Background: an optimization exercise with open tools, aiming at small area, a short achievable clock period and few clock cycles. Do not read the settings as production practice. Function was checked by simulation only, so behaviour that the tests miss may differ from the original. Not every run is shown, and edits may drop behaviour that the tests do not exercise.

===== flow/design.v =====
localparam SCR1_IALU_CMD_ALL_NUM_E    = 23;
localparam SCR1_IALU_CMD_WIDTH_E      = $clog2(SCR1_IALU_CMD_ALL_NUM_E);
typedef enum logic [SCR1_IALU_CMD_WIDTH_E-1:0] {
    SCR1_IALU_CMD_NONE  = '0,    
    SCR1_IALU_CMD_AND,           
    SCR1_IALU_CMD_OR,            
    SCR1_IALU_CMD_XOR,           
    SCR1_IALU_CMD_ADD,           
    SCR1_IALU_CMD_SUB,           
    SCR1_IALU_CMD_SUB_LT,        
    SCR1_IALU_CMD_SUB_LTU,       
    SCR1_IALU_CMD_SUB_EQ,        
    SCR1_IALU_CMD_SUB_NE,        
    SCR1_IALU_CMD_SUB_GE,        
    SCR1_IALU_CMD_SUB_GEU,       
    SCR1_IALU_CMD_SLL,           
    SCR1_IALU_CMD_SRL,           
    SCR1_IALU_CMD_SRA,           
    SCR1_IALU_CMD_MUL,           
    SCR1_IALU_CMD_MULHU,         
    SCR1_IALU_CMD_MULHSU,        
    SCR1_IALU_CMD_MULH,          
    SCR1_IALU_CMD_DIV,           
    SCR1_IALU_CMD_DIVU,          
    SCR1_IALU_CMD_REM,           
    SCR1_IALU_CMD_REMU           
} type_scr1_ialu_cmd_sel_e;
/*verilator coverage_on*/
module scr1_pipe_ialu (
    input   logic                           clk,                         
    input   logic                           rst_n,                       
    input   logic                           exu2ialu_rvm_cmd_vd_i,       
    output  logic                           ialu2exu_rvm_res_rdy_o,      
    input   logic [32-1:0]          exu2ialu_main_op1_i,         
    input   logic [32-1:0]          exu2ialu_main_op2_i,         
    input   logic [SCR1_IALU_CMD_WIDTH_E-1:0] exu2ialu_cmd_i,            
    output  logic [32-1:0]          ialu2exu_main_res_o,         
    output  logic                           ialu2exu_cmp_res_o,          
    input   logic [32-1:0]          exu2ialu_addr_op1_i,         
    input   logic [32-1:0]          exu2ialu_addr_op2_i,         
    output  logic [32-1:0]          ialu2exu_addr_res_o          
);
localparam SCR1_MUL_WIDTH     = 32;
localparam SCR1_MUL_RES_WIDTH = 2 * 32;
localparam SCR1_MDU_SUM_WIDTH = 32 + 1;
localparam SCR1_DIV_WIDTH     = 1;
localparam SCR1_DIV_CNT_INIT  = 32'b1 << (32/SCR1_DIV_WIDTH - 2);
typedef struct packed {
    logic       z;       
    logic       s;       
    logic       o;       
    logic       c;       
} type_scr1_ialu_flags_s;
typedef enum logic [1:0] {
    SCR1_IALU_MDU_FSM_IDLE,
    SCR1_IALU_MDU_FSM_ITER,
    SCR1_IALU_MDU_FSM_CORR
} type_scr1_ialu_fsm_state;
typedef enum logic [1:0] {
   SCR1_IALU_MDU_NONE,
   SCR1_IALU_MDU_MUL,
   SCR1_IALU_MDU_DIV
} type_scr1_ialu_mdu_cmd;
logic        [32:0]                 main_sum_res;        
type_scr1_ialu_flags_s                      main_sum_flags;      
logic                                       main_sum_pos_ovflw;  
logic                                       main_sum_neg_ovflw;  
logic                                       main_ops_diff_sgn;   
logic                                       main_ops_non_zero;   
logic                                       ialu_cmd_shft;       
logic signed [32-1:0]               shft_op1;            
logic        [4:0]                          shft_op2;            
logic        [1:0]                          shft_cmd;            
logic        [32-1:0]               shft_res;            
logic                                       mdu_cmd_is_iter;     
logic                                       mdu_iter_req;        
logic                                       mdu_iter_rdy;        
logic                                       mdu_corr_req;        
logic                                       div_corr_req;        
logic                                       rem_corr_req;        
type_scr1_ialu_fsm_state                    mdu_fsm_ff;          
type_scr1_ialu_fsm_state                    mdu_fsm_next;        
logic                                       mdu_fsm_idle;        
logic                                       mdu_fsm_corr;        
type_scr1_ialu_mdu_cmd                      mdu_cmd;             
logic                                       mdu_cmd_mul;         
logic                                       mdu_cmd_div;         
logic        [1:0]                          mul_cmd;             
logic                                       mul_cmd_hi;          
logic        [1:0]                          div_cmd;             
logic                                       div_cmd_div;         
logic                                       div_cmd_rem;         
logic                                       mul_op1_is_sgn;      
logic                                       mul_op2_is_sgn;      
logic                                       mul_op1_sgn;         
logic                                       mul_op2_sgn;         
logic signed [32:0]                 mul_op1;             
logic signed [SCR1_MUL_WIDTH:0]             mul_op2;             
logic signed [SCR1_MUL_RES_WIDTH-1:0]       mul_res;             
logic                                       div_ops_are_sgn;
logic                                       div_op1_is_neg;
logic                                       div_op2_is_neg;
logic                                       div_res_rem_c;
logic        [32-1:0]               div_res_rem;
logic        [32-1:0]               div_res_quo;
logic                                       div_quo_bit;
logic                                       div_dvdnd_lo_upd;
logic        [32-1:0]               div_dvdnd_lo_ff;
logic        [32-1:0]               div_dvdnd_lo_next;
logic                                       mdu_sum_sub;         
logic signed [SCR1_MDU_SUM_WIDTH-1:0]       mdu_sum_op1;         
logic signed [SCR1_MDU_SUM_WIDTH-1:0]       mdu_sum_op2;         
logic signed [SCR1_MDU_SUM_WIDTH-1:0]       mdu_sum_res;         
logic                                       mdu_iter_cnt_en;
logic        [32-1:0]               mdu_iter_cnt;
logic        [32-1:0]               mdu_iter_cnt_next;
logic                                       mdu_res_upd;
logic                                       mdu_res_c_ff;
logic                                       mdu_res_c_next;
logic        [32-1:0]               mdu_res_hi_ff;
logic        [32-1:0]               mdu_res_hi_next;
logic        [32-1:0]               mdu_res_lo_ff;
logic        [32-1:0]               mdu_res_lo_next;
always_comb begin
    main_sum_res = (exu2ialu_cmd_i != SCR1_IALU_CMD_ADD)
                 ? ({1'b0, exu2ialu_main_op1_i} - {1'b0, exu2ialu_main_op2_i})    
                 : ({1'b0, exu2ialu_main_op1_i} + {1'b0, exu2ialu_main_op2_i});   
    main_sum_pos_ovflw = ~exu2ialu_main_op1_i[32-1]
                       &  exu2ialu_main_op2_i[32-1]
                       &  main_sum_res[32-1];
    main_sum_neg_ovflw =  exu2ialu_main_op1_i[32-1]
                       & ~exu2ialu_main_op2_i[32-1]
                       & ~main_sum_res[32-1];
    main_sum_flags.c = main_sum_res[32];
    main_sum_flags.z = ~|main_sum_res[32-1:0];
    main_sum_flags.s = main_sum_res[32-1];
    main_sum_flags.o = main_sum_pos_ovflw | main_sum_neg_ovflw;
end
assign ialu2exu_addr_res_o = exu2ialu_addr_op1_i + exu2ialu_addr_op2_i;
assign ialu_cmd_shft = (exu2ialu_cmd_i == SCR1_IALU_CMD_SLL)
                     | (exu2ialu_cmd_i == SCR1_IALU_CMD_SRL)
                     | (exu2ialu_cmd_i == SCR1_IALU_CMD_SRA);
assign shft_cmd      = ialu_cmd_shft
                     ? {(exu2ialu_cmd_i != SCR1_IALU_CMD_SLL),
                        (exu2ialu_cmd_i == SCR1_IALU_CMD_SRA)}
                     : 2'b00;
always_comb begin
    shft_op1 = exu2ialu_main_op1_i;
    shft_op2 = exu2ialu_main_op2_i[4:0];
    case (shft_cmd)
        2'b10   : shft_res = shft_op1  >> shft_op2;
        2'b11   : shft_res = shft_op1 >>> shft_op2;
        default : shft_res = shft_op1  << shft_op2;
    endcase
end
assign mdu_cmd_div = (exu2ialu_cmd_i == SCR1_IALU_CMD_DIV)
                   | (exu2ialu_cmd_i == SCR1_IALU_CMD_DIVU)
                   | (exu2ialu_cmd_i == SCR1_IALU_CMD_REM)
                   | (exu2ialu_cmd_i == SCR1_IALU_CMD_REMU);
assign mdu_cmd_mul = (exu2ialu_cmd_i == SCR1_IALU_CMD_MUL)
                   | (exu2ialu_cmd_i == SCR1_IALU_CMD_MULH)
                   | (exu2ialu_cmd_i == SCR1_IALU_CMD_MULHU)
                   | (exu2ialu_cmd_i == SCR1_IALU_CMD_MULHSU);
assign mdu_cmd     = mdu_cmd_div ? SCR1_IALU_MDU_DIV
                   : mdu_cmd_mul ? SCR1_IALU_MDU_MUL
                                 : SCR1_IALU_MDU_NONE;
assign main_ops_non_zero = |exu2ialu_main_op1_i & |exu2ialu_main_op2_i;
assign main_ops_diff_sgn = exu2ialu_main_op1_i[32-1]
                         ^ exu2ialu_main_op2_i[32-1];
    assign mdu_cmd_is_iter = mdu_cmd_div;
assign mdu_iter_req = mdu_cmd_is_iter ? (main_ops_non_zero & mdu_fsm_idle) : 1'b0;
assign mdu_iter_rdy = mdu_iter_cnt[0];
assign div_cmd_div = (div_cmd == 2'b00);
assign div_cmd_rem = div_cmd[1];
assign div_corr_req = div_cmd_div & main_ops_diff_sgn;
assign rem_corr_req = div_cmd_rem & |div_res_rem & (div_op1_is_neg ^ div_res_rem_c);
assign mdu_corr_req = mdu_cmd_div & (div_corr_req | rem_corr_req);
assign mdu_iter_cnt_en = exu2ialu_rvm_cmd_vd_i & ~ialu2exu_rvm_res_rdy_o;
always_ff @(posedge clk) begin
    if (mdu_iter_cnt_en) begin
        mdu_iter_cnt <= mdu_iter_cnt_next;
    end
end
assign mdu_iter_cnt_next = ~mdu_fsm_idle ? mdu_iter_cnt >> 1
                         : mdu_cmd_div   ? SCR1_DIV_CNT_INIT
                                         : mdu_iter_cnt;
always_ff @(posedge clk, negedge rst_n) begin
    if (~rst_n) begin
        mdu_fsm_ff <= SCR1_IALU_MDU_FSM_IDLE;
    end else begin
        mdu_fsm_ff <= mdu_fsm_next;
    end
end
/*verilator lint_off CASEINCOMPLETE*/
always_comb begin
    mdu_fsm_next = SCR1_IALU_MDU_FSM_IDLE;
    if (exu2ialu_rvm_cmd_vd_i) begin
        case (mdu_fsm_ff)
            SCR1_IALU_MDU_FSM_IDLE : begin
                mdu_fsm_next = mdu_iter_req  ? SCR1_IALU_MDU_FSM_ITER
                                             : SCR1_IALU_MDU_FSM_IDLE;
            end
            SCR1_IALU_MDU_FSM_ITER : begin
                mdu_fsm_next = ~mdu_iter_rdy ? SCR1_IALU_MDU_FSM_ITER
                             : mdu_corr_req  ? SCR1_IALU_MDU_FSM_CORR
                                             : SCR1_IALU_MDU_FSM_IDLE;
            end
            SCR1_IALU_MDU_FSM_CORR : begin
                mdu_fsm_next = SCR1_IALU_MDU_FSM_IDLE;
            end
        endcase
    end
end
assign mdu_fsm_idle = (mdu_fsm_ff == SCR1_IALU_MDU_FSM_IDLE);
assign mdu_fsm_corr = (mdu_fsm_ff == SCR1_IALU_MDU_FSM_CORR);
assign mul_cmd  = {((exu2ialu_cmd_i == SCR1_IALU_CMD_MULHU) | (exu2ialu_cmd_i == SCR1_IALU_CMD_MULHSU)),
                   ((exu2ialu_cmd_i == SCR1_IALU_CMD_MULHU) | (exu2ialu_cmd_i == SCR1_IALU_CMD_MULH))};
assign mul_cmd_hi     = |mul_cmd;
assign mul_op1_is_sgn = ~&mul_cmd;
assign mul_op2_is_sgn = ~mul_cmd[1];
assign mul_op1_sgn    = mul_op1_is_sgn & exu2ialu_main_op1_i[32-1];
assign mul_op2_sgn    = mul_op2_is_sgn & exu2ialu_main_op2_i[32-1];
assign mul_op1 = mdu_cmd_mul ? $signed({mul_op1_sgn, exu2ialu_main_op1_i}) : '0;
assign mul_op2 = mdu_cmd_mul ? $signed({mul_op2_sgn, exu2ialu_main_op2_i}) : '0;
assign mul_res = mdu_cmd_mul ? mul_op1 * mul_op2                           : $signed({64{1'b0}});
assign div_cmd  = {((exu2ialu_cmd_i == SCR1_IALU_CMD_REM)   | (exu2ialu_cmd_i == SCR1_IALU_CMD_REMU)),
                   ((exu2ialu_cmd_i == SCR1_IALU_CMD_REMU)  | (exu2ialu_cmd_i == SCR1_IALU_CMD_DIVU))};
assign div_ops_are_sgn = ~div_cmd[0];
assign div_op1_is_neg  = div_ops_are_sgn & exu2ialu_main_op1_i[32-1];
assign div_op2_is_neg  = div_ops_are_sgn & exu2ialu_main_op2_i[32-1];
always_comb begin
    div_res_rem_c = '0;
    div_res_rem   = '0;
    div_res_quo   = '0;
    div_quo_bit   = 1'b0;
    if (mdu_cmd_div & ~mdu_fsm_corr) begin
        div_res_rem_c = mdu_sum_res[SCR1_MDU_SUM_WIDTH-1];
        div_res_rem   = mdu_sum_res[SCR1_MDU_SUM_WIDTH-2:0];
        div_quo_bit   = ~(div_op1_is_neg ^ div_res_rem_c)
                      | (div_op1_is_neg & ({mdu_sum_res, div_dvdnd_lo_next} == '0));
        div_res_quo   = mdu_fsm_idle
                      ? {{31{1'b0}}, div_quo_bit}
                      : {mdu_res_lo_ff[32-2:0], div_quo_bit};
    end
end
assign div_dvdnd_lo_upd = exu2ialu_rvm_cmd_vd_i & ~ialu2exu_rvm_res_rdy_o;
always_ff @(posedge clk) begin
    if (div_dvdnd_lo_upd) begin
        div_dvdnd_lo_ff <= div_dvdnd_lo_next;
    end
end
assign div_dvdnd_lo_next = (~mdu_cmd_div | mdu_fsm_corr) ? '0
                         : mdu_fsm_idle                  ? exu2ialu_main_op1_i << 1
                                                         : div_dvdnd_lo_ff     << 1;
always_comb begin
    mdu_sum_sub    = 1'b0;
    mdu_sum_op1    = '0;
    mdu_sum_op2    = '0;
    case (mdu_cmd)
        SCR1_IALU_MDU_DIV : begin
            logic           sgn;
            logic           inv;
            sgn         = mdu_fsm_corr ? div_op1_is_neg ^ mdu_res_c_ff
                        : mdu_fsm_idle ? 1'b0
                                       : ~mdu_res_lo_ff[0];
            inv         = div_ops_are_sgn & main_ops_diff_sgn;
            mdu_sum_sub = ~inv ^ sgn;
            mdu_sum_op1 = mdu_fsm_corr ? $signed({1'b0, mdu_res_hi_ff})
                        : mdu_fsm_idle ? $signed({{31{div_op1_is_neg}},div_op1_is_neg, exu2ialu_main_op1_i[32-1]})
                                       : $signed({mdu_res_hi_ff, div_dvdnd_lo_ff[32-1]});
            mdu_sum_op2 = $signed({div_op2_is_neg, exu2ialu_main_op2_i});
        end
        default : begin end
    endcase
    mdu_sum_res = mdu_sum_sub
                ? (mdu_sum_op1 - mdu_sum_op2)
                : (mdu_sum_op1 + mdu_sum_op2);
end
assign mdu_res_upd = exu2ialu_rvm_cmd_vd_i & ~ialu2exu_rvm_res_rdy_o;
always_ff @(posedge clk) begin
    if (mdu_res_upd) begin
        mdu_res_c_ff  <= mdu_res_c_next;
        mdu_res_hi_ff <= mdu_res_hi_next;
        mdu_res_lo_ff <= mdu_res_lo_next;
    end
end
assign mdu_res_c_next  = mdu_cmd_div ? div_res_rem_c : mdu_res_c_ff;
assign mdu_res_hi_next = mdu_cmd_div ? div_res_rem
                                     : mdu_res_hi_ff;
assign mdu_res_lo_next = mdu_cmd_div ? div_res_quo
                                     : mdu_res_lo_ff;
always_comb begin
    ialu2exu_main_res_o    = '0;
    ialu2exu_cmp_res_o     = 1'b0;
    ialu2exu_rvm_res_rdy_o = 1'b1;
    case (exu2ialu_cmd_i)
        SCR1_IALU_CMD_AND : begin
            ialu2exu_main_res_o = exu2ialu_main_op1_i & exu2ialu_main_op2_i;
        end
        SCR1_IALU_CMD_OR : begin
            ialu2exu_main_res_o = exu2ialu_main_op1_i | exu2ialu_main_op2_i;
        end
        SCR1_IALU_CMD_XOR : begin
            ialu2exu_main_res_o = exu2ialu_main_op1_i ^ exu2ialu_main_op2_i;
        end
        SCR1_IALU_CMD_ADD : begin
            ialu2exu_main_res_o = main_sum_res[32-1:0];
        end
        SCR1_IALU_CMD_SUB : begin
            ialu2exu_main_res_o = main_sum_res[32-1:0];
        end
        SCR1_IALU_CMD_SUB_LT : begin
            ialu2exu_main_res_o = 32'({{31{1'b0}},main_sum_flags.s ^ main_sum_flags.o});
            ialu2exu_cmp_res_o  = main_sum_flags.s ^ main_sum_flags.o;
        end
        SCR1_IALU_CMD_SUB_LTU : begin
            ialu2exu_main_res_o = 32'(main_sum_flags.c);
            ialu2exu_cmp_res_o  = main_sum_flags.c;
        end
        SCR1_IALU_CMD_SUB_EQ : begin
            ialu2exu_main_res_o = 32'(main_sum_flags.z);
            ialu2exu_cmp_res_o  = main_sum_flags.z;
        end
        SCR1_IALU_CMD_SUB_NE : begin
            ialu2exu_main_res_o = 32'({{31{1'b0}},~main_sum_flags.z});
            ialu2exu_cmp_res_o  = ~main_sum_flags.z;
        end
        SCR1_IALU_CMD_SUB_GE : begin
            ialu2exu_main_res_o = 32'({{31{1'b0}}, ~(main_sum_flags.s ^ main_sum_flags.o)});
            ialu2exu_cmp_res_o  = ~(main_sum_flags.s ^ main_sum_flags.o);
        end
        SCR1_IALU_CMD_SUB_GEU : begin
            ialu2exu_main_res_o = 32'({{31{1'b0}}, ~main_sum_flags.c});
            ialu2exu_cmp_res_o  = ~main_sum_flags.c;
        end
        SCR1_IALU_CMD_SLL,
        SCR1_IALU_CMD_SRL,
        SCR1_IALU_CMD_SRA: begin
            ialu2exu_main_res_o = shft_res;
        end
        SCR1_IALU_CMD_MUL,
        SCR1_IALU_CMD_MULHU,
        SCR1_IALU_CMD_MULHSU,
        SCR1_IALU_CMD_MULH : begin
            ialu2exu_main_res_o = mul_cmd_hi
                                ? mul_res[SCR1_MUL_RES_WIDTH-1:32]
                                : mul_res[32-1:0];
        end
        SCR1_IALU_CMD_DIV,
        SCR1_IALU_CMD_DIVU,
        SCR1_IALU_CMD_REM,
        SCR1_IALU_CMD_REMU : begin
            case (mdu_fsm_ff)/*verilator lint_off CASEINCOMPLETE*/
                SCR1_IALU_MDU_FSM_IDLE : begin
                    ialu2exu_main_res_o    = (|exu2ialu_main_op2_i | div_cmd_rem)
                                           ? exu2ialu_main_op1_i
                                           : '1;
                    ialu2exu_rvm_res_rdy_o = ~mdu_iter_req;
                end
                SCR1_IALU_MDU_FSM_ITER : begin
                    ialu2exu_main_res_o    = div_cmd_rem ? div_res_rem : div_res_quo;
                    ialu2exu_rvm_res_rdy_o = mdu_iter_rdy & ~mdu_corr_req;
                end
                SCR1_IALU_MDU_FSM_CORR : begin
                    ialu2exu_main_res_o    = div_cmd_rem
                                           ? mdu_sum_res[32-1:0]
                                           : -mdu_res_lo_ff[32-1:0];
                    ialu2exu_rvm_res_rdy_o = 1'b1;
                end
            endcase
        end
        default : begin end
    endcase
end
endmodule
/*verilator coverage_off*/

===== flow/run.sh =====
#!/bin/bash
# synth_recipe.tcl (not shown) runs the flow's synth.tcl, then flattens the netlist and writes it again
# the make line also repeats each setting of config.mk as NAME=value (left out here)
make -C /OpenROAD-flow-scripts/flow DESIGN_CONFIG=/design/flow/config.mk WORK_HOME=/design/flow/orfs CLKGATE_MAP_FILE= SYNTH_SCRIPT=/design/flow/synth_recipe.tcl finish

===== flow/config.mk =====
export PLATFORM = sky130hd
export DESIGN_NAME = scr1_pipe_ialu
export DESIGN_NICKNAME = scr1_pipe_ialu
export VERILOG_FILES = /design/flow/design.v
export SDC_FILE = /design/flow/constraint.sdc
export NUM_CORES = 4
export LEC_CHECK = 0
export CAP_MARGIN = 20
export CORE_MARGIN = 2
export CORE_UTILIZATION = 40
export SLEW_MARGIN = 20

===== flow/constraint.sdc =====
create_clock -name core_clock -period 17.0 [get_ports {clk}]
set_input_delay 3.4000 -clock core_clock [delete_from_list [all_inputs] [get_ports {clk}]]
set_output_delay 3.4000 -clock core_clock [all_outputs]
set_load 0.01 [all_outputs]

Fig. 1: run 1, sizing map
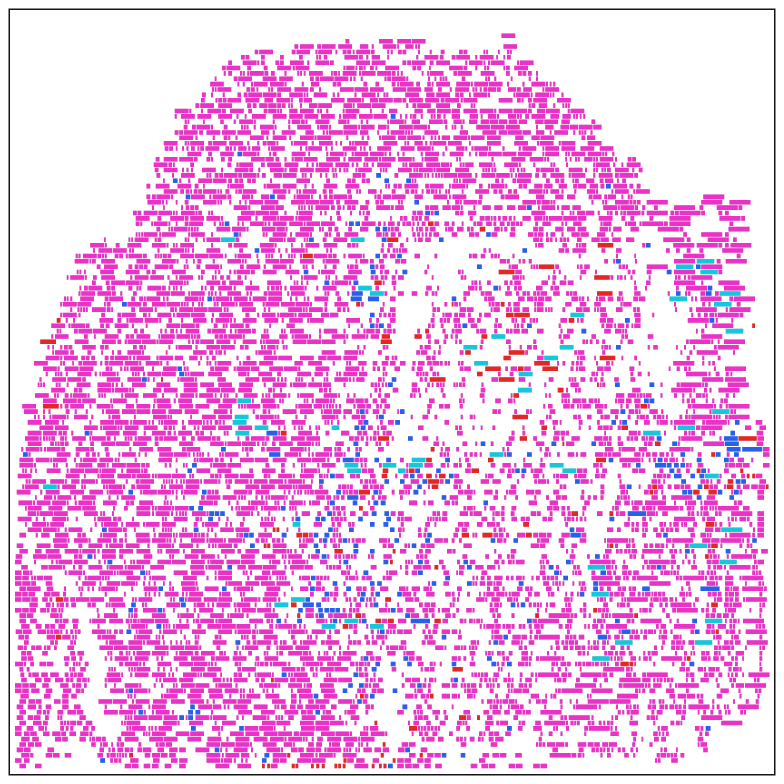
| color | size | cells | share |
|---|---|---|---|
| magenta | _0 and _1 cells | 6628 | 93% |
| cyan | _6 and larger | 54 | 0.76% |
| blue | _3 and _4 cells | 327 | 4.6% |
| red | _2 cells | 143 | 2.0% |
worst setup margin: 262 ps
area delta synth->final: 10.9%

Fig. 2: run 1, routing congestion map
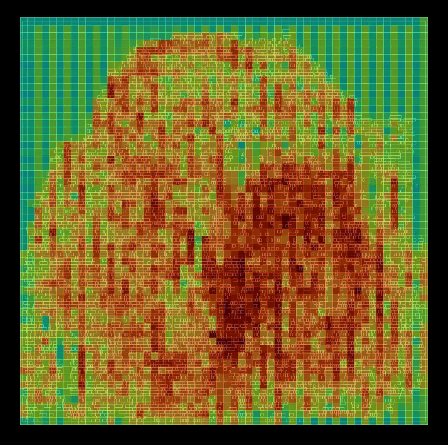
met1 usage: 40.8%
DR WL/cell: 25.8 um
final core utilization: 44.7%
GR peak layer: met2
GRT Total Usage: 31.2%

Fig. 3: run 1, port wiring
The bar under the picture is 100 um long.
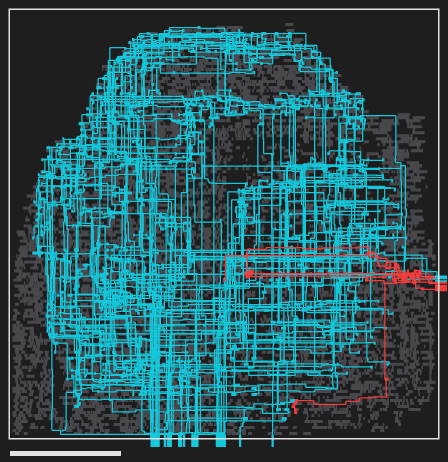
| color | port | bits | direction | end cells | wire |
|---|---|---|---|---|---|
| red | exu2ialu_cmd_i | 5 | input | 39 | 1350 um |
| cyan | exu2ialu_main_op1_i | 32 | input | 1306 | 44.7 mm |
Ports: 202
IO Port Bufs: 201

[run 1: sequential cells by signal, summed over array words and instances, names as in the netlist]
register         count
mdu_fsm_ff           2
mdu_res_c_ff         1
mdu_res_hi_ff       32
mdu_iter_cnt        31
mdu_res_lo_ff       32
div_dvdnd_lo_ff     31
[run 1: cell usage in the layout, fill, tap and decap left out, types with 23 or more instances in the layout]
master,count
buf_2,34
clkdlybuf4s50_1,162
nor2_1,396
o22ai_1,34
nor3_1,80
xor2_1,62
nand3_1,79
a21o_1,71
a221oi_1,39
buf_12,32
nor4_1,32
nand2_1,823
o21ai_0,258
o21a_1,23
o211ai_1,46
ha_1,376
edfxtp_1,127
fa_1,1126
a31oi_1,36
nor2b_1,25
buf_4,296
and2_1,519
inv_1,1242
xnor2_1,149
and3_1,116
a21oi_1,353
a211oi_1,31
nand2b_1,50
mux2i_1,85
a21oi_2,25
nand4_1,36
[run 1: cell type report]
| class | count | area (um^2) | share of cell area (%) |
|---|---|---|---|
| Antenna cell | 9 | 22.5 | 0.0346 |
| Clock buffer | 18 | 429 | 0.659 |
| Clock inverter | 14 | 143 | 0.219 |
| Inverter | 1248 | 4680 | 7.19 |
| Multi-Input combinational cell | 5213 | 48800 | 75.0 |
| Sequential cell | 129 | 3870 | 5.94 |
| Tap cell | 1917 | 2400 | 3.68 |
| Timing Repair Buffer | 530 | 4720 | 7.25 |
[run 1: layer usage]
layer  up-vias  wire length [um]  global-route usage (%)
met5         -                48                       0
met4         8             14300                    16.3
met2      2583            106000                    49.4
li1      22500                 -                       -
met3       564             20800                    5.83
met1     26400             93100                    40.8
[run 1: kinds of logic after synthesis]
| kind of cell | after synthesis |
|---|---|
| AO/OA/AOI/OAI | 1131 |
| XOR/XNOR | 212 |
| adder cells (fa/ha/maj) | 1505 |
| buffers and inverters | 1692 |
| flip-flops | 129 |
| multiplexers | 104 |
| AND/OR/NAND/NOR | 2261 |
==> flow_metrics.tcl, run 1 <==
set metrics [dict create \
    crit_top_cell "fa_1" \
    clockBufferDepth 2 \
    stdcell_area_mm2 0.0651 \
    synth_edf_count 127 \
    cap_violations 0 \
    r2r_cells 21 \
    relSlewSlack_pct 23.2 \
    ys_seq_area_share_pct 6.58 \
    synth_area_leader_cell "fa_1" \
    yosysTopAreaCellShare_pct 38.5 \
    final_cells 9078 \
    wl_um 235000 \
    vias 52000 \
    ctsHoldBuffers 0 \
    cts_tree "done" \
    initial_core_util_pct 40.3 \
    hpwlAfterDp_um 189000 \
    fp.coreArea_mm2 0.146 \
    avgSynthCellArea_um2 8.35 \
    placed_area_mm2 0.0644 \
    finalMaxSlewViolations 0 \
    hold_depth 1 \
    die_h_um 387 \
    cp-start-kind "input pin" \
    rrSetupSlack_ps 7880 \
    cts_setup_buffers 0 \
    drt_iter0_drc 5168 \
    hold_path_end "mdu_iter_cnt[15]$_SDFFCE_PP0P_" \
    crit_start "exu2ialu_cmd_i[4]" \
    synth_top_family_by_area "adder cells" \
    grt_pass1_vias 53400 \
    setup-tns-final_ps 0 \
    rsz0062_at_grt "no" \
    yosys.area_share.simple_pct 18.7 \
    synthCells 7034 \
    hold_violations 0 \
    ys_ff_latch 129 \
    grt_max_degree 69 \
    endpoint_kind "primary output" \
    synth_commonest_cells "inv_1 (1243), fa_1 (1128), nand2_1 (829)" \
    crit_cells 36 \
    setup_viol 0 \
    hold_start "mdu_iter_cnt[16]$_SDFFCE_PP0P_" \
    cpMaxStageDelayCell "fa_1" \
    post_cts_resized 5 \
    overflow 0 \
    cts_buffers 17 \
    critPathBufInv 10 \
    grt_pass1_wl_um 350000 \
    placed_cells 9034 \
    async_flop_share_pct 1.55 \
    drive_above_1_share_pct 7.33 \
    drtAntennaViolNets 0 \
    worstReg2RegStart "mdu_fsm_ff[0]$_DFF_PN0_" \
    place.gp.congestion 1.03 \
    synthTopCellsByArea "fa_1 (38%), ha_1 (8.0%), inv_1 (7.9%)" \
    status "timing/DRC/antenna clean" \
    post_synth_num_cell_types 95 \
    synthFlopType "edfxtp_1" \
    synth-compound-area-share_pct 12.1 \
    whs_ps 514 \
    critPathMaxFanout 24 \
    crit_path_end "ialu2exu_main_res_o[24]" \
    synth_fa_ha_area_share_pct 46.5 \
    hold_class "reg -> reg" \
    worstSetupPathType "in -> out" \
    drc 0 \
    fmax_ghz 0.0597 \
    synth_area_mm2 0.0587 \
    required_ps 13600 \
    synth_mux_area_share_pct 2.08 \
    cts.sinks 129 \
    max_stage_delay_ps 570 \
    critPathArrivalTime_ps 13340 \
    crit_family "adder cells" \
    fillers 14500 \
    syn_nets 8675 \
    die_area_mm2 0.150 \
    fin_crit_ps 16740 \
    yosys.cell_count.top_type "inv_1" \
    clk_pin_slew_ps 60 \
    clock_skew_ps 17.5 \
    place_worst_setup_slack_ps -44.8 \
    layout_worst_path_cycle_share_pct 98.5 \
    rows 140 \
]
Testbench counts for the RTL of run 1, summed over its fixed seeds: cycles 48,913.
Fig. 4: run 1, sequential cells colored by netlist name
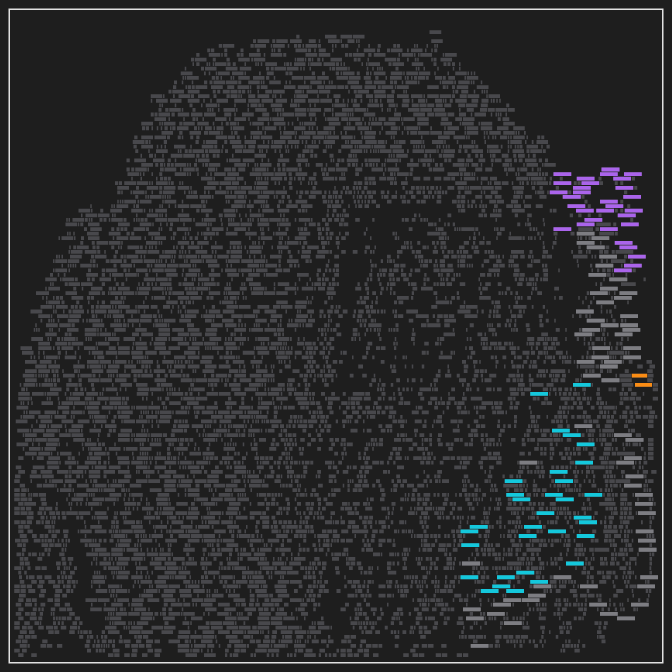

## Run 2: files that changed since run 1, shown whole
==> flow/design.v <==
localparam SCR1_IALU_CMD_ALL_NUM_E    = 23;
localparam SCR1_IALU_CMD_WIDTH_E      = $clog2(SCR1_IALU_CMD_ALL_NUM_E);
typedef enum logic [SCR1_IALU_CMD_WIDTH_E-1:0] {
    SCR1_IALU_CMD_NONE  = '0,    
    SCR1_IALU_CMD_AND,           
    SCR1_IALU_CMD_OR,            
    SCR1_IALU_CMD_XOR,           
    SCR1_IALU_CMD_ADD,           
    SCR1_IALU_CMD_SUB,           
    SCR1_IALU_CMD_SUB_LT,        
    SCR1_IALU_CMD_SUB_LTU,       
    SCR1_IALU_CMD_SUB_EQ,        
    SCR1_IALU_CMD_SUB_NE,        
    SCR1_IALU_CMD_SUB_GE,        
    SCR1_IALU_CMD_SUB_GEU,       
    SCR1_IALU_CMD_SLL,           
    SCR1_IALU_CMD_SRL,           
    SCR1_IALU_CMD_SRA,           
    SCR1_IALU_CMD_MUL,           
    SCR1_IALU_CMD_MULHU,         
    SCR1_IALU_CMD_MULHSU,        
    SCR1_IALU_CMD_MULH,          
    SCR1_IALU_CMD_DIV,           
    SCR1_IALU_CMD_DIVU,          
    SCR1_IALU_CMD_REM,           
    SCR1_IALU_CMD_REMU           
} type_scr1_ialu_cmd_sel_e;
module scr1_pipe_ialu (
    input   logic                           clk,
    input   logic                           rst_n,
    input   logic                           exu2ialu_rvm_cmd_vd_i,
    output  logic                           ialu2exu_rvm_res_rdy_o,
    input   logic [32-1:0]          exu2ialu_main_op1_i,
    input   logic [32-1:0]          exu2ialu_main_op2_i,
    input   logic [SCR1_IALU_CMD_WIDTH_E-1:0] exu2ialu_cmd_i,
    output  logic [32-1:0]          ialu2exu_main_res_o,
    output  logic                           ialu2exu_cmp_res_o,
    input   logic [32-1:0]          exu2ialu_addr_op1_i,
    input   logic [32-1:0]          exu2ialu_addr_op2_i,
    output  logic [32-1:0]          ialu2exu_addr_res_o
);
logic [31:0] op1, op2;
logic [4:0]  cmd;
assign op1 = exu2ialu_main_op1_i;
assign op2 = exu2ialu_main_op2_i;
assign cmd = exu2ialu_cmd_i;
assign ialu2exu_addr_res_o = exu2ialu_addr_op1_i + exu2ialu_addr_op2_i;
logic        sum_sub;
logic [32:0] sum_res;
logic        ltu, lt, eq;
assign sum_sub = (cmd != SCR1_IALU_CMD_ADD);
assign sum_res = {1'b0, op1} + {1'b0, op2 ^ {32{sum_sub}}} + {32'd0, sum_sub};
assign ltu     = ~sum_res[32];
assign lt      = ltu ^ op1[31] ^ op2[31];
assign eq      = (op1 == op2);
logic [31:0] shl_res, shr_res;
assign shl_res = op1 << op2[4:0];
assign shr_res = 32'($signed({(cmd == SCR1_IALU_CMD_SRA) & op1[31], op1}) >>> op2[4:0]);
logic cmd_mul, cmd_div, div_rem, div_sgn;
assign cmd_mul = (cmd == SCR1_IALU_CMD_MUL)  | (cmd == SCR1_IALU_CMD_MULHU)
               | (cmd == SCR1_IALU_CMD_MULHSU) | (cmd == SCR1_IALU_CMD_MULH);
assign cmd_div = (cmd == SCR1_IALU_CMD_DIV)  | (cmd == SCR1_IALU_CMD_DIVU)
               | (cmd == SCR1_IALU_CMD_REM)  | (cmd == SCR1_IALU_CMD_REMU);
assign div_rem = (cmd == SCR1_IALU_CMD_REM)  | (cmd == SCR1_IALU_CMD_REMU);
assign div_sgn = (cmd == SCR1_IALU_CMD_DIV)  | (cmd == SCR1_IALU_CMD_REM);
logic st_m1, st_m2, st_it, st_fix;
logic st_idle;
assign st_idle = ~(st_m1 | st_m2 | st_it | st_fix);
logic [33:0] x_ff;
logic [32:0] y_ff;
logic [32:0] z_ff;
logic        pl17_ff;
logic [4:0]  cnt_ff;
logic        fix_ff;              
logic        mul_a_sgn, mul_b_sgn;
logic [18:0] mul_y;               
logic [32:0] mul_mc;
logic [50:0] mul_p;
logic [31:0] mul_res;
assign mul_a_sgn = ((cmd == SCR1_IALU_CMD_MULH) | (cmd == SCR1_IALU_CMD_MULHSU)) & op1[31];
assign mul_b_sgn = (cmd == SCR1_IALU_CMD_MULH) & op2[31];
assign mul_y  = st_m2 ? {{3{y_ff[32]}}, y_ff[32:17]} : {y_ff[17:0], 1'b0};
assign mul_mc = st_m2 ? z_ff : 33'd0;
always_comb begin
    logic [34:0] a1, a2, pp;
    logic        b0, b1, b2, neg, one, two;
    logic [50:0] acc;
    a1  = {{2{x_ff[32]}}, x_ff[32:0]};
    a2  = {x_ff[32], x_ff[32:0], 1'b0};
    acc = 51'(-(51'd1 << 32));
    for (int i = 0; i < 9; i++) begin
        acc = acc - (51'd1 << (34 + 2*i));
    end
    acc = acc + {18'd0, ~mul_mc[32], mul_mc[31:0]};
    for (int i = 0; i < 9; i++) begin
        b0  = mul_y[2*i];
        b1  = mul_y[2*i+1];
        b2  = mul_y[2*i+2];
        neg = b2 & ~(b1 & b0);
        one = b1 ^ b0;
        two = (b2 & ~b1 & ~b0) | (~b2 & b1 & b0);
        pp  = ({35{one}} & a1) | ({35{two}} & a2);
        pp  = pp ^ {35{neg}};
        acc = acc + ({16'd0, ~pp[34], pp[33:0]} << (2*i)) + ({50'd0, neg} << (2*i));
    end
    mul_p = acc;
end
assign mul_res = (cmd == SCR1_IALU_CMD_MUL) ? {mul_p[13:0], pl17_ff, y_ff[16:0]} : mul_p[45:14];
logic        a_neg, b_neg;
logic [31:0] a_abs, b_abs;
logic [31:0] a_x, b_x;
logic [5:0]  a_lz, b_lz;
logic        b_zero;
logic        div_triv;
logic [5:0]  div_sh;
logic [33:0] div_d0;
assign a_neg  = div_sgn & op1[31];
assign b_neg  = div_sgn & op2[31];
assign a_abs  = a_neg ? -op1 : op1;
assign b_abs  = b_neg ? -op2 : op2;
assign a_x    = op1 ^ {32{a_neg}};
assign b_x    = op2 ^ {32{b_neg}};
always_comb begin
    a_lz = 6'd32;
    b_lz = 6'd32;
    for (int i = 0; i < 32; i++) begin
        if (a_x[i]) a_lz = 6'd31 - 6'(i);
        if (b_x[i]) b_lz = 6'd31 - 6'(i);
    end
end
assign b_zero = (op2 == 32'd0);
assign div_triv = b_zero | (a_lz > (b_lz + {5'd0, a_neg}));
assign div_sh   = (b_lz - a_lz + {5'd0, a_neg}) | 6'd1;
assign div_d0   = {2'b00, b_abs} << div_sh;
logic [34:0] div_t1, div_t2;
logic        div_q1, div_q2;
logic [31:0] div_r1, div_r2;
logic [31:0] div_qn;
logic        div_last;
logic [31:0] div_res_it;
logic [31:0] div_res_fix;
logic [31:0] div_res_triv;
assign div_t1 = {3'b000, z_ff[31:0]} - {1'b0, x_ff};
assign div_q1 = ~div_t1[34];
assign div_r1 = div_q1 ? div_t1[31:0] : z_ff[31:0];
assign div_t2 = {3'b000, div_r1} - {2'b00, x_ff[33:1]};
assign div_q2 = ~div_t2[34];
assign div_r2 = div_q2 ? div_t2[31:0] : div_r1;
assign div_qn = {y_ff[29:0], div_q1, div_q2};
assign div_last     = (cnt_ff == 5'd0);
assign div_res_it   = div_rem ? div_r2 : div_qn;
assign div_res_fix  = -(div_rem ? z_ff[31:0] : y_ff[31:0]);
assign div_res_triv = div_rem ? op1 : {32{b_zero}};
always_ff @(posedge clk) begin
    if (st_idle) begin
        x_ff   <= cmd_div ? div_d0 : {1'b0, mul_a_sgn, op1};
        y_ff   <= cmd_div ? 33'd0  : {mul_b_sgn, op2};
        z_ff   <= {1'b0, a_abs};
        cnt_ff <= 5'(div_sh >> 1);
        fix_ff <= div_rem ? a_neg : (a_neg ^ b_neg);
    end else if (st_m1) begin
        y_ff[16:0] <= mul_p[16:0];
        pl17_ff    <= mul_p[17];
        z_ff       <= mul_p[50:18];
    end else if (st_it) begin
        x_ff   <= {2'b00, x_ff[33:2]};
        y_ff   <= {1'b0, div_qn};
        z_ff   <= {1'b0, div_r2};
        cnt_ff <= cnt_ff - 5'd1;
    end
end
always_ff @(posedge clk, negedge rst_n) begin
    if (~rst_n) begin
        st_m1  <= 1'b0;
        st_m2  <= 1'b0;
        st_it  <= 1'b0;
        st_fix <= 1'b0;
    end else begin
        st_m1  <= exu2ialu_rvm_cmd_vd_i & st_idle & cmd_mul;
        st_m2  <= exu2ialu_rvm_cmd_vd_i & st_m1;
        st_it  <= exu2ialu_rvm_cmd_vd_i & ((st_idle & cmd_div & ~div_triv) | (st_it & ~div_last));
        st_fix <= exu2ialu_rvm_cmd_vd_i & st_it & div_last & fix_ff;
    end
end
always_comb begin
    ialu2exu_main_res_o    = '0;
    ialu2exu_cmp_res_o     = 1'b0;
    ialu2exu_rvm_res_rdy_o = 1'b1;
    case (cmd)
        SCR1_IALU_CMD_AND : ialu2exu_main_res_o = op1 & op2;
        SCR1_IALU_CMD_OR  : ialu2exu_main_res_o = op1 | op2;
        SCR1_IALU_CMD_XOR : ialu2exu_main_res_o = op1 ^ op2;
        SCR1_IALU_CMD_ADD,
        SCR1_IALU_CMD_SUB : ialu2exu_main_res_o = sum_res[31:0];
        SCR1_IALU_CMD_SUB_LT : begin
            ialu2exu_main_res_o = {31'd0, lt};
            ialu2exu_cmp_res_o  = lt;
        end
        SCR1_IALU_CMD_SUB_LTU : begin
            ialu2exu_main_res_o = {31'd0, ltu};
            ialu2exu_cmp_res_o  = ltu;
        end
        SCR1_IALU_CMD_SUB_EQ : begin
            ialu2exu_main_res_o = {31'd0, eq};
            ialu2exu_cmp_res_o  = eq;
        end
        SCR1_IALU_CMD_SUB_NE : begin
            ialu2exu_main_res_o = {31'd0, ~eq};
            ialu2exu_cmp_res_o  = ~eq;
        end
        SCR1_IALU_CMD_SUB_GE : begin
            ialu2exu_main_res_o = {31'd0, ~lt};
            ialu2exu_cmp_res_o  = ~lt;
        end
        SCR1_IALU_CMD_SUB_GEU : begin
            ialu2exu_main_res_o = {31'd0, ~ltu};
            ialu2exu_cmp_res_o  = ~ltu;
        end
        SCR1_IALU_CMD_SLL : ialu2exu_main_res_o = shl_res;
        SCR1_IALU_CMD_SRL,
        SCR1_IALU_CMD_SRA : ialu2exu_main_res_o = shr_res;
        SCR1_IALU_CMD_MUL,
        SCR1_IALU_CMD_MULHU,
        SCR1_IALU_CMD_MULHSU,
        SCR1_IALU_CMD_MULH : begin
            ialu2exu_main_res_o    = mul_res;
            ialu2exu_rvm_res_rdy_o = st_m2;
        end
        SCR1_IALU_CMD_DIV,
        SCR1_IALU_CMD_DIVU,
        SCR1_IALU_CMD_REM,
        SCR1_IALU_CMD_REMU : begin
            if (st_fix) begin
                ialu2exu_main_res_o    = div_res_fix;
            end else if (st_it) begin
                ialu2exu_main_res_o    = div_res_it;
                ialu2exu_rvm_res_rdy_o = div_last & ~fix_ff;
            end else begin
                ialu2exu_main_res_o    = div_res_triv;
                ialu2exu_rvm_res_rdy_o = div_triv;
            end
        end
        default : begin end
    endcase
end
endmodule
Fig. 5: run 2, sequential cells colored by netlist name
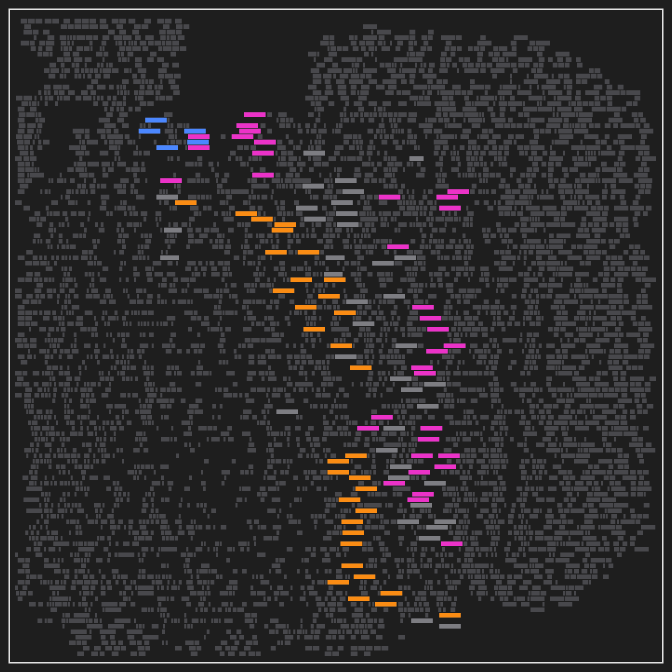
| color | netlist name | sequential cells |
|---|---|---|
| orange | y_ff | 33 |
| magenta | x_ff | 34 |
| blue | cnt_ff | 5 |
fraction of area in registers: 7.46%
final core utilization: 44.2%

Fig. 6: run 2, clock network drawn from the DEF
The bar under the picture is 100 um long.
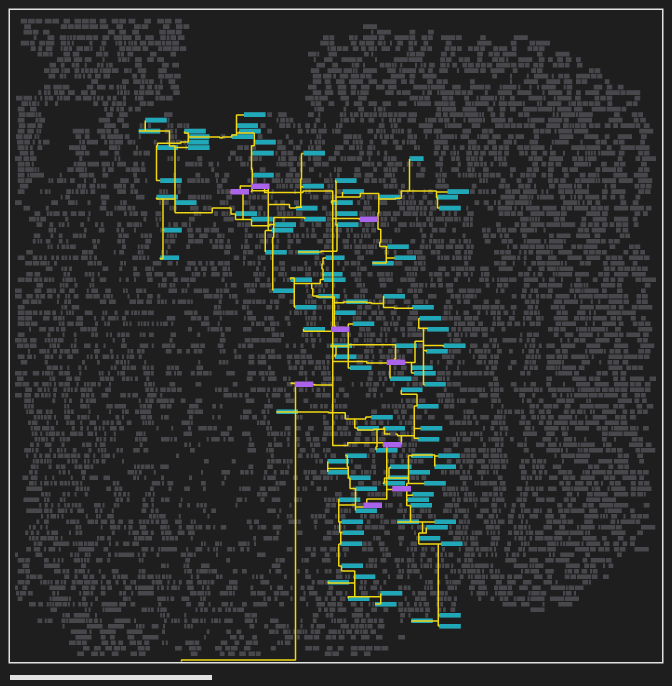
[cyan] flip-flops | count: 111
[yellow] clock wires | length: 1980 um
[purple] clock drivers | count: 9
routed clock nets: 10
clock latency (worst-skew pair): 390 ps

Fig. 7: run 2, port wiring
The bar under the picture is 100 um long.
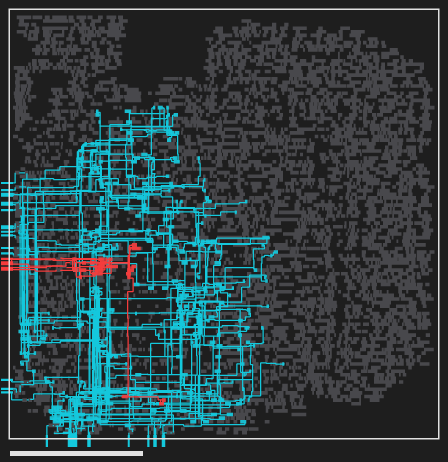
| color | port | bits | direction | end cells | wire |
|---|---|---|---|---|---|
| cyan | exu2ialu_main_op1_i | 32 | input | 336 | 14000 um |
| red | exu2ialu_cmd_i | 5 | input | 33 | 749 um |

Fig. 8: run 2, routing congestion map
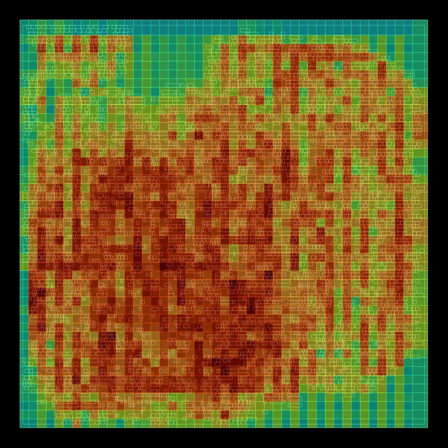
GRT Total Usage: 38.0%
DR WL/cell: 30.7 um

==> run 2 against run 1 <==
Compared with the run above:
- synthesized cell count is 25% lower
- synthesized area decreased by 31%
- first-iteration DRC count rose by 8.6%
- die area decreased by 31%
- cell area down 32%
- setup slack better by 2200 ps
- clock skew shrank 1.3 ps
- wire length is 14% lower
- critical endpoint is now ialu2exu_main_res_o[0]
==> flow_metrics.tcl, run 2 <==
set metrics [dict create \
    synth_commonest_cells "inv_1 (394), nand2_1 (388), ha_1 (363), nor2_1 (363), xnor2_1 (355)" \
    rsz0062_at_grt "no" \
    fin_crit_ps 14550 \
    die_h_um 322 \
    fmax_ghz 0.0687 \
    ys_seq_area_share_pct 8.14 \
    worstReg2RegStart "st_m2$_DFF_PN0_" \
    synthTopCellsByArea "fa_1 (13%), ha_1 (11%), edfxtp_1 (7.8%)" \
    synth_area_leader_cell "fa_1" \
    stdcell_area_mm2 0.0443 \
    whs_ps 493 \
    reg_top3 "x_ff: 34 flops, y_ff: 33 flops, z_ff: 33 flops" \
    synth_area_mm2 0.0406 \
    regMostFlops "x_ff" \
    hpwlAfterDp_um 157000 \
    final_common_cell "inv_1" \
    setup-tns-final_ps 0 \
    endpoint_kind "primary output" \
    placed_area_mm2 0.0440 \
    grt_pass1_wl_um 292000 \
    cts_buffers 9 \
    cts.sinks 111 \
    grt_use_met2_pct 57.6 \
    die_area_mm2 0.104 \
    vias 43200 \
    syn_nets 6042 \
    drtAntennaViolNets 0 \
    grt_use_met1_pct 50.4 \
    clk_pin_slew_ps 90 \
    crit_start "exu2ialu_cmd_i[1]" \
    ys_ff_latch 111 \
    place.gp.congestion 1.05 \
    status "timing/DRC/antenna clean" \
    rrSetupSlack_ps 7060 \
    required_ps 13600 \
    layout_worst_path_cycle_share_pct 85.6 \
    placement.io_buffers 201 \
    drive_above_1_share_pct 6.35 \
    setup_viol 0 \
    layout_common_cells "inv_1 (393), nand2_1 (387), ha_1 (362)" \
    yosys.cell_count.top_type "inv_1" \
    worst_slack_ps 2450 \
    cts_tree "done" \
    synthCells 5281 \
    hold_class "reg -> reg" \
    io_pins 202 \
    critPathArrivalTime_ps 11150 \
    hold_violations 0 \
    cts_setup_buffers 0 \
    post_synth_num_cell_types 91 \
    initial_core_util_pct 40.4 \
    async_flop_share_pct 3.60 \
    ctsHoldBuffers 0 \
    drt_iter0_drc 5615 \
    cap_violations 0 \
    crit_path_end "ialu2exu_main_res_o[0]" \
    grt_max_degree 70 \
    yosysTopAreaCellShare_pct 12.9 \
    largest_reg_flops 34 \
    clockBufferDepth 2 \
    fp.coreArea_mm2 0.100 \
    synth_edf_count 106 \
    avgSynthCellArea_um2 7.68 \
    critPathMaxFanout 31 \
    rows 116 \
    place_worst_setup_slack_ps 2670 \
    relSlewSlack_pct 9.73 \
    busiest_layer "met2" \
    post_cts_resized 0 \
    grt_pass1_vias 41000 \
]
Testbench counts for the RTL of run 2, summed over its fixed seeds: cycles 22,713.
==> run 2: metal layers <==
metal  vias up  share of wire [%]
met3       542                 11
li1      18800                  -
met2      2906                 43
met5         -              0.017
met1     21000                 40
met4         6                5.9
==> run 2: how the worst min path moves through the flow <==
stage,start,slack [ps],to,cells past startpoint
floorplan,z_ff[32]$_SDFFE_PP0P_,450,z_ff[32]$_SDFFE_PP0P_,2
global placement,z_ff[32]$_SDFFE_PP0P_,470,z_ff[32]$_SDFFE_PP0P_,2
detailed placement,z_ff[32]$_SDFFE_PP0P_,480,z_ff[32]$_SDFFE_PP0P_,2
CTS,z_ff[32]$_SDFFE_PP0P_,490,z_ff[32]$_SDFFE_PP0P_,2
global route,z_ff[32]$_SDFFE_PP0P_,510,z_ff[32]$_SDFFE_PP0P_,2
finish,z_ff[32]$_SDFFE_PP0P_,490,z_ff[32]$_SDFFE_PP0P_,2
==> run 2: kinds of logic after synthesis <==
logic type               count (synthesis)  synth area share [%]
flip-flops                             111                  8.14
multiplexers                           184                  5.41
AND/OR/NAND/NOR                       1339                  15.4
buffers and inverters                  838                  7.81
XOR/XNOR                               582                  12.6
AO/OA/AOI/OAI                         1602                  26.4
adder cells (fa/ha/maj)                625                  24.1
==> run 2: through the flow <==
stage,cells,utilization (%)
after detailed placement,6566,43.9
after global placement,6566,43.9
after floorplan,5281,-
after global routing,6585,44.2
after CTS,6582,44.1
final,6587,44.2
==> run 2: cell type report <==
class,instances,area [um^2]
Inverter,415,1560
Clock buffer,9,225
Clock inverter,7,53.8
Tap cell,1357,1700
Sequential cell,111,3310
Antenna cell,3,7.51
Timing Repair Buffer,353,3130
Multi-Input combinational cell,4332,34300
Fill cell,10200,56000
==> run 2: critical path: stages <==
cell and delay, ps:
clkdlybuf4s50_1 770, or4b_4 870, nor2_4 130, buf_4 480
xnor2_1 190, ha_1 290, nor2b_1 150, o21ai_0 180
a21boi_0 180, o21ai_0 350, a21oi_1 160, o41ai_2 930
o221a_2 430, o211ai_1 160, a2111oi_0 850, nor2_1 200
o221ai_1 270, a32o_1 390, nand4b_1 170, clkdlybuf4s50_1 550
Fig. 9: run 2, clock tree branches
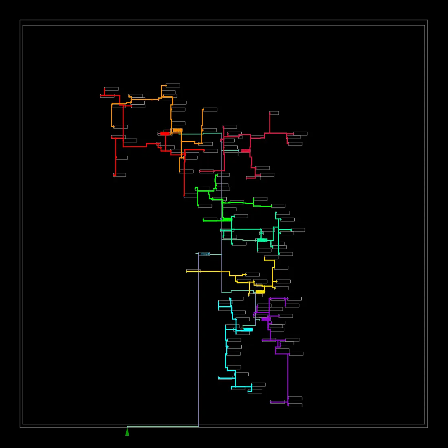

==> run 3: changes to the inputs <==
--- a/flow/design.v
+++ b/flow/design.v
@@ -48,14 +48,28 @@
 logic        sum_sub;
 logic [32:0] sum_res;
 logic        ltu, lt, eq;
-assign sum_sub = (cmd != SCR1_IALU_CMD_ADD);
+assign sum_sub = cmd[3] | cmd[1] | cmd[0];
 assign sum_res = {1'b0, op1} + {1'b0, op2 ^ {32{sum_sub}}} + {32'd0, sum_sub};
 assign ltu     = ~sum_res[32];
 assign lt      = ltu ^ op1[31] ^ op2[31];
 assign eq      = (op1 == op2);
+logic        shft_left;
+logic [31:0] shft_in, shft_out, shft_rev;
+assign shft_left = ~cmd[1] & ~cmd[0];    
+always_comb begin
+    for (int i = 0; i < 32; i++) begin
+        shft_rev[i] = op1[31-i];
+    end
+end
+assign shft_in  = shft_left ? shft_rev : op1;
+assign shft_out = 32'($signed({(cmd == SCR1_IALU_CMD_SRA) & op1[31], shft_in}) >>> op2[4:0]);
 logic [31:0] shl_res, shr_res;
-assign shl_res = op1 << op2[4:0];
-assign shr_res = 32'($signed({(cmd == SCR1_IALU_CMD_SRA) & op1[31], op1}) >>> op2[4:0]);
+always_comb begin
+    for (int i = 0; i < 32; i++) begin
+        shl_res[i] = shft_out[31-i];
+    end
+end
+assign shr_res = shft_out;
 logic cmd_mul, cmd_div, div_rem, div_sgn;
 assign cmd_mul = (cmd == SCR1_IALU_CMD_MUL)  | (cmd == SCR1_IALU_CMD_MULHU)
                | (cmd == SCR1_IALU_CMD_MULHSU) | (cmd == SCR1_IALU_CMD_MULH);
--- a/flow/config.mk
+++ b/flow/config.mk
@@ -8,4 +8,5 @@
 export CAP_MARGIN = 20
 export CORE_MARGIN = 2
 export CORE_UTILIZATION = 40
+export SETUP_SLACK_MARGIN = 5
 export SLEW_MARGIN = 20
Fig. 10: run 3, clock tree branches
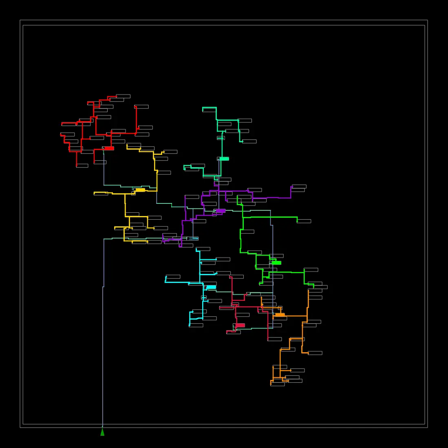
Root Buffer: clkbuf_16
Num CTS Buffers: 9
Seq Cell Count: 111
Clock Sinks: 111
H-tree Lvls: 3

Fig. 11: run 3, sizing map
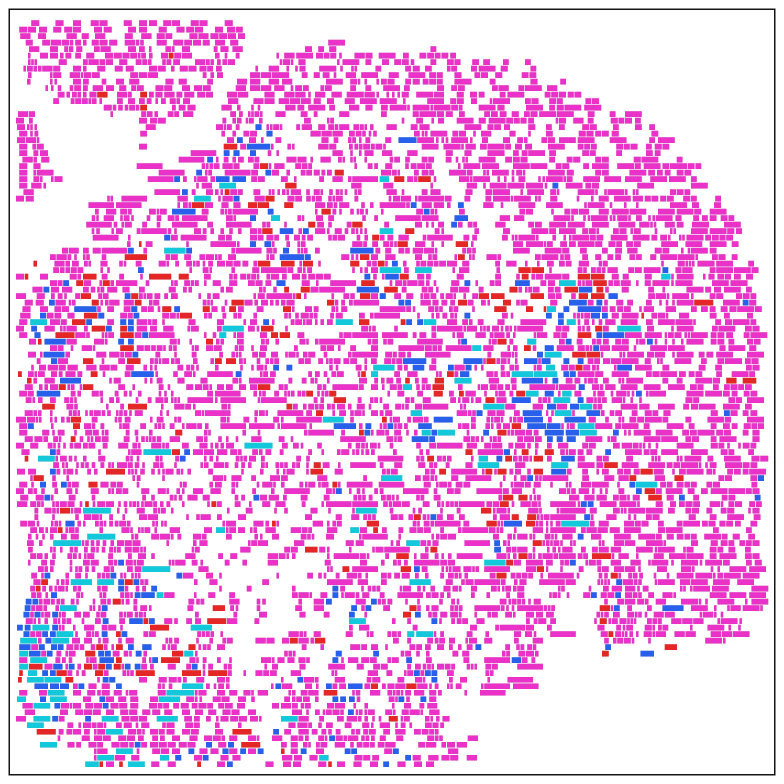
| color | size | cells | share |
|---|---|---|---|
| blue | _3 and _4 cells | 298 | 5.7% |
| magenta | _0 and _1 cells | 4584 | 88% |
| cyan | _6 and larger | 98 | 1.9% |
| red | _2 cells | 238 | 4.6% |
worst setup margin: 5060 ps
Buffers excl. clock: 493

Fig. 12: run 3, port wiring
The bar under the picture is 100 um long.
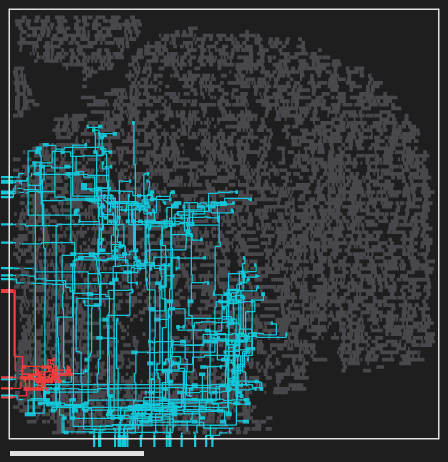
| color | port | bits | direction | end cells | wire |
|---|---|---|---|---|---|
| red | exu2ialu_cmd_i | 5 | input | 33 | 553 um |
| cyan | exu2ialu_main_op1_i | 32 | input | 300 | 11900 um |

Fig. 13: run 3, clock network drawn from the DEF
The bar under the picture is 100 um long.
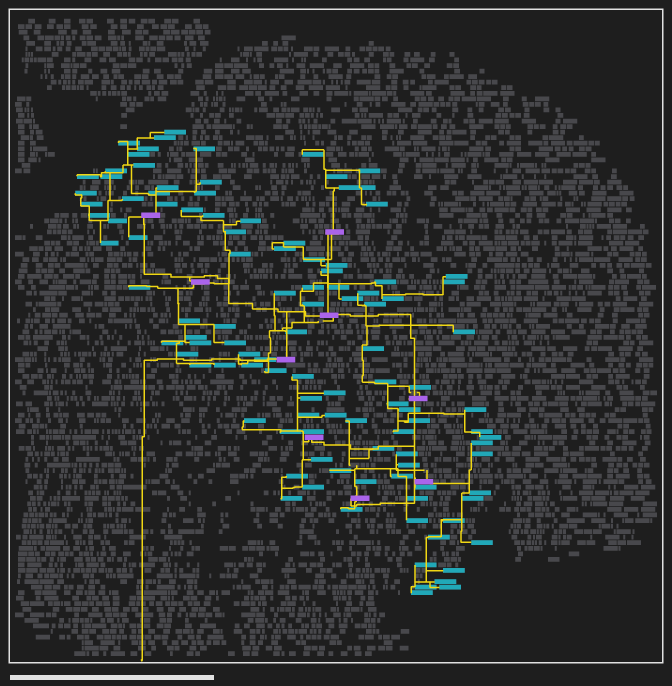
[yellow] clock wires | length: 2300 um
[purple] clock drivers | count: 9
[cyan] flip-flops | count: 111
routed clock nets: 10
Final Skew: 18.9 ps
clock latency (worst-skew pair): 430 ps

==> run 3 against run 2 <==
Compared with the run above:
- cell area up 5.6%
- maximum frequency increased by 22%
- cell count decreased by 1.2%
- sequential cell count is the same
- first-iteration DRC count up 19%
- critical path type is now reg -> out
- synthesized area down 1.7%
==> flow_metrics.tcl, run 3 <==
set metrics [dict create \
    worstSetupPathType "reg -> out" \
    grt_use_met2_pct 55.1 \
    stdcell_area_mm2 0.0468 \
    hold_violations 0 \
    fmax_ghz 0.0837 \
    setup-tns-final_ps 0 \
    place.gp.congestion 1.07 \
    relSlewSlack_pct 13.1 \
    max_stage_delay_ps 840 \
    setup_viol 0 \
    cp-start-kind "flip-flop" \
    drive_above_1_share_pct 12.2 \
    initial_core_util_pct 40.4 \
    async_flop_share_pct 3.60 \
    cap_violations 0 \
    final_cells 6509 \
    status "timing/DRC/antenna clean" \
    synth_top_family_by_area "compound AO/OA/AOI/OAI gates" \
    fp.dieW_um 320 \
    synth_area_leader_cell "fa_1" \
    grt_usage_pct 37.8 \
    reg_top3 "x_ff: 34 flops, y_ff: 33 flops, z_ff: 33 flops" \
    synth_area_mm2 0.0398 \
    drc 0 \
    place_worst_setup_slack_ps 3170 \
    regMostFlops "x_ff" \
    synth_commonest_cells "inv_1 (405), xnor2_1 (366), ha_1 (362)" \
    whs_ps 456 \
    endpoint_kind "primary output" \
    fp.coreArea_mm2 0.0986 \
    grt_pass1_wl_um 286000 \
    crit_top_cell "fa_1" \
    synthCells 5125 \
    critPathMaxFanout 8 \
    wl_per_cell_um 30.9 \
    grt_max_degree 61 \
    yosys.cell_count.top_type "inv_1" \
    wl_um 201000 \
    grt_pass1_vias 40400 \
    rows 115 \
    placed_area_mm2 0.0431 \
    post_synth_num_cell_types 103 \
    synthFlopType "edfxtp_1" \
    hpwlAfterDp_um 149000 \
    synth_xor_area_share_pct 12.9 \
    die_h_um 320 \
    ys_seq_area_share_pct 8.29 \
    hold_depth 2 \
    drt_iter0_drc 6686 \
    fin_crit_ps 11940 \
    placement.io_buffers 201 \
    cts_tree "done" \
    required_ps 13600 \
    rsz0062_at_grt "yes" \
    layout.area.seq_mm2 0.00331 \
    placed_cells 6333 \
    largest_reg_flops 34 \
    vias 43500 \
    clockBufferDepth 2 \
    cpMaxStageDelayCell "edfxtp_1" \
    io_pins 202 \
    synthTopCellsByArea "fa_1 (13%), ha_1 (11%), xnor2_1 (8.0%)" \
    layout_worst_path_cycle_share_pct 70.2 \
    die_area_mm2 0.102 \
    hold_class "reg -> reg" \
    critPathArrivalTime_ps 8540 \
    antenna_found_initial 11 \
    ys_ff_latch 111 \
    met3_usage_pct 11.1 \
    synth_fa_ha_area_share_pct 24.5 \
    busiest_layer "met2" \
    finalMaxSlewViolations 0 \
    r2r_cells 33 \
]
Testbench counts for the RTL of run 3, summed over its fixed seeds: cycles 22,713.
## run 3: cell count changes after synthesis, sizes merged, moves of 12 or more
cell	previous run	this run
a211oi	31	52
a21oi	308	324
buf	71	98
clkbuf	352	322
mux2	43	29
mux2i	117	154
mux4	24	11
nand2	388	335
nand3	144	121
nor2	364	300
o211ai	64	49
o21ai	361	349
## run 3: final cells by class
class | instances | share of cell area (%)
Multi-Input combinational cell | 4184 | 74.4
Antenna cell | 4 | 0.0214
Inverter | 414 | 3.46
Clock inverter | 7 | 0.174
Timing Repair Buffer | 493 | 11.0
Tap cell | 1287 | 3.44
Sequential cell | 111 | 7.08
Clock buffer | 9 | 0.482
## run 3: per-layer routing
layer / vias to the layer above / routed length (um)
li1: 18600 / -
met1: 21000 / 78100
met2: 3179 / 83300
met3: 690 / 25900
met4: 10 / 14000
met5: - / 63
## run 3: per-stage QoR
step | utilization, %
6_report | 47.4
4_1_cts | 45.9
3_3_place_gp | 43.7
2_1_floorplan | -
3_5_place_dp | 43.7
5_1_grt | 47.4
## run 3: path summary, 6_finish.rpt
kind,slack (ps),start,to
setup reg to reg,8640,y_ff[3]$_DFFE_PP_,z_ff[32]$_SDFFE_PP0P_
hold reg to reg,460,z_ff[32]$_SDFFE_PP0P_,z_ff[32]$_SDFFE_PP0P_
hold / removal,460,z_ff[32]$_SDFFE_PP0P_,z_ff[32]$_SDFFE_PP0P_
setup / recovery,5060,y_ff[3]$_DFFE_PP_,ialu2exu_main_res_o[30]
max in group asynchronous,13460,rst_n,st_m2$_DFF_PN0_
min in group asynchronous,3240,rst_n,st_it$_DFF_PN0_
## run 3: worst max-delay path, delay by kind of cell (launching register included)
family | cells | cell delay (ps)
muxes | 1 | 170
and+or+nand+nor | 6 | 980
xor gates and xnor gates | 1 | 220
adders and majority gates | 6 | 2710
buffers and inverters | 8 | 1090
DFF | 1 | 840
AOI/OAI and AO/OA | 11 | 2070
## run 3: repair_timing
action | in CTS | in global routing
gates resized for setup | 244 | 252
setup endpoints to repair | 34 | 34
gates cloned | 12 | 10
pin swaps | 42 | 75
hold endpoints to repair | 0 | 0
buffers inserted | 70 | 61
Fig. 14: run 3, sequential cells colored by netlist name
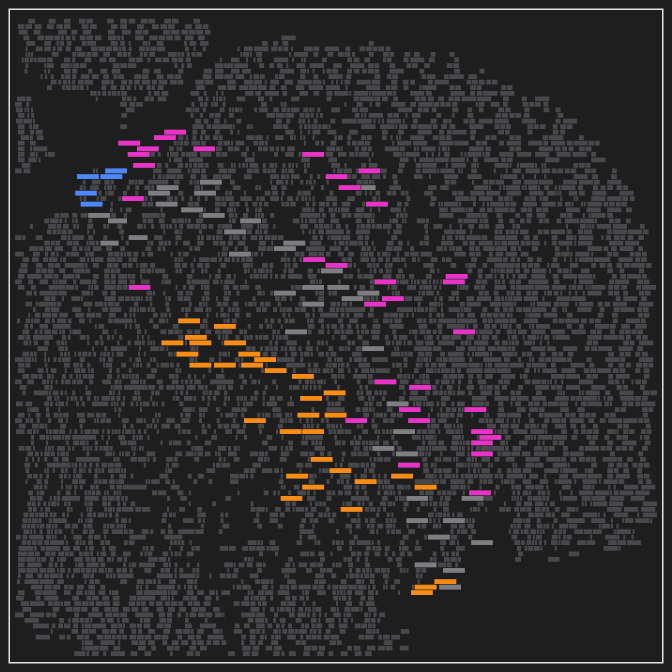

==> run 4: changes to the inputs <==
--- a/flow/design.v
+++ b/flow/design.v
@@ -81,20 +81,30 @@
 logic st_idle;
 assign st_idle = ~(st_m1 | st_m2 | st_it | st_fix);
 logic [33:0] x_ff;
-logic [32:0] y_ff;
+logic [36:0] y_ff;
 logic [32:0] z_ff;
-logic        pl17_ff;
 logic [4:0]  cnt_ff;
+logic        mul1_ff;             
 logic        fix_ff;              
 logic        mul_a_sgn, mul_b_sgn;
 logic [18:0] mul_y;               
 logic [32:0] mul_mc;
 logic [50:0] mul_p;
 logic [31:0] mul_res;
-assign mul_a_sgn = ((cmd == SCR1_IALU_CMD_MULH) | (cmd == SCR1_IALU_CMD_MULHSU)) & op1[31];
-assign mul_b_sgn = (cmd == SCR1_IALU_CMD_MULH) & op2[31];
-assign mul_y  = st_m2 ? {{3{y_ff[32]}}, y_ff[32:17]} : {y_ff[17:0], 1'b0};
-assign mul_mc = st_m2 ? z_ff : 33'd0;
+assign mul_a_sgn = ((cmd == SCR1_IALU_CMD_MUL) | (cmd == SCR1_IALU_CMD_MULH)
+                 |  (cmd == SCR1_IALU_CMD_MULHSU)) & op1[31];
+assign mul_b_sgn = ((cmd == SCR1_IALU_CMD_MUL) | (cmd == SCR1_IALU_CMD_MULH)) & op2[31];
+logic [32:0] mul_a33, mul_b33, mul_xs, mul_ys;
+logic        mul_a_small, mul_b_small, mul_swap;
+assign mul_a33     = {mul_a_sgn, op1};
+assign mul_b33     = {mul_b_sgn, op2};
+assign mul_a_small = (mul_a33[32:17] == '0) | (mul_a33[32:17] == '1);
+assign mul_b_small = (mul_b33[32:17] == '0) | (mul_b33[32:17] == '1);
+assign mul_swap    = ~mul_b_small & mul_a_small;
+assign mul_xs      = mul_swap ? mul_b33 : mul_a33;    
+assign mul_ys      = mul_swap ? mul_a33 : mul_b33;    
+assign mul_y  = y_ff[18:0];
+assign mul_mc = z_ff;
 always_comb begin
     logic [34:0] a1, a2, pp;
     logic        b0, b1, b2, neg, one, two;
@@ -119,7 +129,13 @@
     end
     mul_p = acc;
 end
-assign mul_res = (cmd == SCR1_IALU_CMD_MUL) ? {mul_p[13:0], pl17_ff, y_ff[16:0]} : mul_p[45:14];
+always_comb begin
+    if (st_m2) begin
+        mul_res = (cmd == SCR1_IALU_CMD_MUL) ? {mul_p[13:0], y_ff[36:19]} : mul_p[45:14];
+    end else begin
+        mul_res = (cmd == SCR1_IALU_CMD_MUL) ? mul_p[31:0] : {{13{mul_p[50]}}, mul_p[50:32]};
+    end
+end
 logic        a_neg, b_neg;
 logic [31:0] a_abs, b_abs;
 logic [31:0] a_x, b_x;
@@ -163,23 +179,28 @@
 assign div_qn = {y_ff[29:0], div_q1, div_q2};
 assign div_last     = (cnt_ff == 5'd0);
 assign div_res_it   = div_rem ? div_r2 : div_qn;
-assign div_res_fix  = -(div_rem ? z_ff[31:0] : y_ff[31:0]);
+assign div_res_fix  = div_t1[31:0];
 assign div_res_triv = div_rem ? op1 : {32{b_zero}};
 always_ff @(posedge clk) begin
     if (st_idle) begin
-        x_ff   <= cmd_div ? div_d0 : {1'b0, mul_a_sgn, op1};
-        y_ff   <= cmd_div ? 33'd0  : {mul_b_sgn, op2};
-        z_ff   <= {1'b0, a_abs};
+        x_ff   <= cmd_div ? div_d0 : {1'b0, mul_xs};
+        y_ff   <= cmd_div ? 37'd0  : {3'd0, mul_ys, 1'b0};
+        mul1_ff <= mul_a_small | mul_b_small;
+        z_ff   <= cmd_div ? {1'b0, a_abs} : 33'd0;
         cnt_ff <= 5'(div_sh >> 1);
         fix_ff <= div_rem ? a_neg : (a_neg ^ b_neg);
     end else if (st_m1) begin
-        y_ff[16:0] <= mul_p[16:0];
-        pl17_ff    <= mul_p[17];
+        y_ff       <= {mul_p[17:0], {3{y_ff[33]}}, y_ff[33:18]};
         z_ff       <= mul_p[50:18];
     end else if (st_it) begin
-        x_ff   <= {2'b00, x_ff[33:2]};
-        y_ff   <= {1'b0, div_qn};
-        z_ff   <= {1'b0, div_r2};
+        if (div_last & fix_ff) begin
+            x_ff <= {2'b00, div_res_it};
+            z_ff <= 33'd0;
+        end else begin
+            x_ff <= {2'b00, x_ff[33:2]};
+            z_ff <= {1'b0, div_r2};
+        end
+        y_ff   <= {5'd0, div_qn};
         cnt_ff <= cnt_ff - 5'd1;
     end
 end
@@ -191,7 +212,7 @@
         st_fix <= 1'b0;
     end else begin
         st_m1  <= exu2ialu_rvm_cmd_vd_i & st_idle & cmd_mul;
-        st_m2  <= exu2ialu_rvm_cmd_vd_i & st_m1;
+        st_m2  <= exu2ialu_rvm_cmd_vd_i & st_m1 & ~mul1_ff;
         st_it  <= exu2ialu_rvm_cmd_vd_i & ((st_idle & cmd_div & ~div_triv) | (st_it & ~div_last));
         st_fix <= exu2ialu_rvm_cmd_vd_i & st_it & div_last & fix_ff;
     end
@@ -238,7 +259,7 @@
         SCR1_IALU_CMD_MULHSU,
         SCR1_IALU_CMD_MULH : begin
             ialu2exu_main_res_o    = mul_res;
-            ialu2exu_rvm_res_rdy_o = st_m2;
+            ialu2exu_rvm_res_rdy_o = st_m2 | (st_m1 & mul1_ff);
         end
         SCR1_IALU_CMD_DIV,
         SCR1_IALU_CMD_DIVU,
--- a/flow/config.mk
+++ b/flow/config.mk
@@ -5,6 +5,7 @@
 export SDC_FILE = /design/flow/constraint.sdc
 export NUM_CORES = 4
 export LEC_CHECK = 0
+export ABC_AREA = 1
 export CAP_MARGIN = 20
 export CORE_MARGIN = 2
 export CORE_UTILIZATION = 40
Fig. 15: run 4, sequential cells colored by netlist name
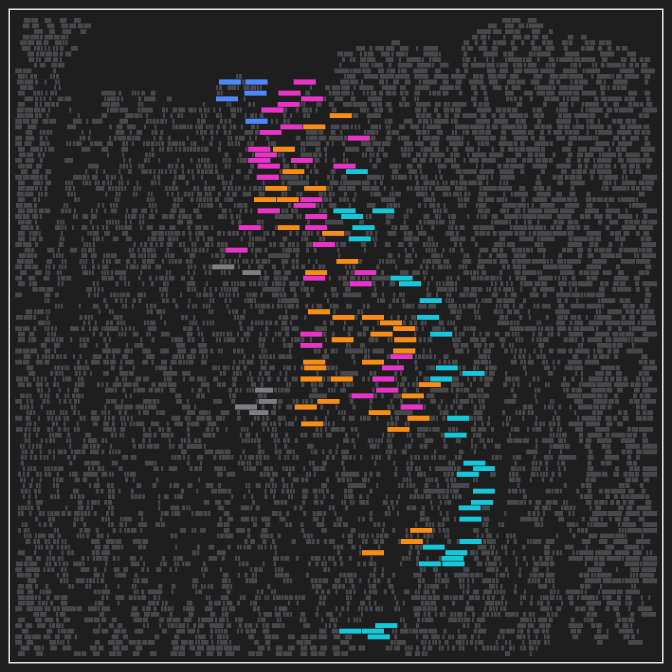
| color | netlist name | sequential cells |
|---|---|---|
| orange | y_ff | 37 |
| magenta | x_ff | 34 |
| blue | cnt_ff | 5 |
| cyan | z_ff | 33 |
fraction of area in registers: 7.78%

Fig. 16: run 4, clock network drawn from the DEF
The bar under the picture is 100 um long.
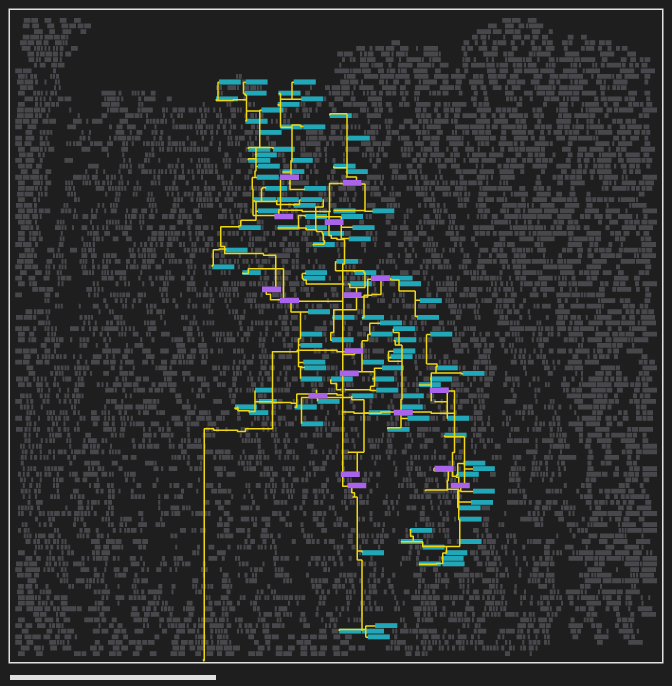
[cyan] flip-flops | count: 115
[yellow] clock wires | length: 2240 um
[purple] clock drivers | count: 17
routed clock nets: 18
clock latency (worst-skew pair): 460 ps
Final Skew: 15.1 ps

Fig. 17: run 4, clock tree branches
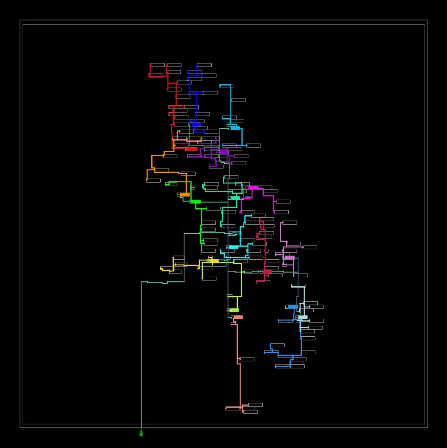
H-tree Lvls: 4
Num CTS Buffers: 17
Clock Sinks: 115

Fig. 18: run 4, sizing map
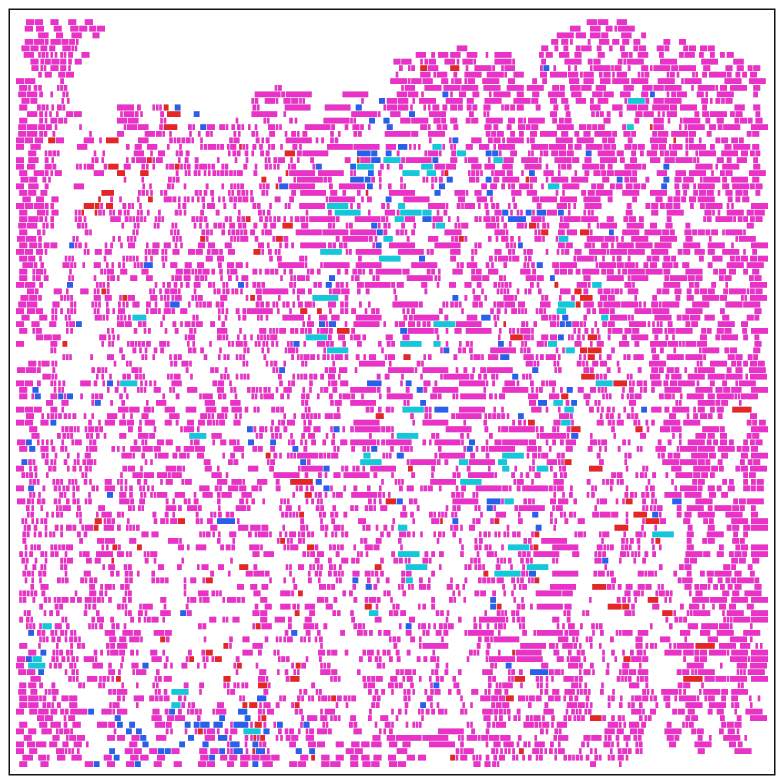
| color | size | cells | share |
|---|---|---|---|
| blue | _3 and _4 cells | 181 | 3.1% |
| cyan | _6 and larger | 67 | 1.1% |
| magenta | _0 and _1 cells | 5465 | 93% |
| red | _2 cells | 137 | 2.3% |
worst setup margin: 5070 ps
design area: 0.0441 mm^2
area delta synth->final: 13.0%

==> run 4 against run 3 <==
Compared with the run above:
- critical path type unchanged
- synthesized area fell by 2.0%
- critical path depth fell by 7
- largest cell class unchanged
- cell count grew 9.5%
- non-clock buffer count decreased by 124
- utilization fell by 1.8 points
==> flow_metrics.tcl, run 4 <==
set metrics [dict create \
    finalMaxSlewViolations 0 \
    drc 0 \
    synthTopCellsByArea "fa_1 (13%), ha_1 (12%), xor2_1 (11%)" \
    largest_reg_flops 37 \
    cp-start-kind "flip-flop" \
    ys_seq_area_share_pct 8.79 \
    hpwlAfterDp_um 169000 \
    wl_per_cell_um 30.5 \
    crit_top_cell "fa_1" \
    critPathArrivalTime_ps 8530 \
    antenna_found_initial 14 \
    synth_mux_area_share_pct 0.311 \
    yosysWarnings 1 \
    synth_fa_ha_area_share_pct 25.0 \
    reg_top3 "y_ff: 37 flops, x_ff: 34 flops, z_ff: 33 flops" \
    setup-tns-final_ps 0 \
    drtAntennaViolNets 0 \
    placement.io_buffers 201 \
    worstSetupPathType "reg -> out" \
    place.gp.congestion 1.10 \
    yosysTopAreaCellShare_pct 13.4 \
    initial_core_util_pct 40.4 \
    async_flop_share_pct 3.48 \
    cts_tree "done" \
    layout_common_cells "nand2_1 (1059), inv_1 (647), o21ai_0 (565)" \
    post_synth_num_cell_types 74 \
    grt_usage_pct 42.4 \
    synth_area_leader_cell "fa_1" \
    die_h_um 316 \
    regMostFlops "y_ff" \
    fp.coreArea_mm2 0.0967 \
    drt_iter0_drc 6030 \
    vias 44900 \
    relSlewSlack_pct 18.3 \
    synthCells 5773 \
    synthFlopType "edfxtp_1" \
    synth_top_family_by_area "adder cells" \
    cpMaxStageDelayCell "fa_1" \
    yosys.cell_count.top_type "nand2_1" \
    place_worst_setup_slack_ps 3290 \
    whs_ps 457 \
    drive_above_1_share_pct 6.58 \
    grt_pass1_wl_um 306000 \
    clockBufferDepth 2 \
    wl_um 217000 \
    clk_pin_slew_ps 60 \
    layout_worst_path_cycle_share_pct 70.2 \
    fin_crit_ps 11930 \
    nNetsFinal 6595 \
    die_area_mm2 0.100 \
    overflow 0 \
    endpoint_kind "primary output" \
    yosys.area_share.simple_pct 18.2 \
    avgSynthCellArea_um2 6.76 \
    grt_max_degree 69 \
    rows 114 \
    io_pins 202 \
    grt_pass1_vias 42800 \
    synth_area_mm2 0.0391 \
    max_stage_delay_ps 660 \
    ctsHoldBuffers 0 \
    crit_family "adder cells" \
    critPathMaxFanout 27 \
    synth_xor_area_share_pct 12.6 \
    synth_edf_count 111 \
    final_common_cell "nand2_1" \
    synth-compound-area-share_pct 24.8 \
    fp.dieW_um 316 \
    syn_nets 6531 \
    hold_class "reg -> reg" \
    required_ps 13600 \
    rsz0062_at_grt "yes" \
    hold_violations 0 \
    setup_viol 0 \
    ys_ff_latch 115 \
    cap_violations 0 \
    cts-root-buf "clkbuf_16" \
    post-route-util_pct 45.6 \
    fmax_ghz 0.0838 \
    status "timing/DRC/antenna clean" \
    synth_commonest_cells "nand2_1 (1066), inv_1 (654), o21ai_0 (597)" \
    viasPerCell 6.30 \
    critPathBufInv 6 \
]
Testbench counts for the RTL of run 4, summed over its fixed seeds: cycles 20,636.
## run 4: cell count changes after synthesis, moves of 285 or more
cell	delta
xor2_1	+289
nand2_1	+734
o21ai_0	+285
a22oi_1	-325
xnor2_1	-307
o22ai_1	+286
## run 4: per-layer routing
layer | wire length, um | GRT usage, %
met1 | 77800 | 49.2
met2 | 93900 | 66.2
met3 | 22400 | 10.0
met4 | 23200 | 35.4
met5 | 109 | 0
## run 4: metrics by stage
step / std cells / instance area, um^2
after floorplan: 5773 / 39100
after global placement: 7054 / 42500
after detailed placement: 7054 / 42500
after CTS: 7110 / 43600
after global routing: 7126 / 44100
final: 7130 / 44100
## run 4: repair_timing
item,in CTS,in global routing
gates cloned,4,1
buffers inserted,20,13
setup endpoints to repair,34,34
pin swaps,9,13
gates resized for setup,98,117
hold endpoints to repair,0,0
## run 4: final timing paths
check                                    from                      end  slack, ps  depth (start not counted)
setup / recovery           y_ff[17]$_DFFE_PP_  ialu2exu_main_res_o[11]       5070                         26
hold / removal              mul1_ff$_DFFE_PP_          st_m2$_DFF_PN0_        460                          1
setup reg to reg            y_ff[4]$_DFFE_PP_       z_ff[24]$_DFFE_PP_       9320                         27
hold reg to reg             mul1_ff$_DFFE_PP_          st_m2$_DFF_PN0_        460                          1
max in group asynchronous               rst_n          st_m1$_DFF_PN0_      13360                          1
min in group asynchronous               rst_n          st_it$_DFF_PN0_       3280                          1
## run 4: cell type report
class / instances / area [um^2]
fill: 10200 / 52600
timing repair inverter: 1 / 5.00
inverter: 732 / 2810
clock buffer: 17 / 425
multi-input combinational: 4601 / 32200
timing repair buffer: 369 / 3490
antenna: 4 / 10.0
sequential: 115 / 3430
clock inverter: 15 / 195
tap: 1276 / 1600
## run 4: logic make-up after synthesis
kind of cell,after synthesis
compound gates,1659
xor+xnor,563
fa+ha+maj,622
buf+inv,1060
flops,115
mux,12
simple gates,1742
## run 4: worst reg2reg max path: cells and delay by family, from the launching register on
kind                       cells  cell delay [ps]
DFF                            1              500
adders and majority gates      7             3310
xor gates and xnor gates       2              600
buffers and inverters          4              520
and+or+nand+nor                6              660
AOI/OAI and AO/OA              8             1890
Fig. 19: run 4, port wiring
The bar under the picture is 100 um long.
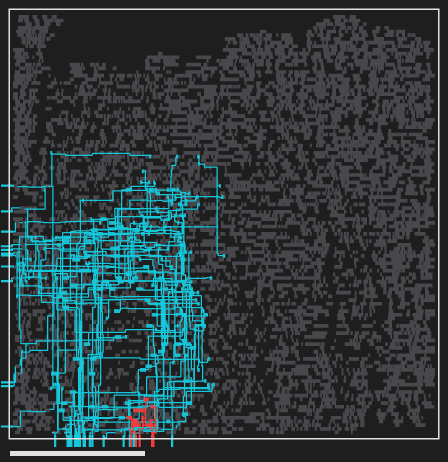

==> run 5: changes to the inputs <==
--- a/flow/design.v
+++ b/flow/design.v
@@ -159,7 +159,15 @@
     end
 end
 assign b_zero = (op2 == 32'd0);
-assign div_triv = b_zero | (a_lz > (b_lz + {5'd0, a_neg}));
+logic [32:0] triv_a, triv_sm;
+assign triv_a = a_neg ? {a_x, 1'b1} : {1'b0, a_x};
+always_comb begin
+    triv_sm = triv_a;
+    for (int k = 1; k < 33; k = k * 2) begin
+        triv_sm = triv_sm | (triv_sm >> k);
+    end
+end
+assign div_triv = b_zero | (|({1'b0, b_x} & ~triv_sm));
 assign div_sh   = (b_lz - a_lz + {5'd0, a_neg}) | 6'd1;
 assign div_d0   = {2'b00, b_abs} << div_sh;
 logic [34:0] div_t1, div_t2;
==> flow/flow/run.sh (new file) <==
#!/bin/bash
set -euo pipefail
bash standard.sh SETUP_SLACK_MARGIN=6 finish > standard_flow.log 2>&1
==> flow/standard.sh (new file) <==
#!/bin/bash
# synth_recipe.tcl (not shown) runs the flow's synth.tcl, then flattens the netlist and writes it again
# the make line also repeats each setting of config.mk as NAME=value (left out here)
make -C /OpenROAD-flow-scripts/flow DESIGN_CONFIG=/design/flow/config.mk WORK_HOME=/design/flow/orfs CLKGATE_MAP_FILE= SYNTH_SCRIPT=/design/flow/synth_recipe.tcl "${@:-finish}"
--- a/flow/config.mk
+++ b/flow/config.mk
@@ -9,5 +9,4 @@
 export CAP_MARGIN = 20
 export CORE_MARGIN = 2
 export CORE_UTILIZATION = 40
-export SETUP_SLACK_MARGIN = 5
 export SLEW_MARGIN = 20
removed: flow/run.sh
Fig. 20: run 5, port wiring
The bar under the picture is 100 um long.
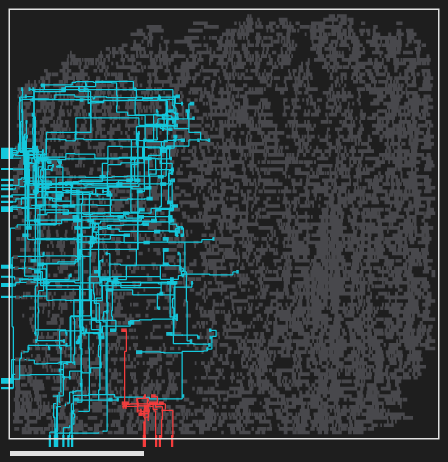
| color | port | bits | direction | end cells | wire |
|---|---|---|---|---|---|
| cyan | exu2ialu_main_op1_i | 32 | input | 227 | 9810 um |
| red | exu2ialu_cmd_i | 5 | input | 22 | 324 um |

Fig. 21: run 5, clock tree branches
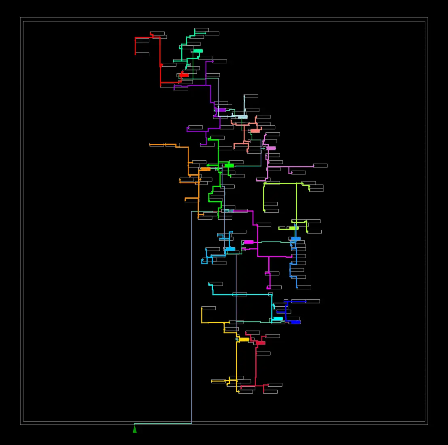
Seq Cell Count: 115

==> run 5 against run 4 <==
Compared with the run above:
- largest cell class unchanged
- synthesized area increased by 1.4%
- still clean
- setup slack improved by 800 ps
- critical path depth decreased by 10
- cell area increased by 9.7%
==> flow_metrics.tcl, run 5 <==
set metrics [dict create \
    antenna_found_initial 9 \
    die_h_um 319 \
    fin_crit_ps 11130 \
    synth_fa_ha_area_share_pct 24.4 \
    layout_common_cells "nand2_1 (1123), inv_1 (593), o21ai_0 (495)" \
    placement.io_buffers 201 \
    synth_commonest_cells "nand2_1 (1177), inv_1 (622), o21ai_0 (573)" \
    placed_area_mm2 0.0430 \
    final_cells 7434 \
    yosysWarnings 1 \
    grt_pass1_vias 44500 \
    crit_family "compound AO/OA/AOI/OAI gates" \
    multi_input_area_mm2 0.0346 \
    yosys.cell_count.top_type "nand2_1" \
    synthTopCellsByArea "fa_1 (13%), nand2_1 (11%), ha_1 (11%)" \
    synth_xor_area_share_pct 12.0 \
    worstReg2RegStart "y_ff[4]$_DFFE_PP_" \
    grt_max_degree 81 \
    nNetsFinal 6880 \
    critPathBufInv 4 \
    ctsHoldBuffers 0 \
    drtPass1Iterations 8 \
    status "timing/DRC/antenna clean" \
    reg_top3 "y_ff: 37 flops, x_ff: 34 flops, z_ff: 33 flops" \
    overflow 0 \
    synth_area_leader_cell "fa_1" \
    relSlewSlack_pct 19.2 \
    drc 0 \
    ys_seq_area_share_pct 8.67 \
    final_common_cell "nand2_1" \
    cts_setup_buffers 69 \
    post_cts_resized 482 \
    synth_area_mm2 0.0396 \
    yosysTopAreaCellShare_pct 13.2 \
    synth-compound-area-share_pct 24.3 \
    max_stage_delay_ps 860 \
    rows 115 \
    endpoint_kind "primary output" \
    avgSynthCellArea_um2 6.68 \
    whs_ps 526 \
    hold_class "reg -> reg" \
    tightest_slew_ps 1200 \
    rsz0062_at_grt "yes" \
    worstSetupPathType "in -> out" \
    critPathMaxFanout 7 \
    stdcell_area_mm2 0.0484 \
    clk_pin_slew_ps 70 \
    worst_slack_ps 5870 \
    drive_above_1_share_pct 13.4 \
    drt_iter0_drc 6119 \
    fmax_ghz 0.0899 \
    fillers 9985 \
    hpwlAfterDp_um 169000 \
    ys_ff_latch 115 \
    cts-root-buf "clkbuf_16" \
    area.growth.synth_to_final_pct 22.2 \
    setup_viol 0 \
    cts_buffers 17 \
    viasPerCell 6.36 \
    cp-start-kind "input pin" \
    fp.coreArea_mm2 0.0983 \
    rrSetupSlack_ps 9940 \
    synthCells 5931 \
    finalMaxSlewViolations 0 \
    crit_chain "clkdlybuf4s50_1 > clkinvlp_4 > o21ai_0 > nand2_1 > nand2_1 > inv_1 > nand2_1 > o21ai_0 > nand2_1 > o21ai_0 > a221oi_1 > nand2_1 > o2111ai_2 > a21oi_1 > o21ai_1 > clkdlybuf4s15_1" \
    ctsHtreeMaxLevel 4 \
    initial_core_util_pct 40.3 \
    grt_pass1_wl_um 316000 \
    synth_mux_area_share_pct 0.281 \
    clock_skew_ps 20.5 \
    hold_path_end "st_m2$_DFF_PN0_" \
    regMostFlops "y_ff" \
    die_area_mm2 0.102 \
    cts_tree "done" \
    async_flop_share_pct 3.48 \
    crit_top_cell "nand2_1" \
    hold_violations 0 \
    place.gp.congestion 1.06 \
    vias 47300 \
    hold_start "mul1_ff$_DFFE_PP_" \
    setup-tns-final_ps 0 \
    cpMaxStageDelayCell "clkdlybuf4s50_1" \
    layout_worst_path_cycle_share_pct 65.4 \
    place_worst_setup_slack_ps 4290 \
    rr_endpoint "z_ff[29]$_DFFE_PP_" \
    required_ps 13600 \
    placed_cells 7222 \
    clockBufferDepth 2 \
    largest_reg_flops 37 \
    yosys.area_share.simple_pct 20.3 \
    synthFlopType "edfxtp_1" \
    synth_edf_count 111 \
    fp.dieW_um 319 \
    drtAntennaViolNets 0 \
    r2r_cells 39 \
    synth_top_family_by_area "adder cells" \
    cts.sinks 115 \
    critPathArrivalTime_ps 7730 \
    clk_latency_ps 470 \
    post_synth_num_cell_types 64 \
    syn_nets 6682 \
    cap_violations 0 \
    io_pins 202 \
    hold_depth 1 \
    wl_um 229000 \
]
Testbench counts for the RTL of run 5, summed over its fixed seeds: cycles 20,636.
Fig. 22: run 5, sequential cells colored by netlist name
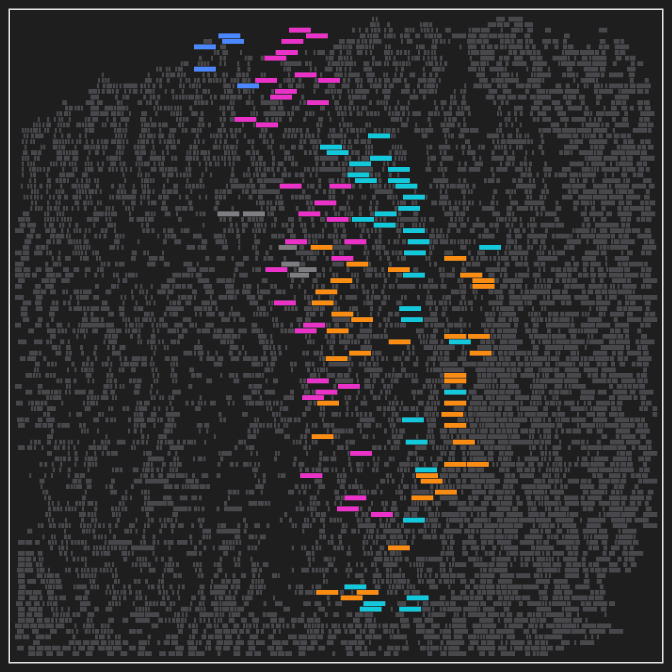
| color | netlist name | sequential cells |
|---|---|---|
| blue | cnt_ff | 5 |
| orange | y_ff | 37 |
| magenta | x_ff | 34 |
| cyan | z_ff | 33 |
not colored: 6
register area: 0.00343 mm^2
final core utilization: 49.2%
fraction of area in registers: 7.10%

Fig. 23: run 5, routing congestion map
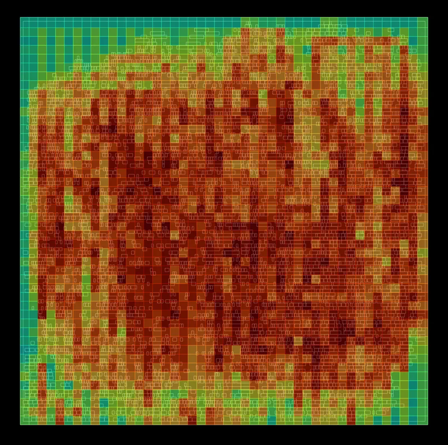
GRT Total Usage: 42.7%
met1 usage: 50.8%
DR WL/cell: 30.8 um
met2 Usage GRT: 66.1%
GR Util met3: 8.90%

run 5: cell types whose count changed after synthesis, moves of 31 or more:
cell     previous run  this run
nor2_1            382       421
inv_1             654       622
a21oi_1           378       417
nand3_1           146       194
o21ai_1            40         9
nand2_1          1066      1177
run 5: logic make-up after synthesis:
kind of cell | after synthesis
and+or+nand+nor | 1959
buffers and inverters | 1041
adders and majority gates | 615
xor gates and xnor gates | 544
AOI/OAI and AO/OA | 1646
DFF | 115
muxes | 11
run 5: metal layers:
layer | vias to the layer above | global-route usage [%] | part of all wire (%)
met5 | - | 0 | 0.023
met4 | 10 | 35.6 | 11
met3 | 975 | 8.90 | 11
met2 | 3370 | 66.1 | 43
met1 | 22400 | 50.8 | 36
li1 | 20600 | - | -
run 5: worst reg2reg max path, delay by kind of cell (launching register included):
| kind | cells | cell delay, ps |
|---|---|---|
| adder cells (fa/ha/maj) | 7 | 2500 |
| AO/OA/AOI/OAI | 11 | 1560 |
| AND/OR/NAND/NOR | 13 | 1230 |
| buffers and inverters | 7 | 870 |
| flip-flops | 1 | 480 |
| XOR/XNOR | 1 | 170 |
run 5: layout make-up:
type                            instances  share of cell area [%]
Multi-Input combinational cell       4778                    71.4
Timing Repair Buffer                  506                    10.9
Sequential cell                       115                    7.10
Inverter                              709                    5.87
Tap cell                             1287                    3.33
Clock buffer                           19                   0.915
Clock inverter                         13                   0.377
Timing Repair inverter                  2                  0.0284
Antenna cell                            5                  0.0259
run 5: worst max path at each step:
stage | depth (start not counted) | end | startpoint
5_1_grt | 33 | ialu2exu_main_res_o[27] | y_ff[4]$_DFFE_PP_
6_report | 16 | ialu2exu_main_res_o[19] | exu2ialu_main_op1_i[14]
4_1_cts | 38 | ialu2exu_main_res_o[31] | y_ff[4]$_DFFE_PP_
2_1_floorplan | 28 | ialu2exu_main_res_o[0] | exu2ialu_main_op2_i[1]
3_5_place_dp | 29 | ialu2exu_main_res_o[26] | exu2ialu_main_op2_i[2]
3_3_place_gp | 26 | ialu2exu_main_res_o[18] | exu2ialu_main_op2_i[2]
Fig. 24: run 5, clock network drawn from the DEF
The bar under the picture is 100 um long.
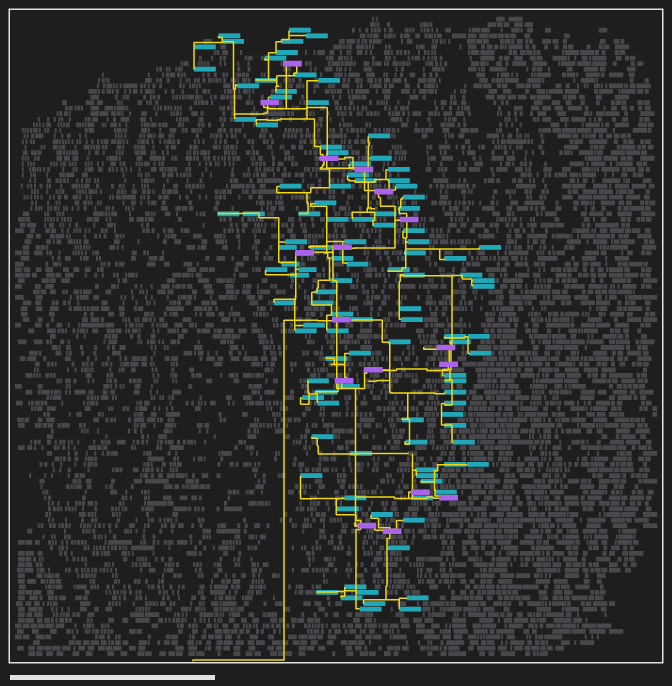

==> run 6: changes to the inputs <==
--- a/flow/design.v
+++ b/flow/design.v
@@ -103,11 +103,29 @@
 assign mul_swap    = ~mul_b_small & mul_a_small;
 assign mul_xs      = mul_swap ? mul_b33 : mul_a33;    
 assign mul_ys      = mul_swap ? mul_a33 : mul_b33;    
+logic [18:0] enc_y;
+logic [26:0] enc_sel;
+logic [26:0] sel_ff;              
+assign enc_y = st_idle ? {mul_ys[17:0], 1'b0} : {{3{y_ff[33]}}, y_ff[33:18]};
+always_comb begin
+    logic b0, b1, b2;
+    for (int i = 0; i < 9; i++) begin
+        b0 = enc_y[2*i];
+        b1 = enc_y[2*i+1];
+        b2 = enc_y[2*i+2];
+        enc_sel[3*i+2] = b2 & ~(b1 & b0);
+        enc_sel[3*i+1] = (b2 & ~b1 & ~b0) | (~b2 & b1 & b0);
+        enc_sel[3*i]   = b1 ^ b0;
+    end
+end
+always_ff @(posedge clk) begin
+    sel_ff <= enc_sel;
+end
 assign mul_y  = y_ff[18:0];
 assign mul_mc = z_ff;
 always_comb begin
     logic [34:0] a1, a2, pp;
-    logic        b0, b1, b2, neg, one, two;
+    logic        neg, one, two;
     logic [50:0] acc;
     a1  = {{2{x_ff[32]}}, x_ff[32:0]};
     a2  = {x_ff[32], x_ff[32:0], 1'b0};
@@ -117,12 +135,9 @@
     end
     acc = acc + {18'd0, ~mul_mc[32], mul_mc[31:0]};
     for (int i = 0; i < 9; i++) begin
-        b0  = mul_y[2*i];
-        b1  = mul_y[2*i+1];
-        b2  = mul_y[2*i+2];
-        neg = b2 & ~(b1 & b0);
-        one = b1 ^ b0;
-        two = (b2 & ~b1 & ~b0) | (~b2 & b1 & b0);
+        neg = sel_ff[3*i+2];
+        two = sel_ff[3*i+1];
+        one = sel_ff[3*i];
         pp  = ({35{one}} & a1) | ({35{two}} & a2);
         pp  = pp ^ {35{neg}};
         acc = acc + ({16'd0, ~pp[34], pp[33:0]} << (2*i)) + ({50'd0, neg} << (2*i));
@@ -225,65 +240,45 @@
         st_fix <= exu2ialu_rvm_cmd_vd_i & st_it & div_last & fix_ff;
     end
 end
-always_comb begin
-    ialu2exu_main_res_o    = '0;
-    ialu2exu_cmp_res_o     = 1'b0;
+logic s_and, s_or, s_xor, s_sum, s_cmp, s_shl, s_shr;
+logic s_mul, s_dit, s_dfix, s_dtriv;
+logic cmp_inv, cmp_bit;
+logic [31:0] res_early;
+assign s_and   = (cmd == SCR1_IALU_CMD_AND);
+assign s_or    = (cmd == SCR1_IALU_CMD_OR);
+assign s_xor   = (cmd == SCR1_IALU_CMD_XOR);
+assign s_sum   = (cmd == SCR1_IALU_CMD_ADD) | (cmd == SCR1_IALU_CMD_SUB);
+assign s_cmp   = (cmd >= SCR1_IALU_CMD_SUB_LT) & (cmd <= SCR1_IALU_CMD_SUB_GEU);
+assign s_shl   = (cmd == SCR1_IALU_CMD_SLL);
+assign s_shr   = (cmd == SCR1_IALU_CMD_SRL) | (cmd == SCR1_IALU_CMD_SRA);
+assign s_mul   = cmd_mul;
+assign s_dit   = cmd_div & st_it;
+assign s_dfix  = cmd_div & st_fix;
+assign s_dtriv = cmd_div & ~st_it & ~st_fix;
+assign cmp_inv = (cmd == SCR1_IALU_CMD_SUB_NE) | (cmd == SCR1_IALU_CMD_SUB_GE)
+               | (cmd == SCR1_IALU_CMD_SUB_GEU);
+assign cmp_bit = cmp_inv ^ ((((cmd == SCR1_IALU_CMD_SUB_LT)  | (cmd == SCR1_IALU_CMD_SUB_GE))  & lt)
+                          | (((cmd == SCR1_IALU_CMD_SUB_LTU) | (cmd == SCR1_IALU_CMD_SUB_GEU)) & ltu)
+                          | (((cmd == SCR1_IALU_CMD_SUB_EQ)  | (cmd == SCR1_IALU_CMD_SUB_NE))  & eq));
+assign res_early = ({32{s_and}}   & (op1 & op2))
+                 | ({32{s_or}}    & (op1 | op2))
+                 | ({32{s_xor}}   & (op1 ^ op2))
+                 | ({32{s_shl}}   & shl_res)
+                 | ({32{s_shr}}   & shr_res)
+                 | ({32{s_dfix}}  & div_res_fix)
+                 | ({32{s_dtriv}} & div_res_triv);
+assign ialu2exu_main_res_o = res_early
+                           | ({32{s_sum}} & sum_res[31:0])
+                           | ({32{s_mul}} & mul_res)
+                           | ({32{s_dit}} & div_res_it)
+                           | {31'd0, s_cmp & cmp_bit};
+assign ialu2exu_cmp_res_o  = s_cmp & cmp_bit;
+always_comb begin
     ialu2exu_rvm_res_rdy_o = 1'b1;
-    case (cmd)
-        SCR1_IALU_CMD_AND : ialu2exu_main_res_o = op1 & op2;
-        SCR1_IALU_CMD_OR  : ialu2exu_main_res_o = op1 | op2;
-        SCR1_IALU_CMD_XOR : ialu2exu_main_res_o = op1 ^ op2;
-        SCR1_IALU_CMD_ADD,
-        SCR1_IALU_CMD_SUB : ialu2exu_main_res_o = sum_res[31:0];
-        SCR1_IALU_CMD_SUB_LT : begin
-            ialu2exu_main_res_o = {31'd0, lt};
-            ialu2exu_cmp_res_o  = lt;
-        end
-        SCR1_IALU_CMD_SUB_LTU : begin
-            ialu2exu_main_res_o = {31'd0, ltu};
-            ialu2exu_cmp_res_o  = ltu;
-        end
-        SCR1_IALU_CMD_SUB_EQ : begin
-            ialu2exu_main_res_o = {31'd0, eq};
-            ialu2exu_cmp_res_o  = eq;
-        end
-        SCR1_IALU_CMD_SUB_NE : begin
-            ialu2exu_main_res_o = {31'd0, ~eq};
-            ialu2exu_cmp_res_o  = ~eq;
-        end
-        SCR1_IALU_CMD_SUB_GE : begin
-            ialu2exu_main_res_o = {31'd0, ~lt};
-            ialu2exu_cmp_res_o  = ~lt;
-        end
-        SCR1_IALU_CMD_SUB_GEU : begin
-            ialu2exu_main_res_o = {31'd0, ~ltu};
-            ialu2exu_cmp_res_o  = ~ltu;
-        end
-        SCR1_IALU_CMD_SLL : ialu2exu_main_res_o = shl_res;
-        SCR1_IALU_CMD_SRL,
-        SCR1_IALU_CMD_SRA : ialu2exu_main_res_o = shr_res;
-        SCR1_IALU_CMD_MUL,
-        SCR1_IALU_CMD_MULHU,
-        SCR1_IALU_CMD_MULHSU,
-        SCR1_IALU_CMD_MULH : begin
-            ialu2exu_main_res_o    = mul_res;
-            ialu2exu_rvm_res_rdy_o = st_m2 | (st_m1 & mul1_ff);
-        end
-        SCR1_IALU_CMD_DIV,
-        SCR1_IALU_CMD_DIVU,
-        SCR1_IALU_CMD_REM,
-        SCR1_IALU_CMD_REMU : begin
-            if (st_fix) begin
-                ialu2exu_main_res_o    = div_res_fix;
-            end else if (st_it) begin
-                ialu2exu_main_res_o    = div_res_it;
-                ialu2exu_rvm_res_rdy_o = div_last & ~fix_ff;
-            end else begin
-                ialu2exu_main_res_o    = div_res_triv;
-                ialu2exu_rvm_res_rdy_o = div_triv;
-            end
-        end
-        default : begin end
-    endcase
+    if (cmd_mul) begin
+        ialu2exu_rvm_res_rdy_o = st_m2 | (st_m1 & mul1_ff);
+    end else if (cmd_div) begin
+        ialu2exu_rvm_res_rdy_o = st_fix | (st_it & div_last & ~fix_ff) | (~st_it & div_triv);
+    end
 end
 endmodule
==> flow/flow/run.sh (replaced) <==
#!/bin/bash
set -euo pipefail
bash standard.sh SETUP_SLACK_MARGIN=6 "BUFFER_PORTS_ARGS=-buffer_cell sky130_fd_sc_hd__buf_4" finish > standard_flow.log 2>&1
Fig. 25: run 6, clock network drawn from the DEF
The bar under the picture is 100 um long.
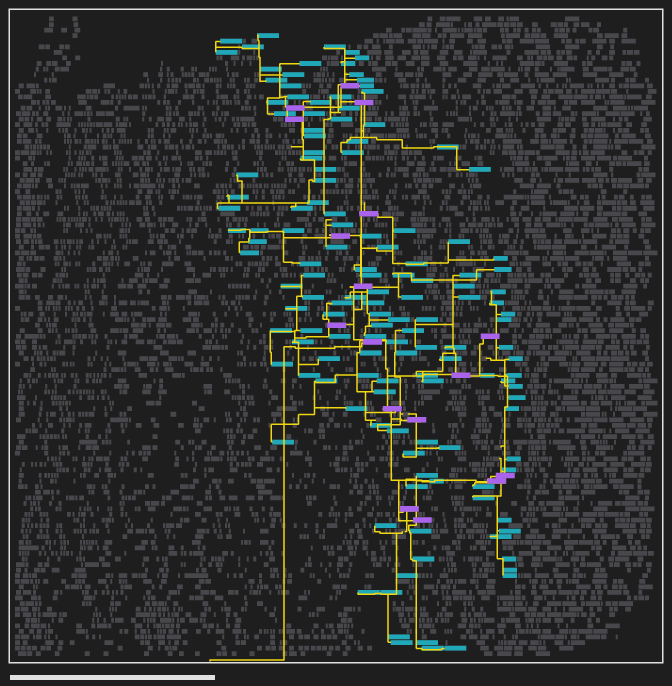
[cyan] flip-flops | count: 142
[yellow] clock wires | length: 2740 um
[purple] clock drivers | count: 17
routed clock nets: 18
Final Skew: 18.9 ps
clock latency (worst-skew pair): 470 ps

Fig. 26: run 6, sizing map
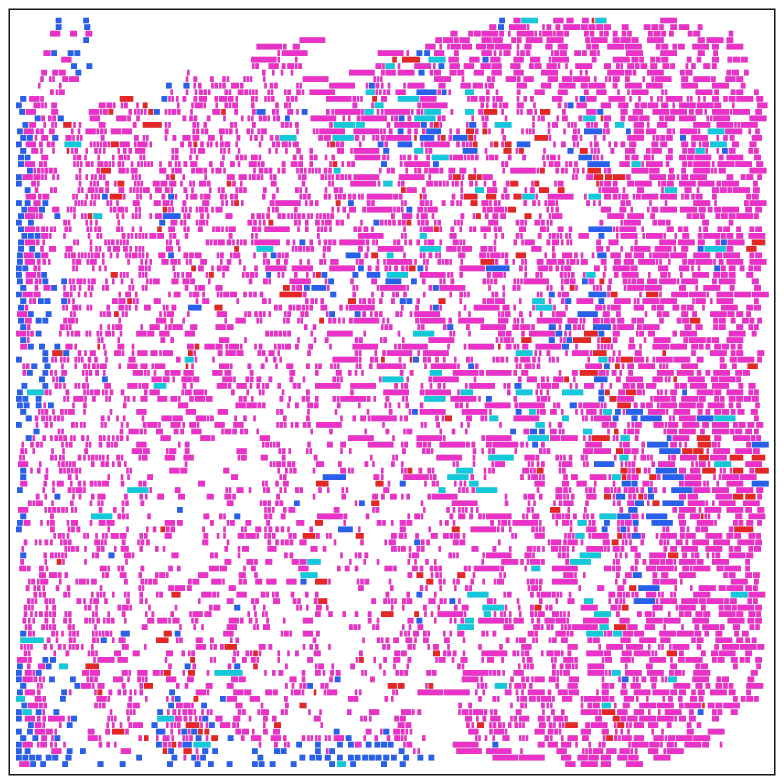
| color | size | cells | share |
|---|---|---|---|
| blue | _3 and _4 cells | 389 | 6.6% |
| cyan | _6 and larger | 105 | 1.8% |
| magenta | _0 and _1 cells | 5224 | 88% |
| red | _2 cells | 204 | 3.4% |
worst setup margin: 5980 ps
Buffers excl. clock: 375
design area: 0.0452 mm^2
area delta synth->final: 14.2%

==> run 6 against run 5 <==
Compared with the run above:
- clock-buffer cell count shrank 2
- critical path depth is the same
- still clean on timing, DRC and antenna
- setup slack gained 110 ps
- first-iteration DRC count shrank 8.4%
- synthesized cell count shrank 1.4%
- clock skew shrank 1.6 ps
- critical path type unchanged
- via count shrank 4.1%
- global-route usage shrank 0.21 points
- wire length shrank 1.9%
- synthesized area is essentially flat
==> flow_metrics.tcl, run 6 <==
set metrics [dict create \
    max_stage_delay_ps 970 \
    clk_pin_slew_ps 80 \
    critPathArrivalTime_ps 7620 \
    final_common_cell "nand2_1" \
    drive_above_1_share_pct 11.8 \
    yosysTopAreaCellShare_pct 13.3 \
    grt_max_degree 71 \
    yosys.cell_count.top_type "nand2_1" \
    synthFlopType "edfxtp_1" \
    crit_family "buffers and inverters" \
    die_h_um 319 \
    relSlewSlack_pct 16.6 \
    fp.coreArea_mm2 0.0983 \
    fillers 10200 \
    ys_seq_area_share_pct 10.0 \
    cts.sinks 142 \
    placed_cells 7104 \
    endpoint_kind "primary output" \
    placement.io_buffers 201 \
    finalMaxSlewViolations 0 \
    grt_pass1_wl_um 313000 \
    required_ps 13600 \
    yosysWarnings 1 \
    r2r_cells 30 \
    synth_top_family_by_area "adder cells" \
    viasPerCell 6.28 \
    vias 45300 \
    largest_reg_flops 37 \
    wl_um 224000 \
    syn_nets 6597 \
    fin_crit_ps 11020 \
    crit_top_cell "buf_4" \
    layout_worst_path_cycle_share_pct 64.8 \
    async_flop_share_pct 2.82 \
    synth_xor_area_share_pct 11.8 \
    synth-compound-area-share_pct 23.8 \
    regMostFlops "y_ff" \
    ctsHtreeMaxLevel 4 \
    synth_fa_ha_area_share_pct 24.4 \
    cpMaxStageDelayCell "clkinv_1" \
    clockBufferDepth 2 \
    hold_depth 1 \
    antenna_found_initial 11 \
    ys_ff_latch 142 \
    yosys.area_share.simple_pct 19.7 \
    setup_viol 0 \
    crit_chain "buf_4 > inv_4 > nor2_1 > nor2_1 > nor2_2 > buf_4 > clkinv_1 > buf_4 > nand2_2 > nand2_8 > clkinv_8 > o21ai_0 > nand4_1 > nor4_1 > nand3_1 > buf_4" \
    place.gp.congestion 1.11 \
    rows 115 \
    overflow 0 \
    synth_edf_count 111 \
    synthCells 5846 \
    synthTopCellsByArea "fa_1 (13%), nand2_1 (11%), ha_1 (11%)" \
    cts-root-buf "clkbuf_16" \
    final_cells 7218 \
    worstSetupPathType "in -> out" \
    avgSynthCellArea_um2 6.77 \
    grt_pass1_vias 43400 \
    hold_class "reg -> reg" \
    setup-tns-final_ps 0 \
    synth_area_leader_cell "fa_1" \
    critPathMaxFanout 39 \
    fp.dieW_um 319 \
    post_synth_num_cell_types 71 \
    drtAntennaViolNets 0 \
    drt_iter0_drc 5607 \
    die_area_mm2 0.101 \
    io_pins 202 \
    cap_violations 0 \
    synth_commonest_cells "nand2_1 (1187), inv_1 (628), o21ai_0 (586)" \
    synth_area_mm2 0.0396 \
    fmax_ghz 0.0908 \
    drtPass1Iterations 10 \
    cts_tree "done" \
    ctsHoldBuffers 0 \
    status "timing/DRC/antenna clean" \
    crit_cells 16 \
    synth_mux_area_share_pct 0.379 \
    cts_buffers 17 \
    drc 0 \
    layout_common_cells "nand2_1 (1171), inv_1 (613), o21ai_0 (551)" \
    hold_violations 0 \
    initial_core_util_pct 40.3 \
    hpwlAfterDp_um 173000 \
    rsz0062_at_grt "yes" \
    tightest_slew_ps 1240 \
    reg_top3 "y_ff: 37 flops, x_ff: 34 flops, z_ff: 33 flops" \
    wl_per_cell_um 31.1 \
    nNetsFinal 6660 \
    critPathBufInv 7 \
    cp-start-kind "input pin" \
]
Testbench counts for the RTL of run 6, summed over its fixed seeds: cycles 20,636.
Fig. 27: run 6, port wiring
The bar under the picture is 100 um long.
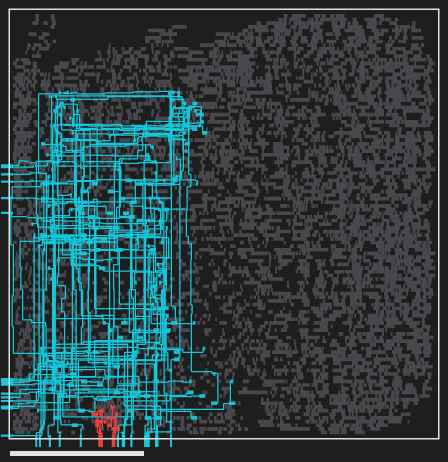
| color | port | bits | direction | end cells | wire |
|---|---|---|---|---|---|
| cyan | exu2ialu_main_op1_i | 32 | input | 261 | 14500 um |
| red | exu2ialu_cmd_i | 5 | input | 19 | 142 um |

Fig. 28: run 6, routing congestion map
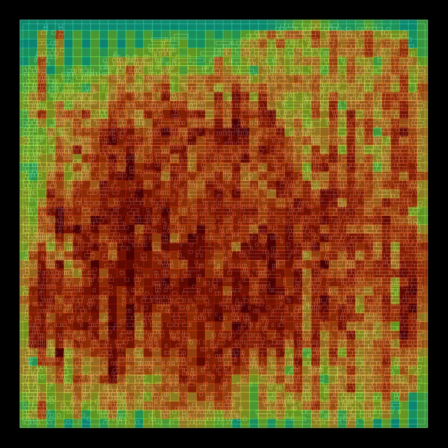
GRT Total Usage: 42.5%
GR Util met3: 8.06%
final core utilization: 46.0%
met1 usage: 51.8%

run 6: what timing repair did:
item	CTS	global route
setup endpoints to repair	35	64
pin swaps	11	84
resized for setup	156	251
buffers inserted	10	51
cloned	1	11
run 6: cells by family after synthesis:
family	Yosys count
compound gates	1618
xor+xnor	532
fa+ha+maj	615
buf+inv	1026
flops	142
mux	15
simple gates	1898
run 6: routing by layer:
layer  global-route usage, %  share of wire (%)  wire (um)
met5                       0              0.023         52
met2                    66.0                 43      97300
met4                    33.0                9.9      22100
met1                    51.8                 37      83300
met3                    8.06                9.7      21700
run 6: area by class of cell:
class | instances | area, um^2 | share of cell area [%]
Inverter | 688 | 2730 | 6.04
Clock inverter | 15 | 138 | 0.304
Sequential cell | 142 | 3990 | 8.83
Multi-Input combinational cell | 4679 | 32900 | 72.7
Clock buffer | 17 | 425 | 0.941
Antenna cell | 9 | 22.5 | 0.0498
Timing Repair Buffer | 375 | 3370 | 7.46
Tap cell | 1287 | 1610 | 3.56
Timing Repair inverter | 6 | 33.8 | 0.0747
run 6: path summary, 6_finish.rpt:
path                            slack [ps]               from                      end
worst max register to register        9460  x_ff[2]$_DFFE_PP_        x_ff[9]$_DFFE_PP_
worst min-delay path                   480  mul1_ff$_DFFE_PP_          st_m2$_DFF_PN0_
worst max-delay path                  5980  exu2ialu_cmd_i[1]  ialu2exu_main_res_o[28]
max in group asynchronous            14110              rst_n          st_m1$_DFF_PN0_
min in group asynchronous             2750              rst_n          st_m1$_DFF_PN0_
worst min register to register         480  mul1_ff$_DFFE_PP_          st_m2$_DFF_PN0_
run 6: per-stage QoR:
stage          instance area [um^2]  setup slack [ps]  hold WS (ps)
2_1_floorplan                 39600              6650           413
3_3_place_gp                  42200              4460           462
3_5_place_dp                  42200              4440           464
4_1_cts                       43500              5960           481
5_1_grt                       45200              5930           494
6_report                      45200              5980           481
Fig. 29: run 6, clock tree branches
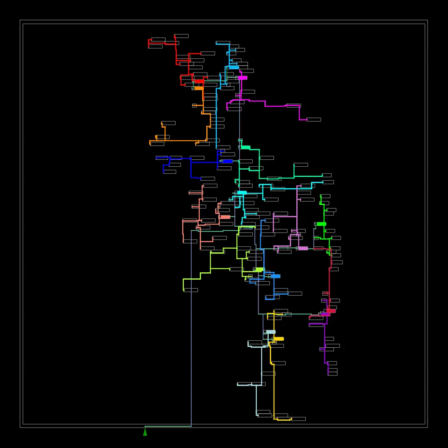

==> run 7: changes to the inputs <==
==> flow/flow/run.sh (replaced) <==
#!/bin/bash
set -euo pipefail
PORTS="BUFFER_PORTS_ARGS=-buffer_cell sky130_fd_sc_hd__buf_4"
bash standard.sh SETUP_SLACK_MARGIN=6 "$PORTS" cts > standard_flow_cts.log 2>&1
bash standard.sh SETUP_SLACK_MARGIN=0 "$PORTS" finish > standard_flow_finish.log 2>&1
--- a/flow/config.mk
+++ b/flow/config.mk
@@ -8,5 +8,5 @@
 export ABC_AREA = 1
 export CAP_MARGIN = 20
 export CORE_MARGIN = 2
-export CORE_UTILIZATION = 40
+export CORE_UTILIZATION = 55
 export SLEW_MARGIN = 20
Fig. 30: run 7, clock tree branches
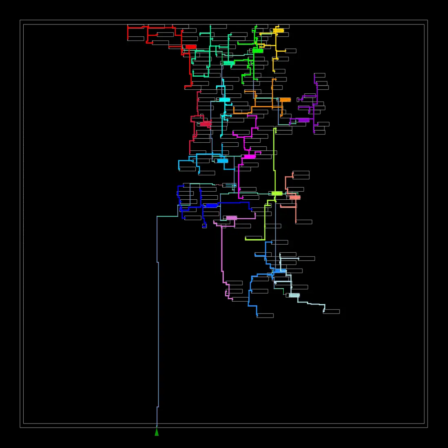
Seq Cell Count: 142
Clock Sinks: 142

Fig. 31: run 7, sizing map
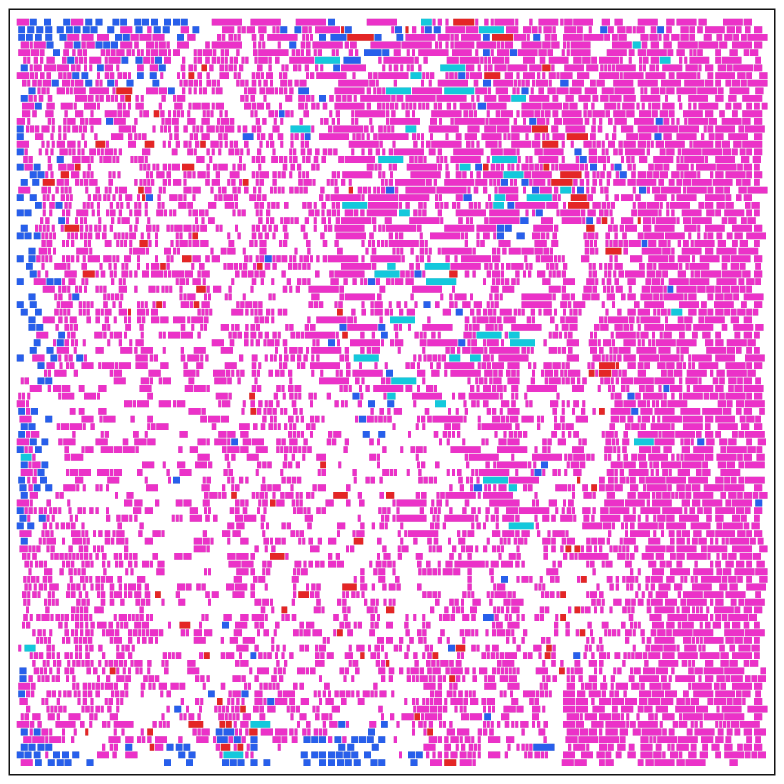
| color | size | cells | share |
|---|---|---|---|
| red | _2 cells | 104 | 1.8% |
| magenta | _0 and _1 cells | 5380 | 92% |
| blue | _3 and _4 cells | 306 | 5.2% |
| cyan | _6 and larger | 45 | 0.77% |
worst setup margin: 5600 ps
design area: 0.0427 mm^2

Fig. 32: run 7, port wiring
The bar under the picture is 100 um long.
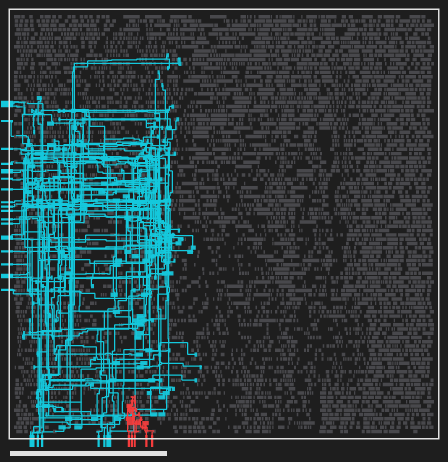
| color | port | bits | direction | end cells | wire |
|---|---|---|---|---|---|
| cyan | exu2ialu_main_op1_i | 32 | input | 261 | 12300 um |
| red | exu2ialu_cmd_i | 5 | input | 19 | 148 um |

Fig. 33: run 7, clock network drawn from the DEF
The bar under the picture is 100 um long.
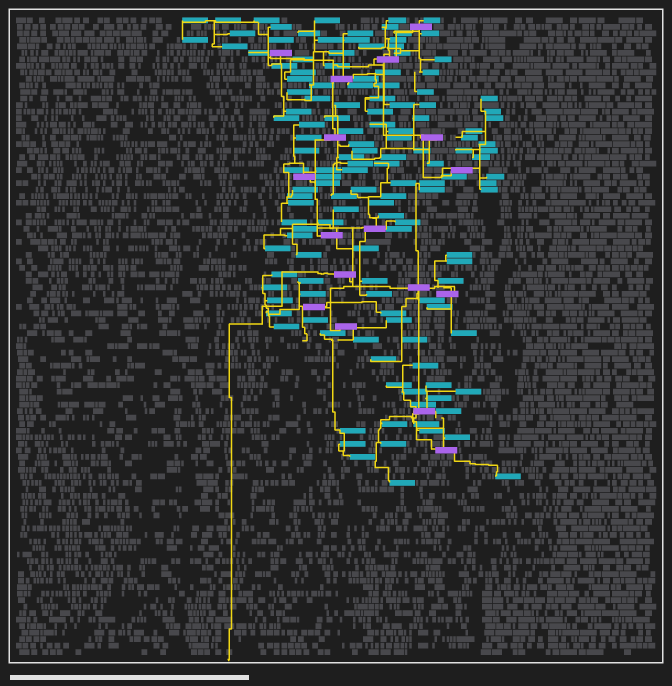
[purple] clock drivers | count: 17
[yellow] clock wires | length: 2240 um
[cyan] flip-flops | count: 142
routed clock nets: 18
clock latency (worst-skew pair): 460 ps
Final Skew: 12.5 ps

==> run 7 against run 6 <==
Compared with the run above:
- maximum frequency is 3.3% lower
- utilization rose by 14 points
- synthesized area unchanged
- synthesized cell count did not move
- sequential cell count stayed put
- die area shrank 27%
- critical path type is now reg -> out
- clock skew down 6.4 ps
- cell count fell by 5.7%
- largest cell class unchanged
- still clean
==> flow_metrics.tcl, run 7 <==
set metrics [dict create \
    synth_commonest_cells "nand2_1 (1187), inv_1 (628), o21ai_0 (586)" \
    yosysTopAreaCellShare_pct 13.3 \
    drive_above_1_share_pct 7.80 \
    async_flop_share_pct 2.82 \
    wl_met3_um 30100 \
    drc 0 \
    drt_iter0_drc 7383 \
    synth_edf_count 111 \
    cp-start-kind "flip-flop" \
    post_synth_num_cell_types 71 \
    drt-met1-wl_um 68400 \
    setup_viol 0 \
    crit_family "adder cells" \
    yosysWarnings 1 \
    setup-tns-final_ps 0 \
    busiest_layer "met2" \
    fp.dieW_um 272 \
    post-route-util_pct 59.8 \
    hold_class "reg -> reg" \
    viasPerCell 6.85 \
    vias 46600 \
    wl_um 209000 \
    ctsHoldBuffers 0 \
    worstSetupPathType "reg -> out" \
    nNetsFinal 6573 \
    fillers 6849 \
    reg_top3 "y_ff: 37 flops, x_ff: 34 flops, z_ff: 33 flops" \
    crit_cells 28 \
    rr_endpoint "x_ff[30]$_DFFE_PP_" \
    syn_nets 6597 \
    required_ps 13600 \
    ctsHtreeMaxLevel 4 \
    synthFlopType "edfxtp_1" \
    io_pins 202 \
    rows 98 \
    overflow 0 \
    rrSetupSlack_ps 8850 \
    grt_pass1_vias 43400 \
    max_stage_delay_ps 540 \
    layout_common_cells "nand2_1 (1184), inv_1 (621), o21ai_0 (577)" \
    critPathMaxFanout 19 \
    fmax_ghz 0.0877 \
    place.gp.congestion 1.20 \
    hold_path_end "st_m2$_DFF_PN0_" \
    r2r_cells 31 \
    drtPass1Iterations 9 \
    initial_core_util_pct 55.5 \
    wl_per_cell_um 30.7 \
    grt_max_degree 70 \
    fin_crit_ps 11400 \
    hold_depth 1 \
    grt_pass1_wl_um 298000 \
    highest_layer "met5" \
    synthCells 5846 \
    synth_area_leader_cell "fa_1" \
    synthTopCellsByArea "fa_1 (13%), nand2_1 (11%), ha_1 (11%)" \
    area.growth.synth_to_final_pct 7.81 \
    avgSynthCellArea_um2 6.77 \
    hold_violations 0 \
    critPathBufInv 7 \
    status "timing/DRC/antenna clean" \
    met3_usage_pct 21.4 \
    fp.coreArea_mm2 0.0714 \
    cpMaxStageDelayCell "o311ai_1" \
    cts_tree "done" \
    clk_pin_slew_ps 70 \
    regMostFlops "y_ff" \
    cts-root-buf "clkbuf_16" \
    placement.io_buffers 201 \
    layout_worst_path_cycle_share_pct 67.0 \
    tightest_slew_ps 1410 \
    grt_use_met1_pct 61.4 \
    rsz0062_at_grt "no" \
    finalMaxSlewViolations 0 \
    endpoint_kind "primary output" \
    critPathArrivalTime_ps 8000 \
    layout.area.seq_mm2 0.00398 \
    yosys.cell_count.top_type "nand2_1" \
    largest_reg_flops 37 \
    wl_met2_um 84900 \
    final_common_cell "nand2_1" \
    cap_violations 0 \
    antenna_found_initial 30 \
    ys_seq_area_share_pct 10.0 \
    grt_usage_pct 55.0 \
    drtAntennaViolNets 0 \
    grt_use_met2_pct 80.1 \
    hold_start "mul1_ff$_DFFE_PP_" \
    die_h_um 272 \
    worstReg2RegStart "x_ff[24]$_DFFE_PP_" \
    multi_input_area_mm2 0.0319 \
    clockBufferDepth 2 \
    hpwlAfterDp_um 158000 \
    die_area_mm2 0.0741 \
    relSlewSlack_pct 5.40 \
    synth_area_mm2 0.0396 \
]
-- run 7: cell counts after synthesis --
Identical to the previous run, type by type.
-- run 7: cell type report --
class                      instances  area share [%]
clock buffer                      18            1.01
timing repair inverter             1          0.0176
antenna                           20           0.117
clock inverter                    14           0.372
multi-input combinational       4678            74.8
sequential                       142            9.34
tap                              950            2.79
inverter                         688            6.20
timing repair buffer             294            5.40
-- run 7: metrics by stage --
stage | hold WS, ps | setup WS, ps | cells | instance area, um^2
after CTS | 455 | 6000 | 6784 | 42500
after global placement | 439 | 5090 | 6743 | 41600
after detailed placement | 441 | 5080 | 6743 | 41600
after floorplan | 413 | 6650 | 5846 | 39600
after global routing | 468 | 5020 | 6786 | 42600
final | 457 | 5600 | 6805 | 42700
-- run 7: cells by family (layout without fill, tap and decap cells) --
group	Yosys count	after routing	synth area share, %
multiplexers	15	15	0.379
other	0	20	0
flip-flops	142	142	10.0
XOR/XNOR	532	532	11.8
AND/OR/NAND/NOR	1898	1898	19.7
AO/OA/AOI/OAI	1618	1618	23.8
buffers and inverters	1026	1015	9.92
adder cells (fa/ha/maj)	615	615	24.4
-- run 7: how the worst max path moves through the flow --
stage	to	start	slack, ps
2_1_floorplan	ialu2exu_main_res_o[22]	exu2ialu_cmd_i[0]	6650
3_3_place_gp	ialu2exu_main_res_o[18]	exu2ialu_cmd_i[0]	5090
3_5_place_dp	ialu2exu_main_res_o[18]	exu2ialu_cmd_i[0]	5080
4_1_cts	ialu2exu_main_res_o[23]	exu2ialu_cmd_i[4]	6000
5_1_grt	x_ff[28]$_DFFE_PP_	exu2ialu_cmd_i[0]	5020
6_report	ialu2exu_main_res_o[15]	x_ff[26]$_DFFE_PP_	5600
-- run 7: what timing repair did --
item,4_1_cts,5_1_grt
buffers inserted,8,0
gates resized for setup,78,0
setup endpoints to repair,33,0

## port drivers added, routing unchanged
How much do the figures lean on ideal ports? The routed layouts below were timed once more, with nothing changed but the port constraints. Step 1 assumes that a clkbuf_16 drives the clock port and a buf_2 every other input. Step 2, shift: input delay + t, output delay - t, t = (earliest + latest rising clock arrival at the registers) / 2. This alone moves slack from input paths to output paths. a / b / c = ideal ports / drivers / drivers and shift; a / b = the first two.
run	t (ns)	setup WS [ns]	worst hold slack (ns)	worst register clock-pin slew, ns
run 1	0.503	0.262 / 0.235 / 0.235	0.514 / 0.514 / 0.514	0.07 / 0.07
run 2	0.441	2.450 / 2.395 / 2.395	0.493 / 0.493 / 0.493	0.09 / 0.09
run 3	0.483	5.058 / 4.994 / 5.045	0.456 / 0.456 / 0.456	0.11 / 0.11
run 4	0.518	5.072 / 5.007 / 5.062	0.457 / 0.457 / 0.457	0.07 / 0.07
run 5	0.523	5.874 / 5.844 / 5.844	0.526 / 0.526 / 0.526	0.07 / 0.07
run 6	0.526	5.982 / 5.948 / 5.948	0.481 / 0.481 / 0.481	0.09 / 0.09
run 7	0.520	5.604 / 5.541 / 5.208	0.457 / 0.457 / 0.457	0.07 / 0.07
After both steps setup and hold are still met in every run listed. For run 7, which loses most, drivers alone change the setup slack by -0.063 ns; drivers and shift together by -0.396 ns.
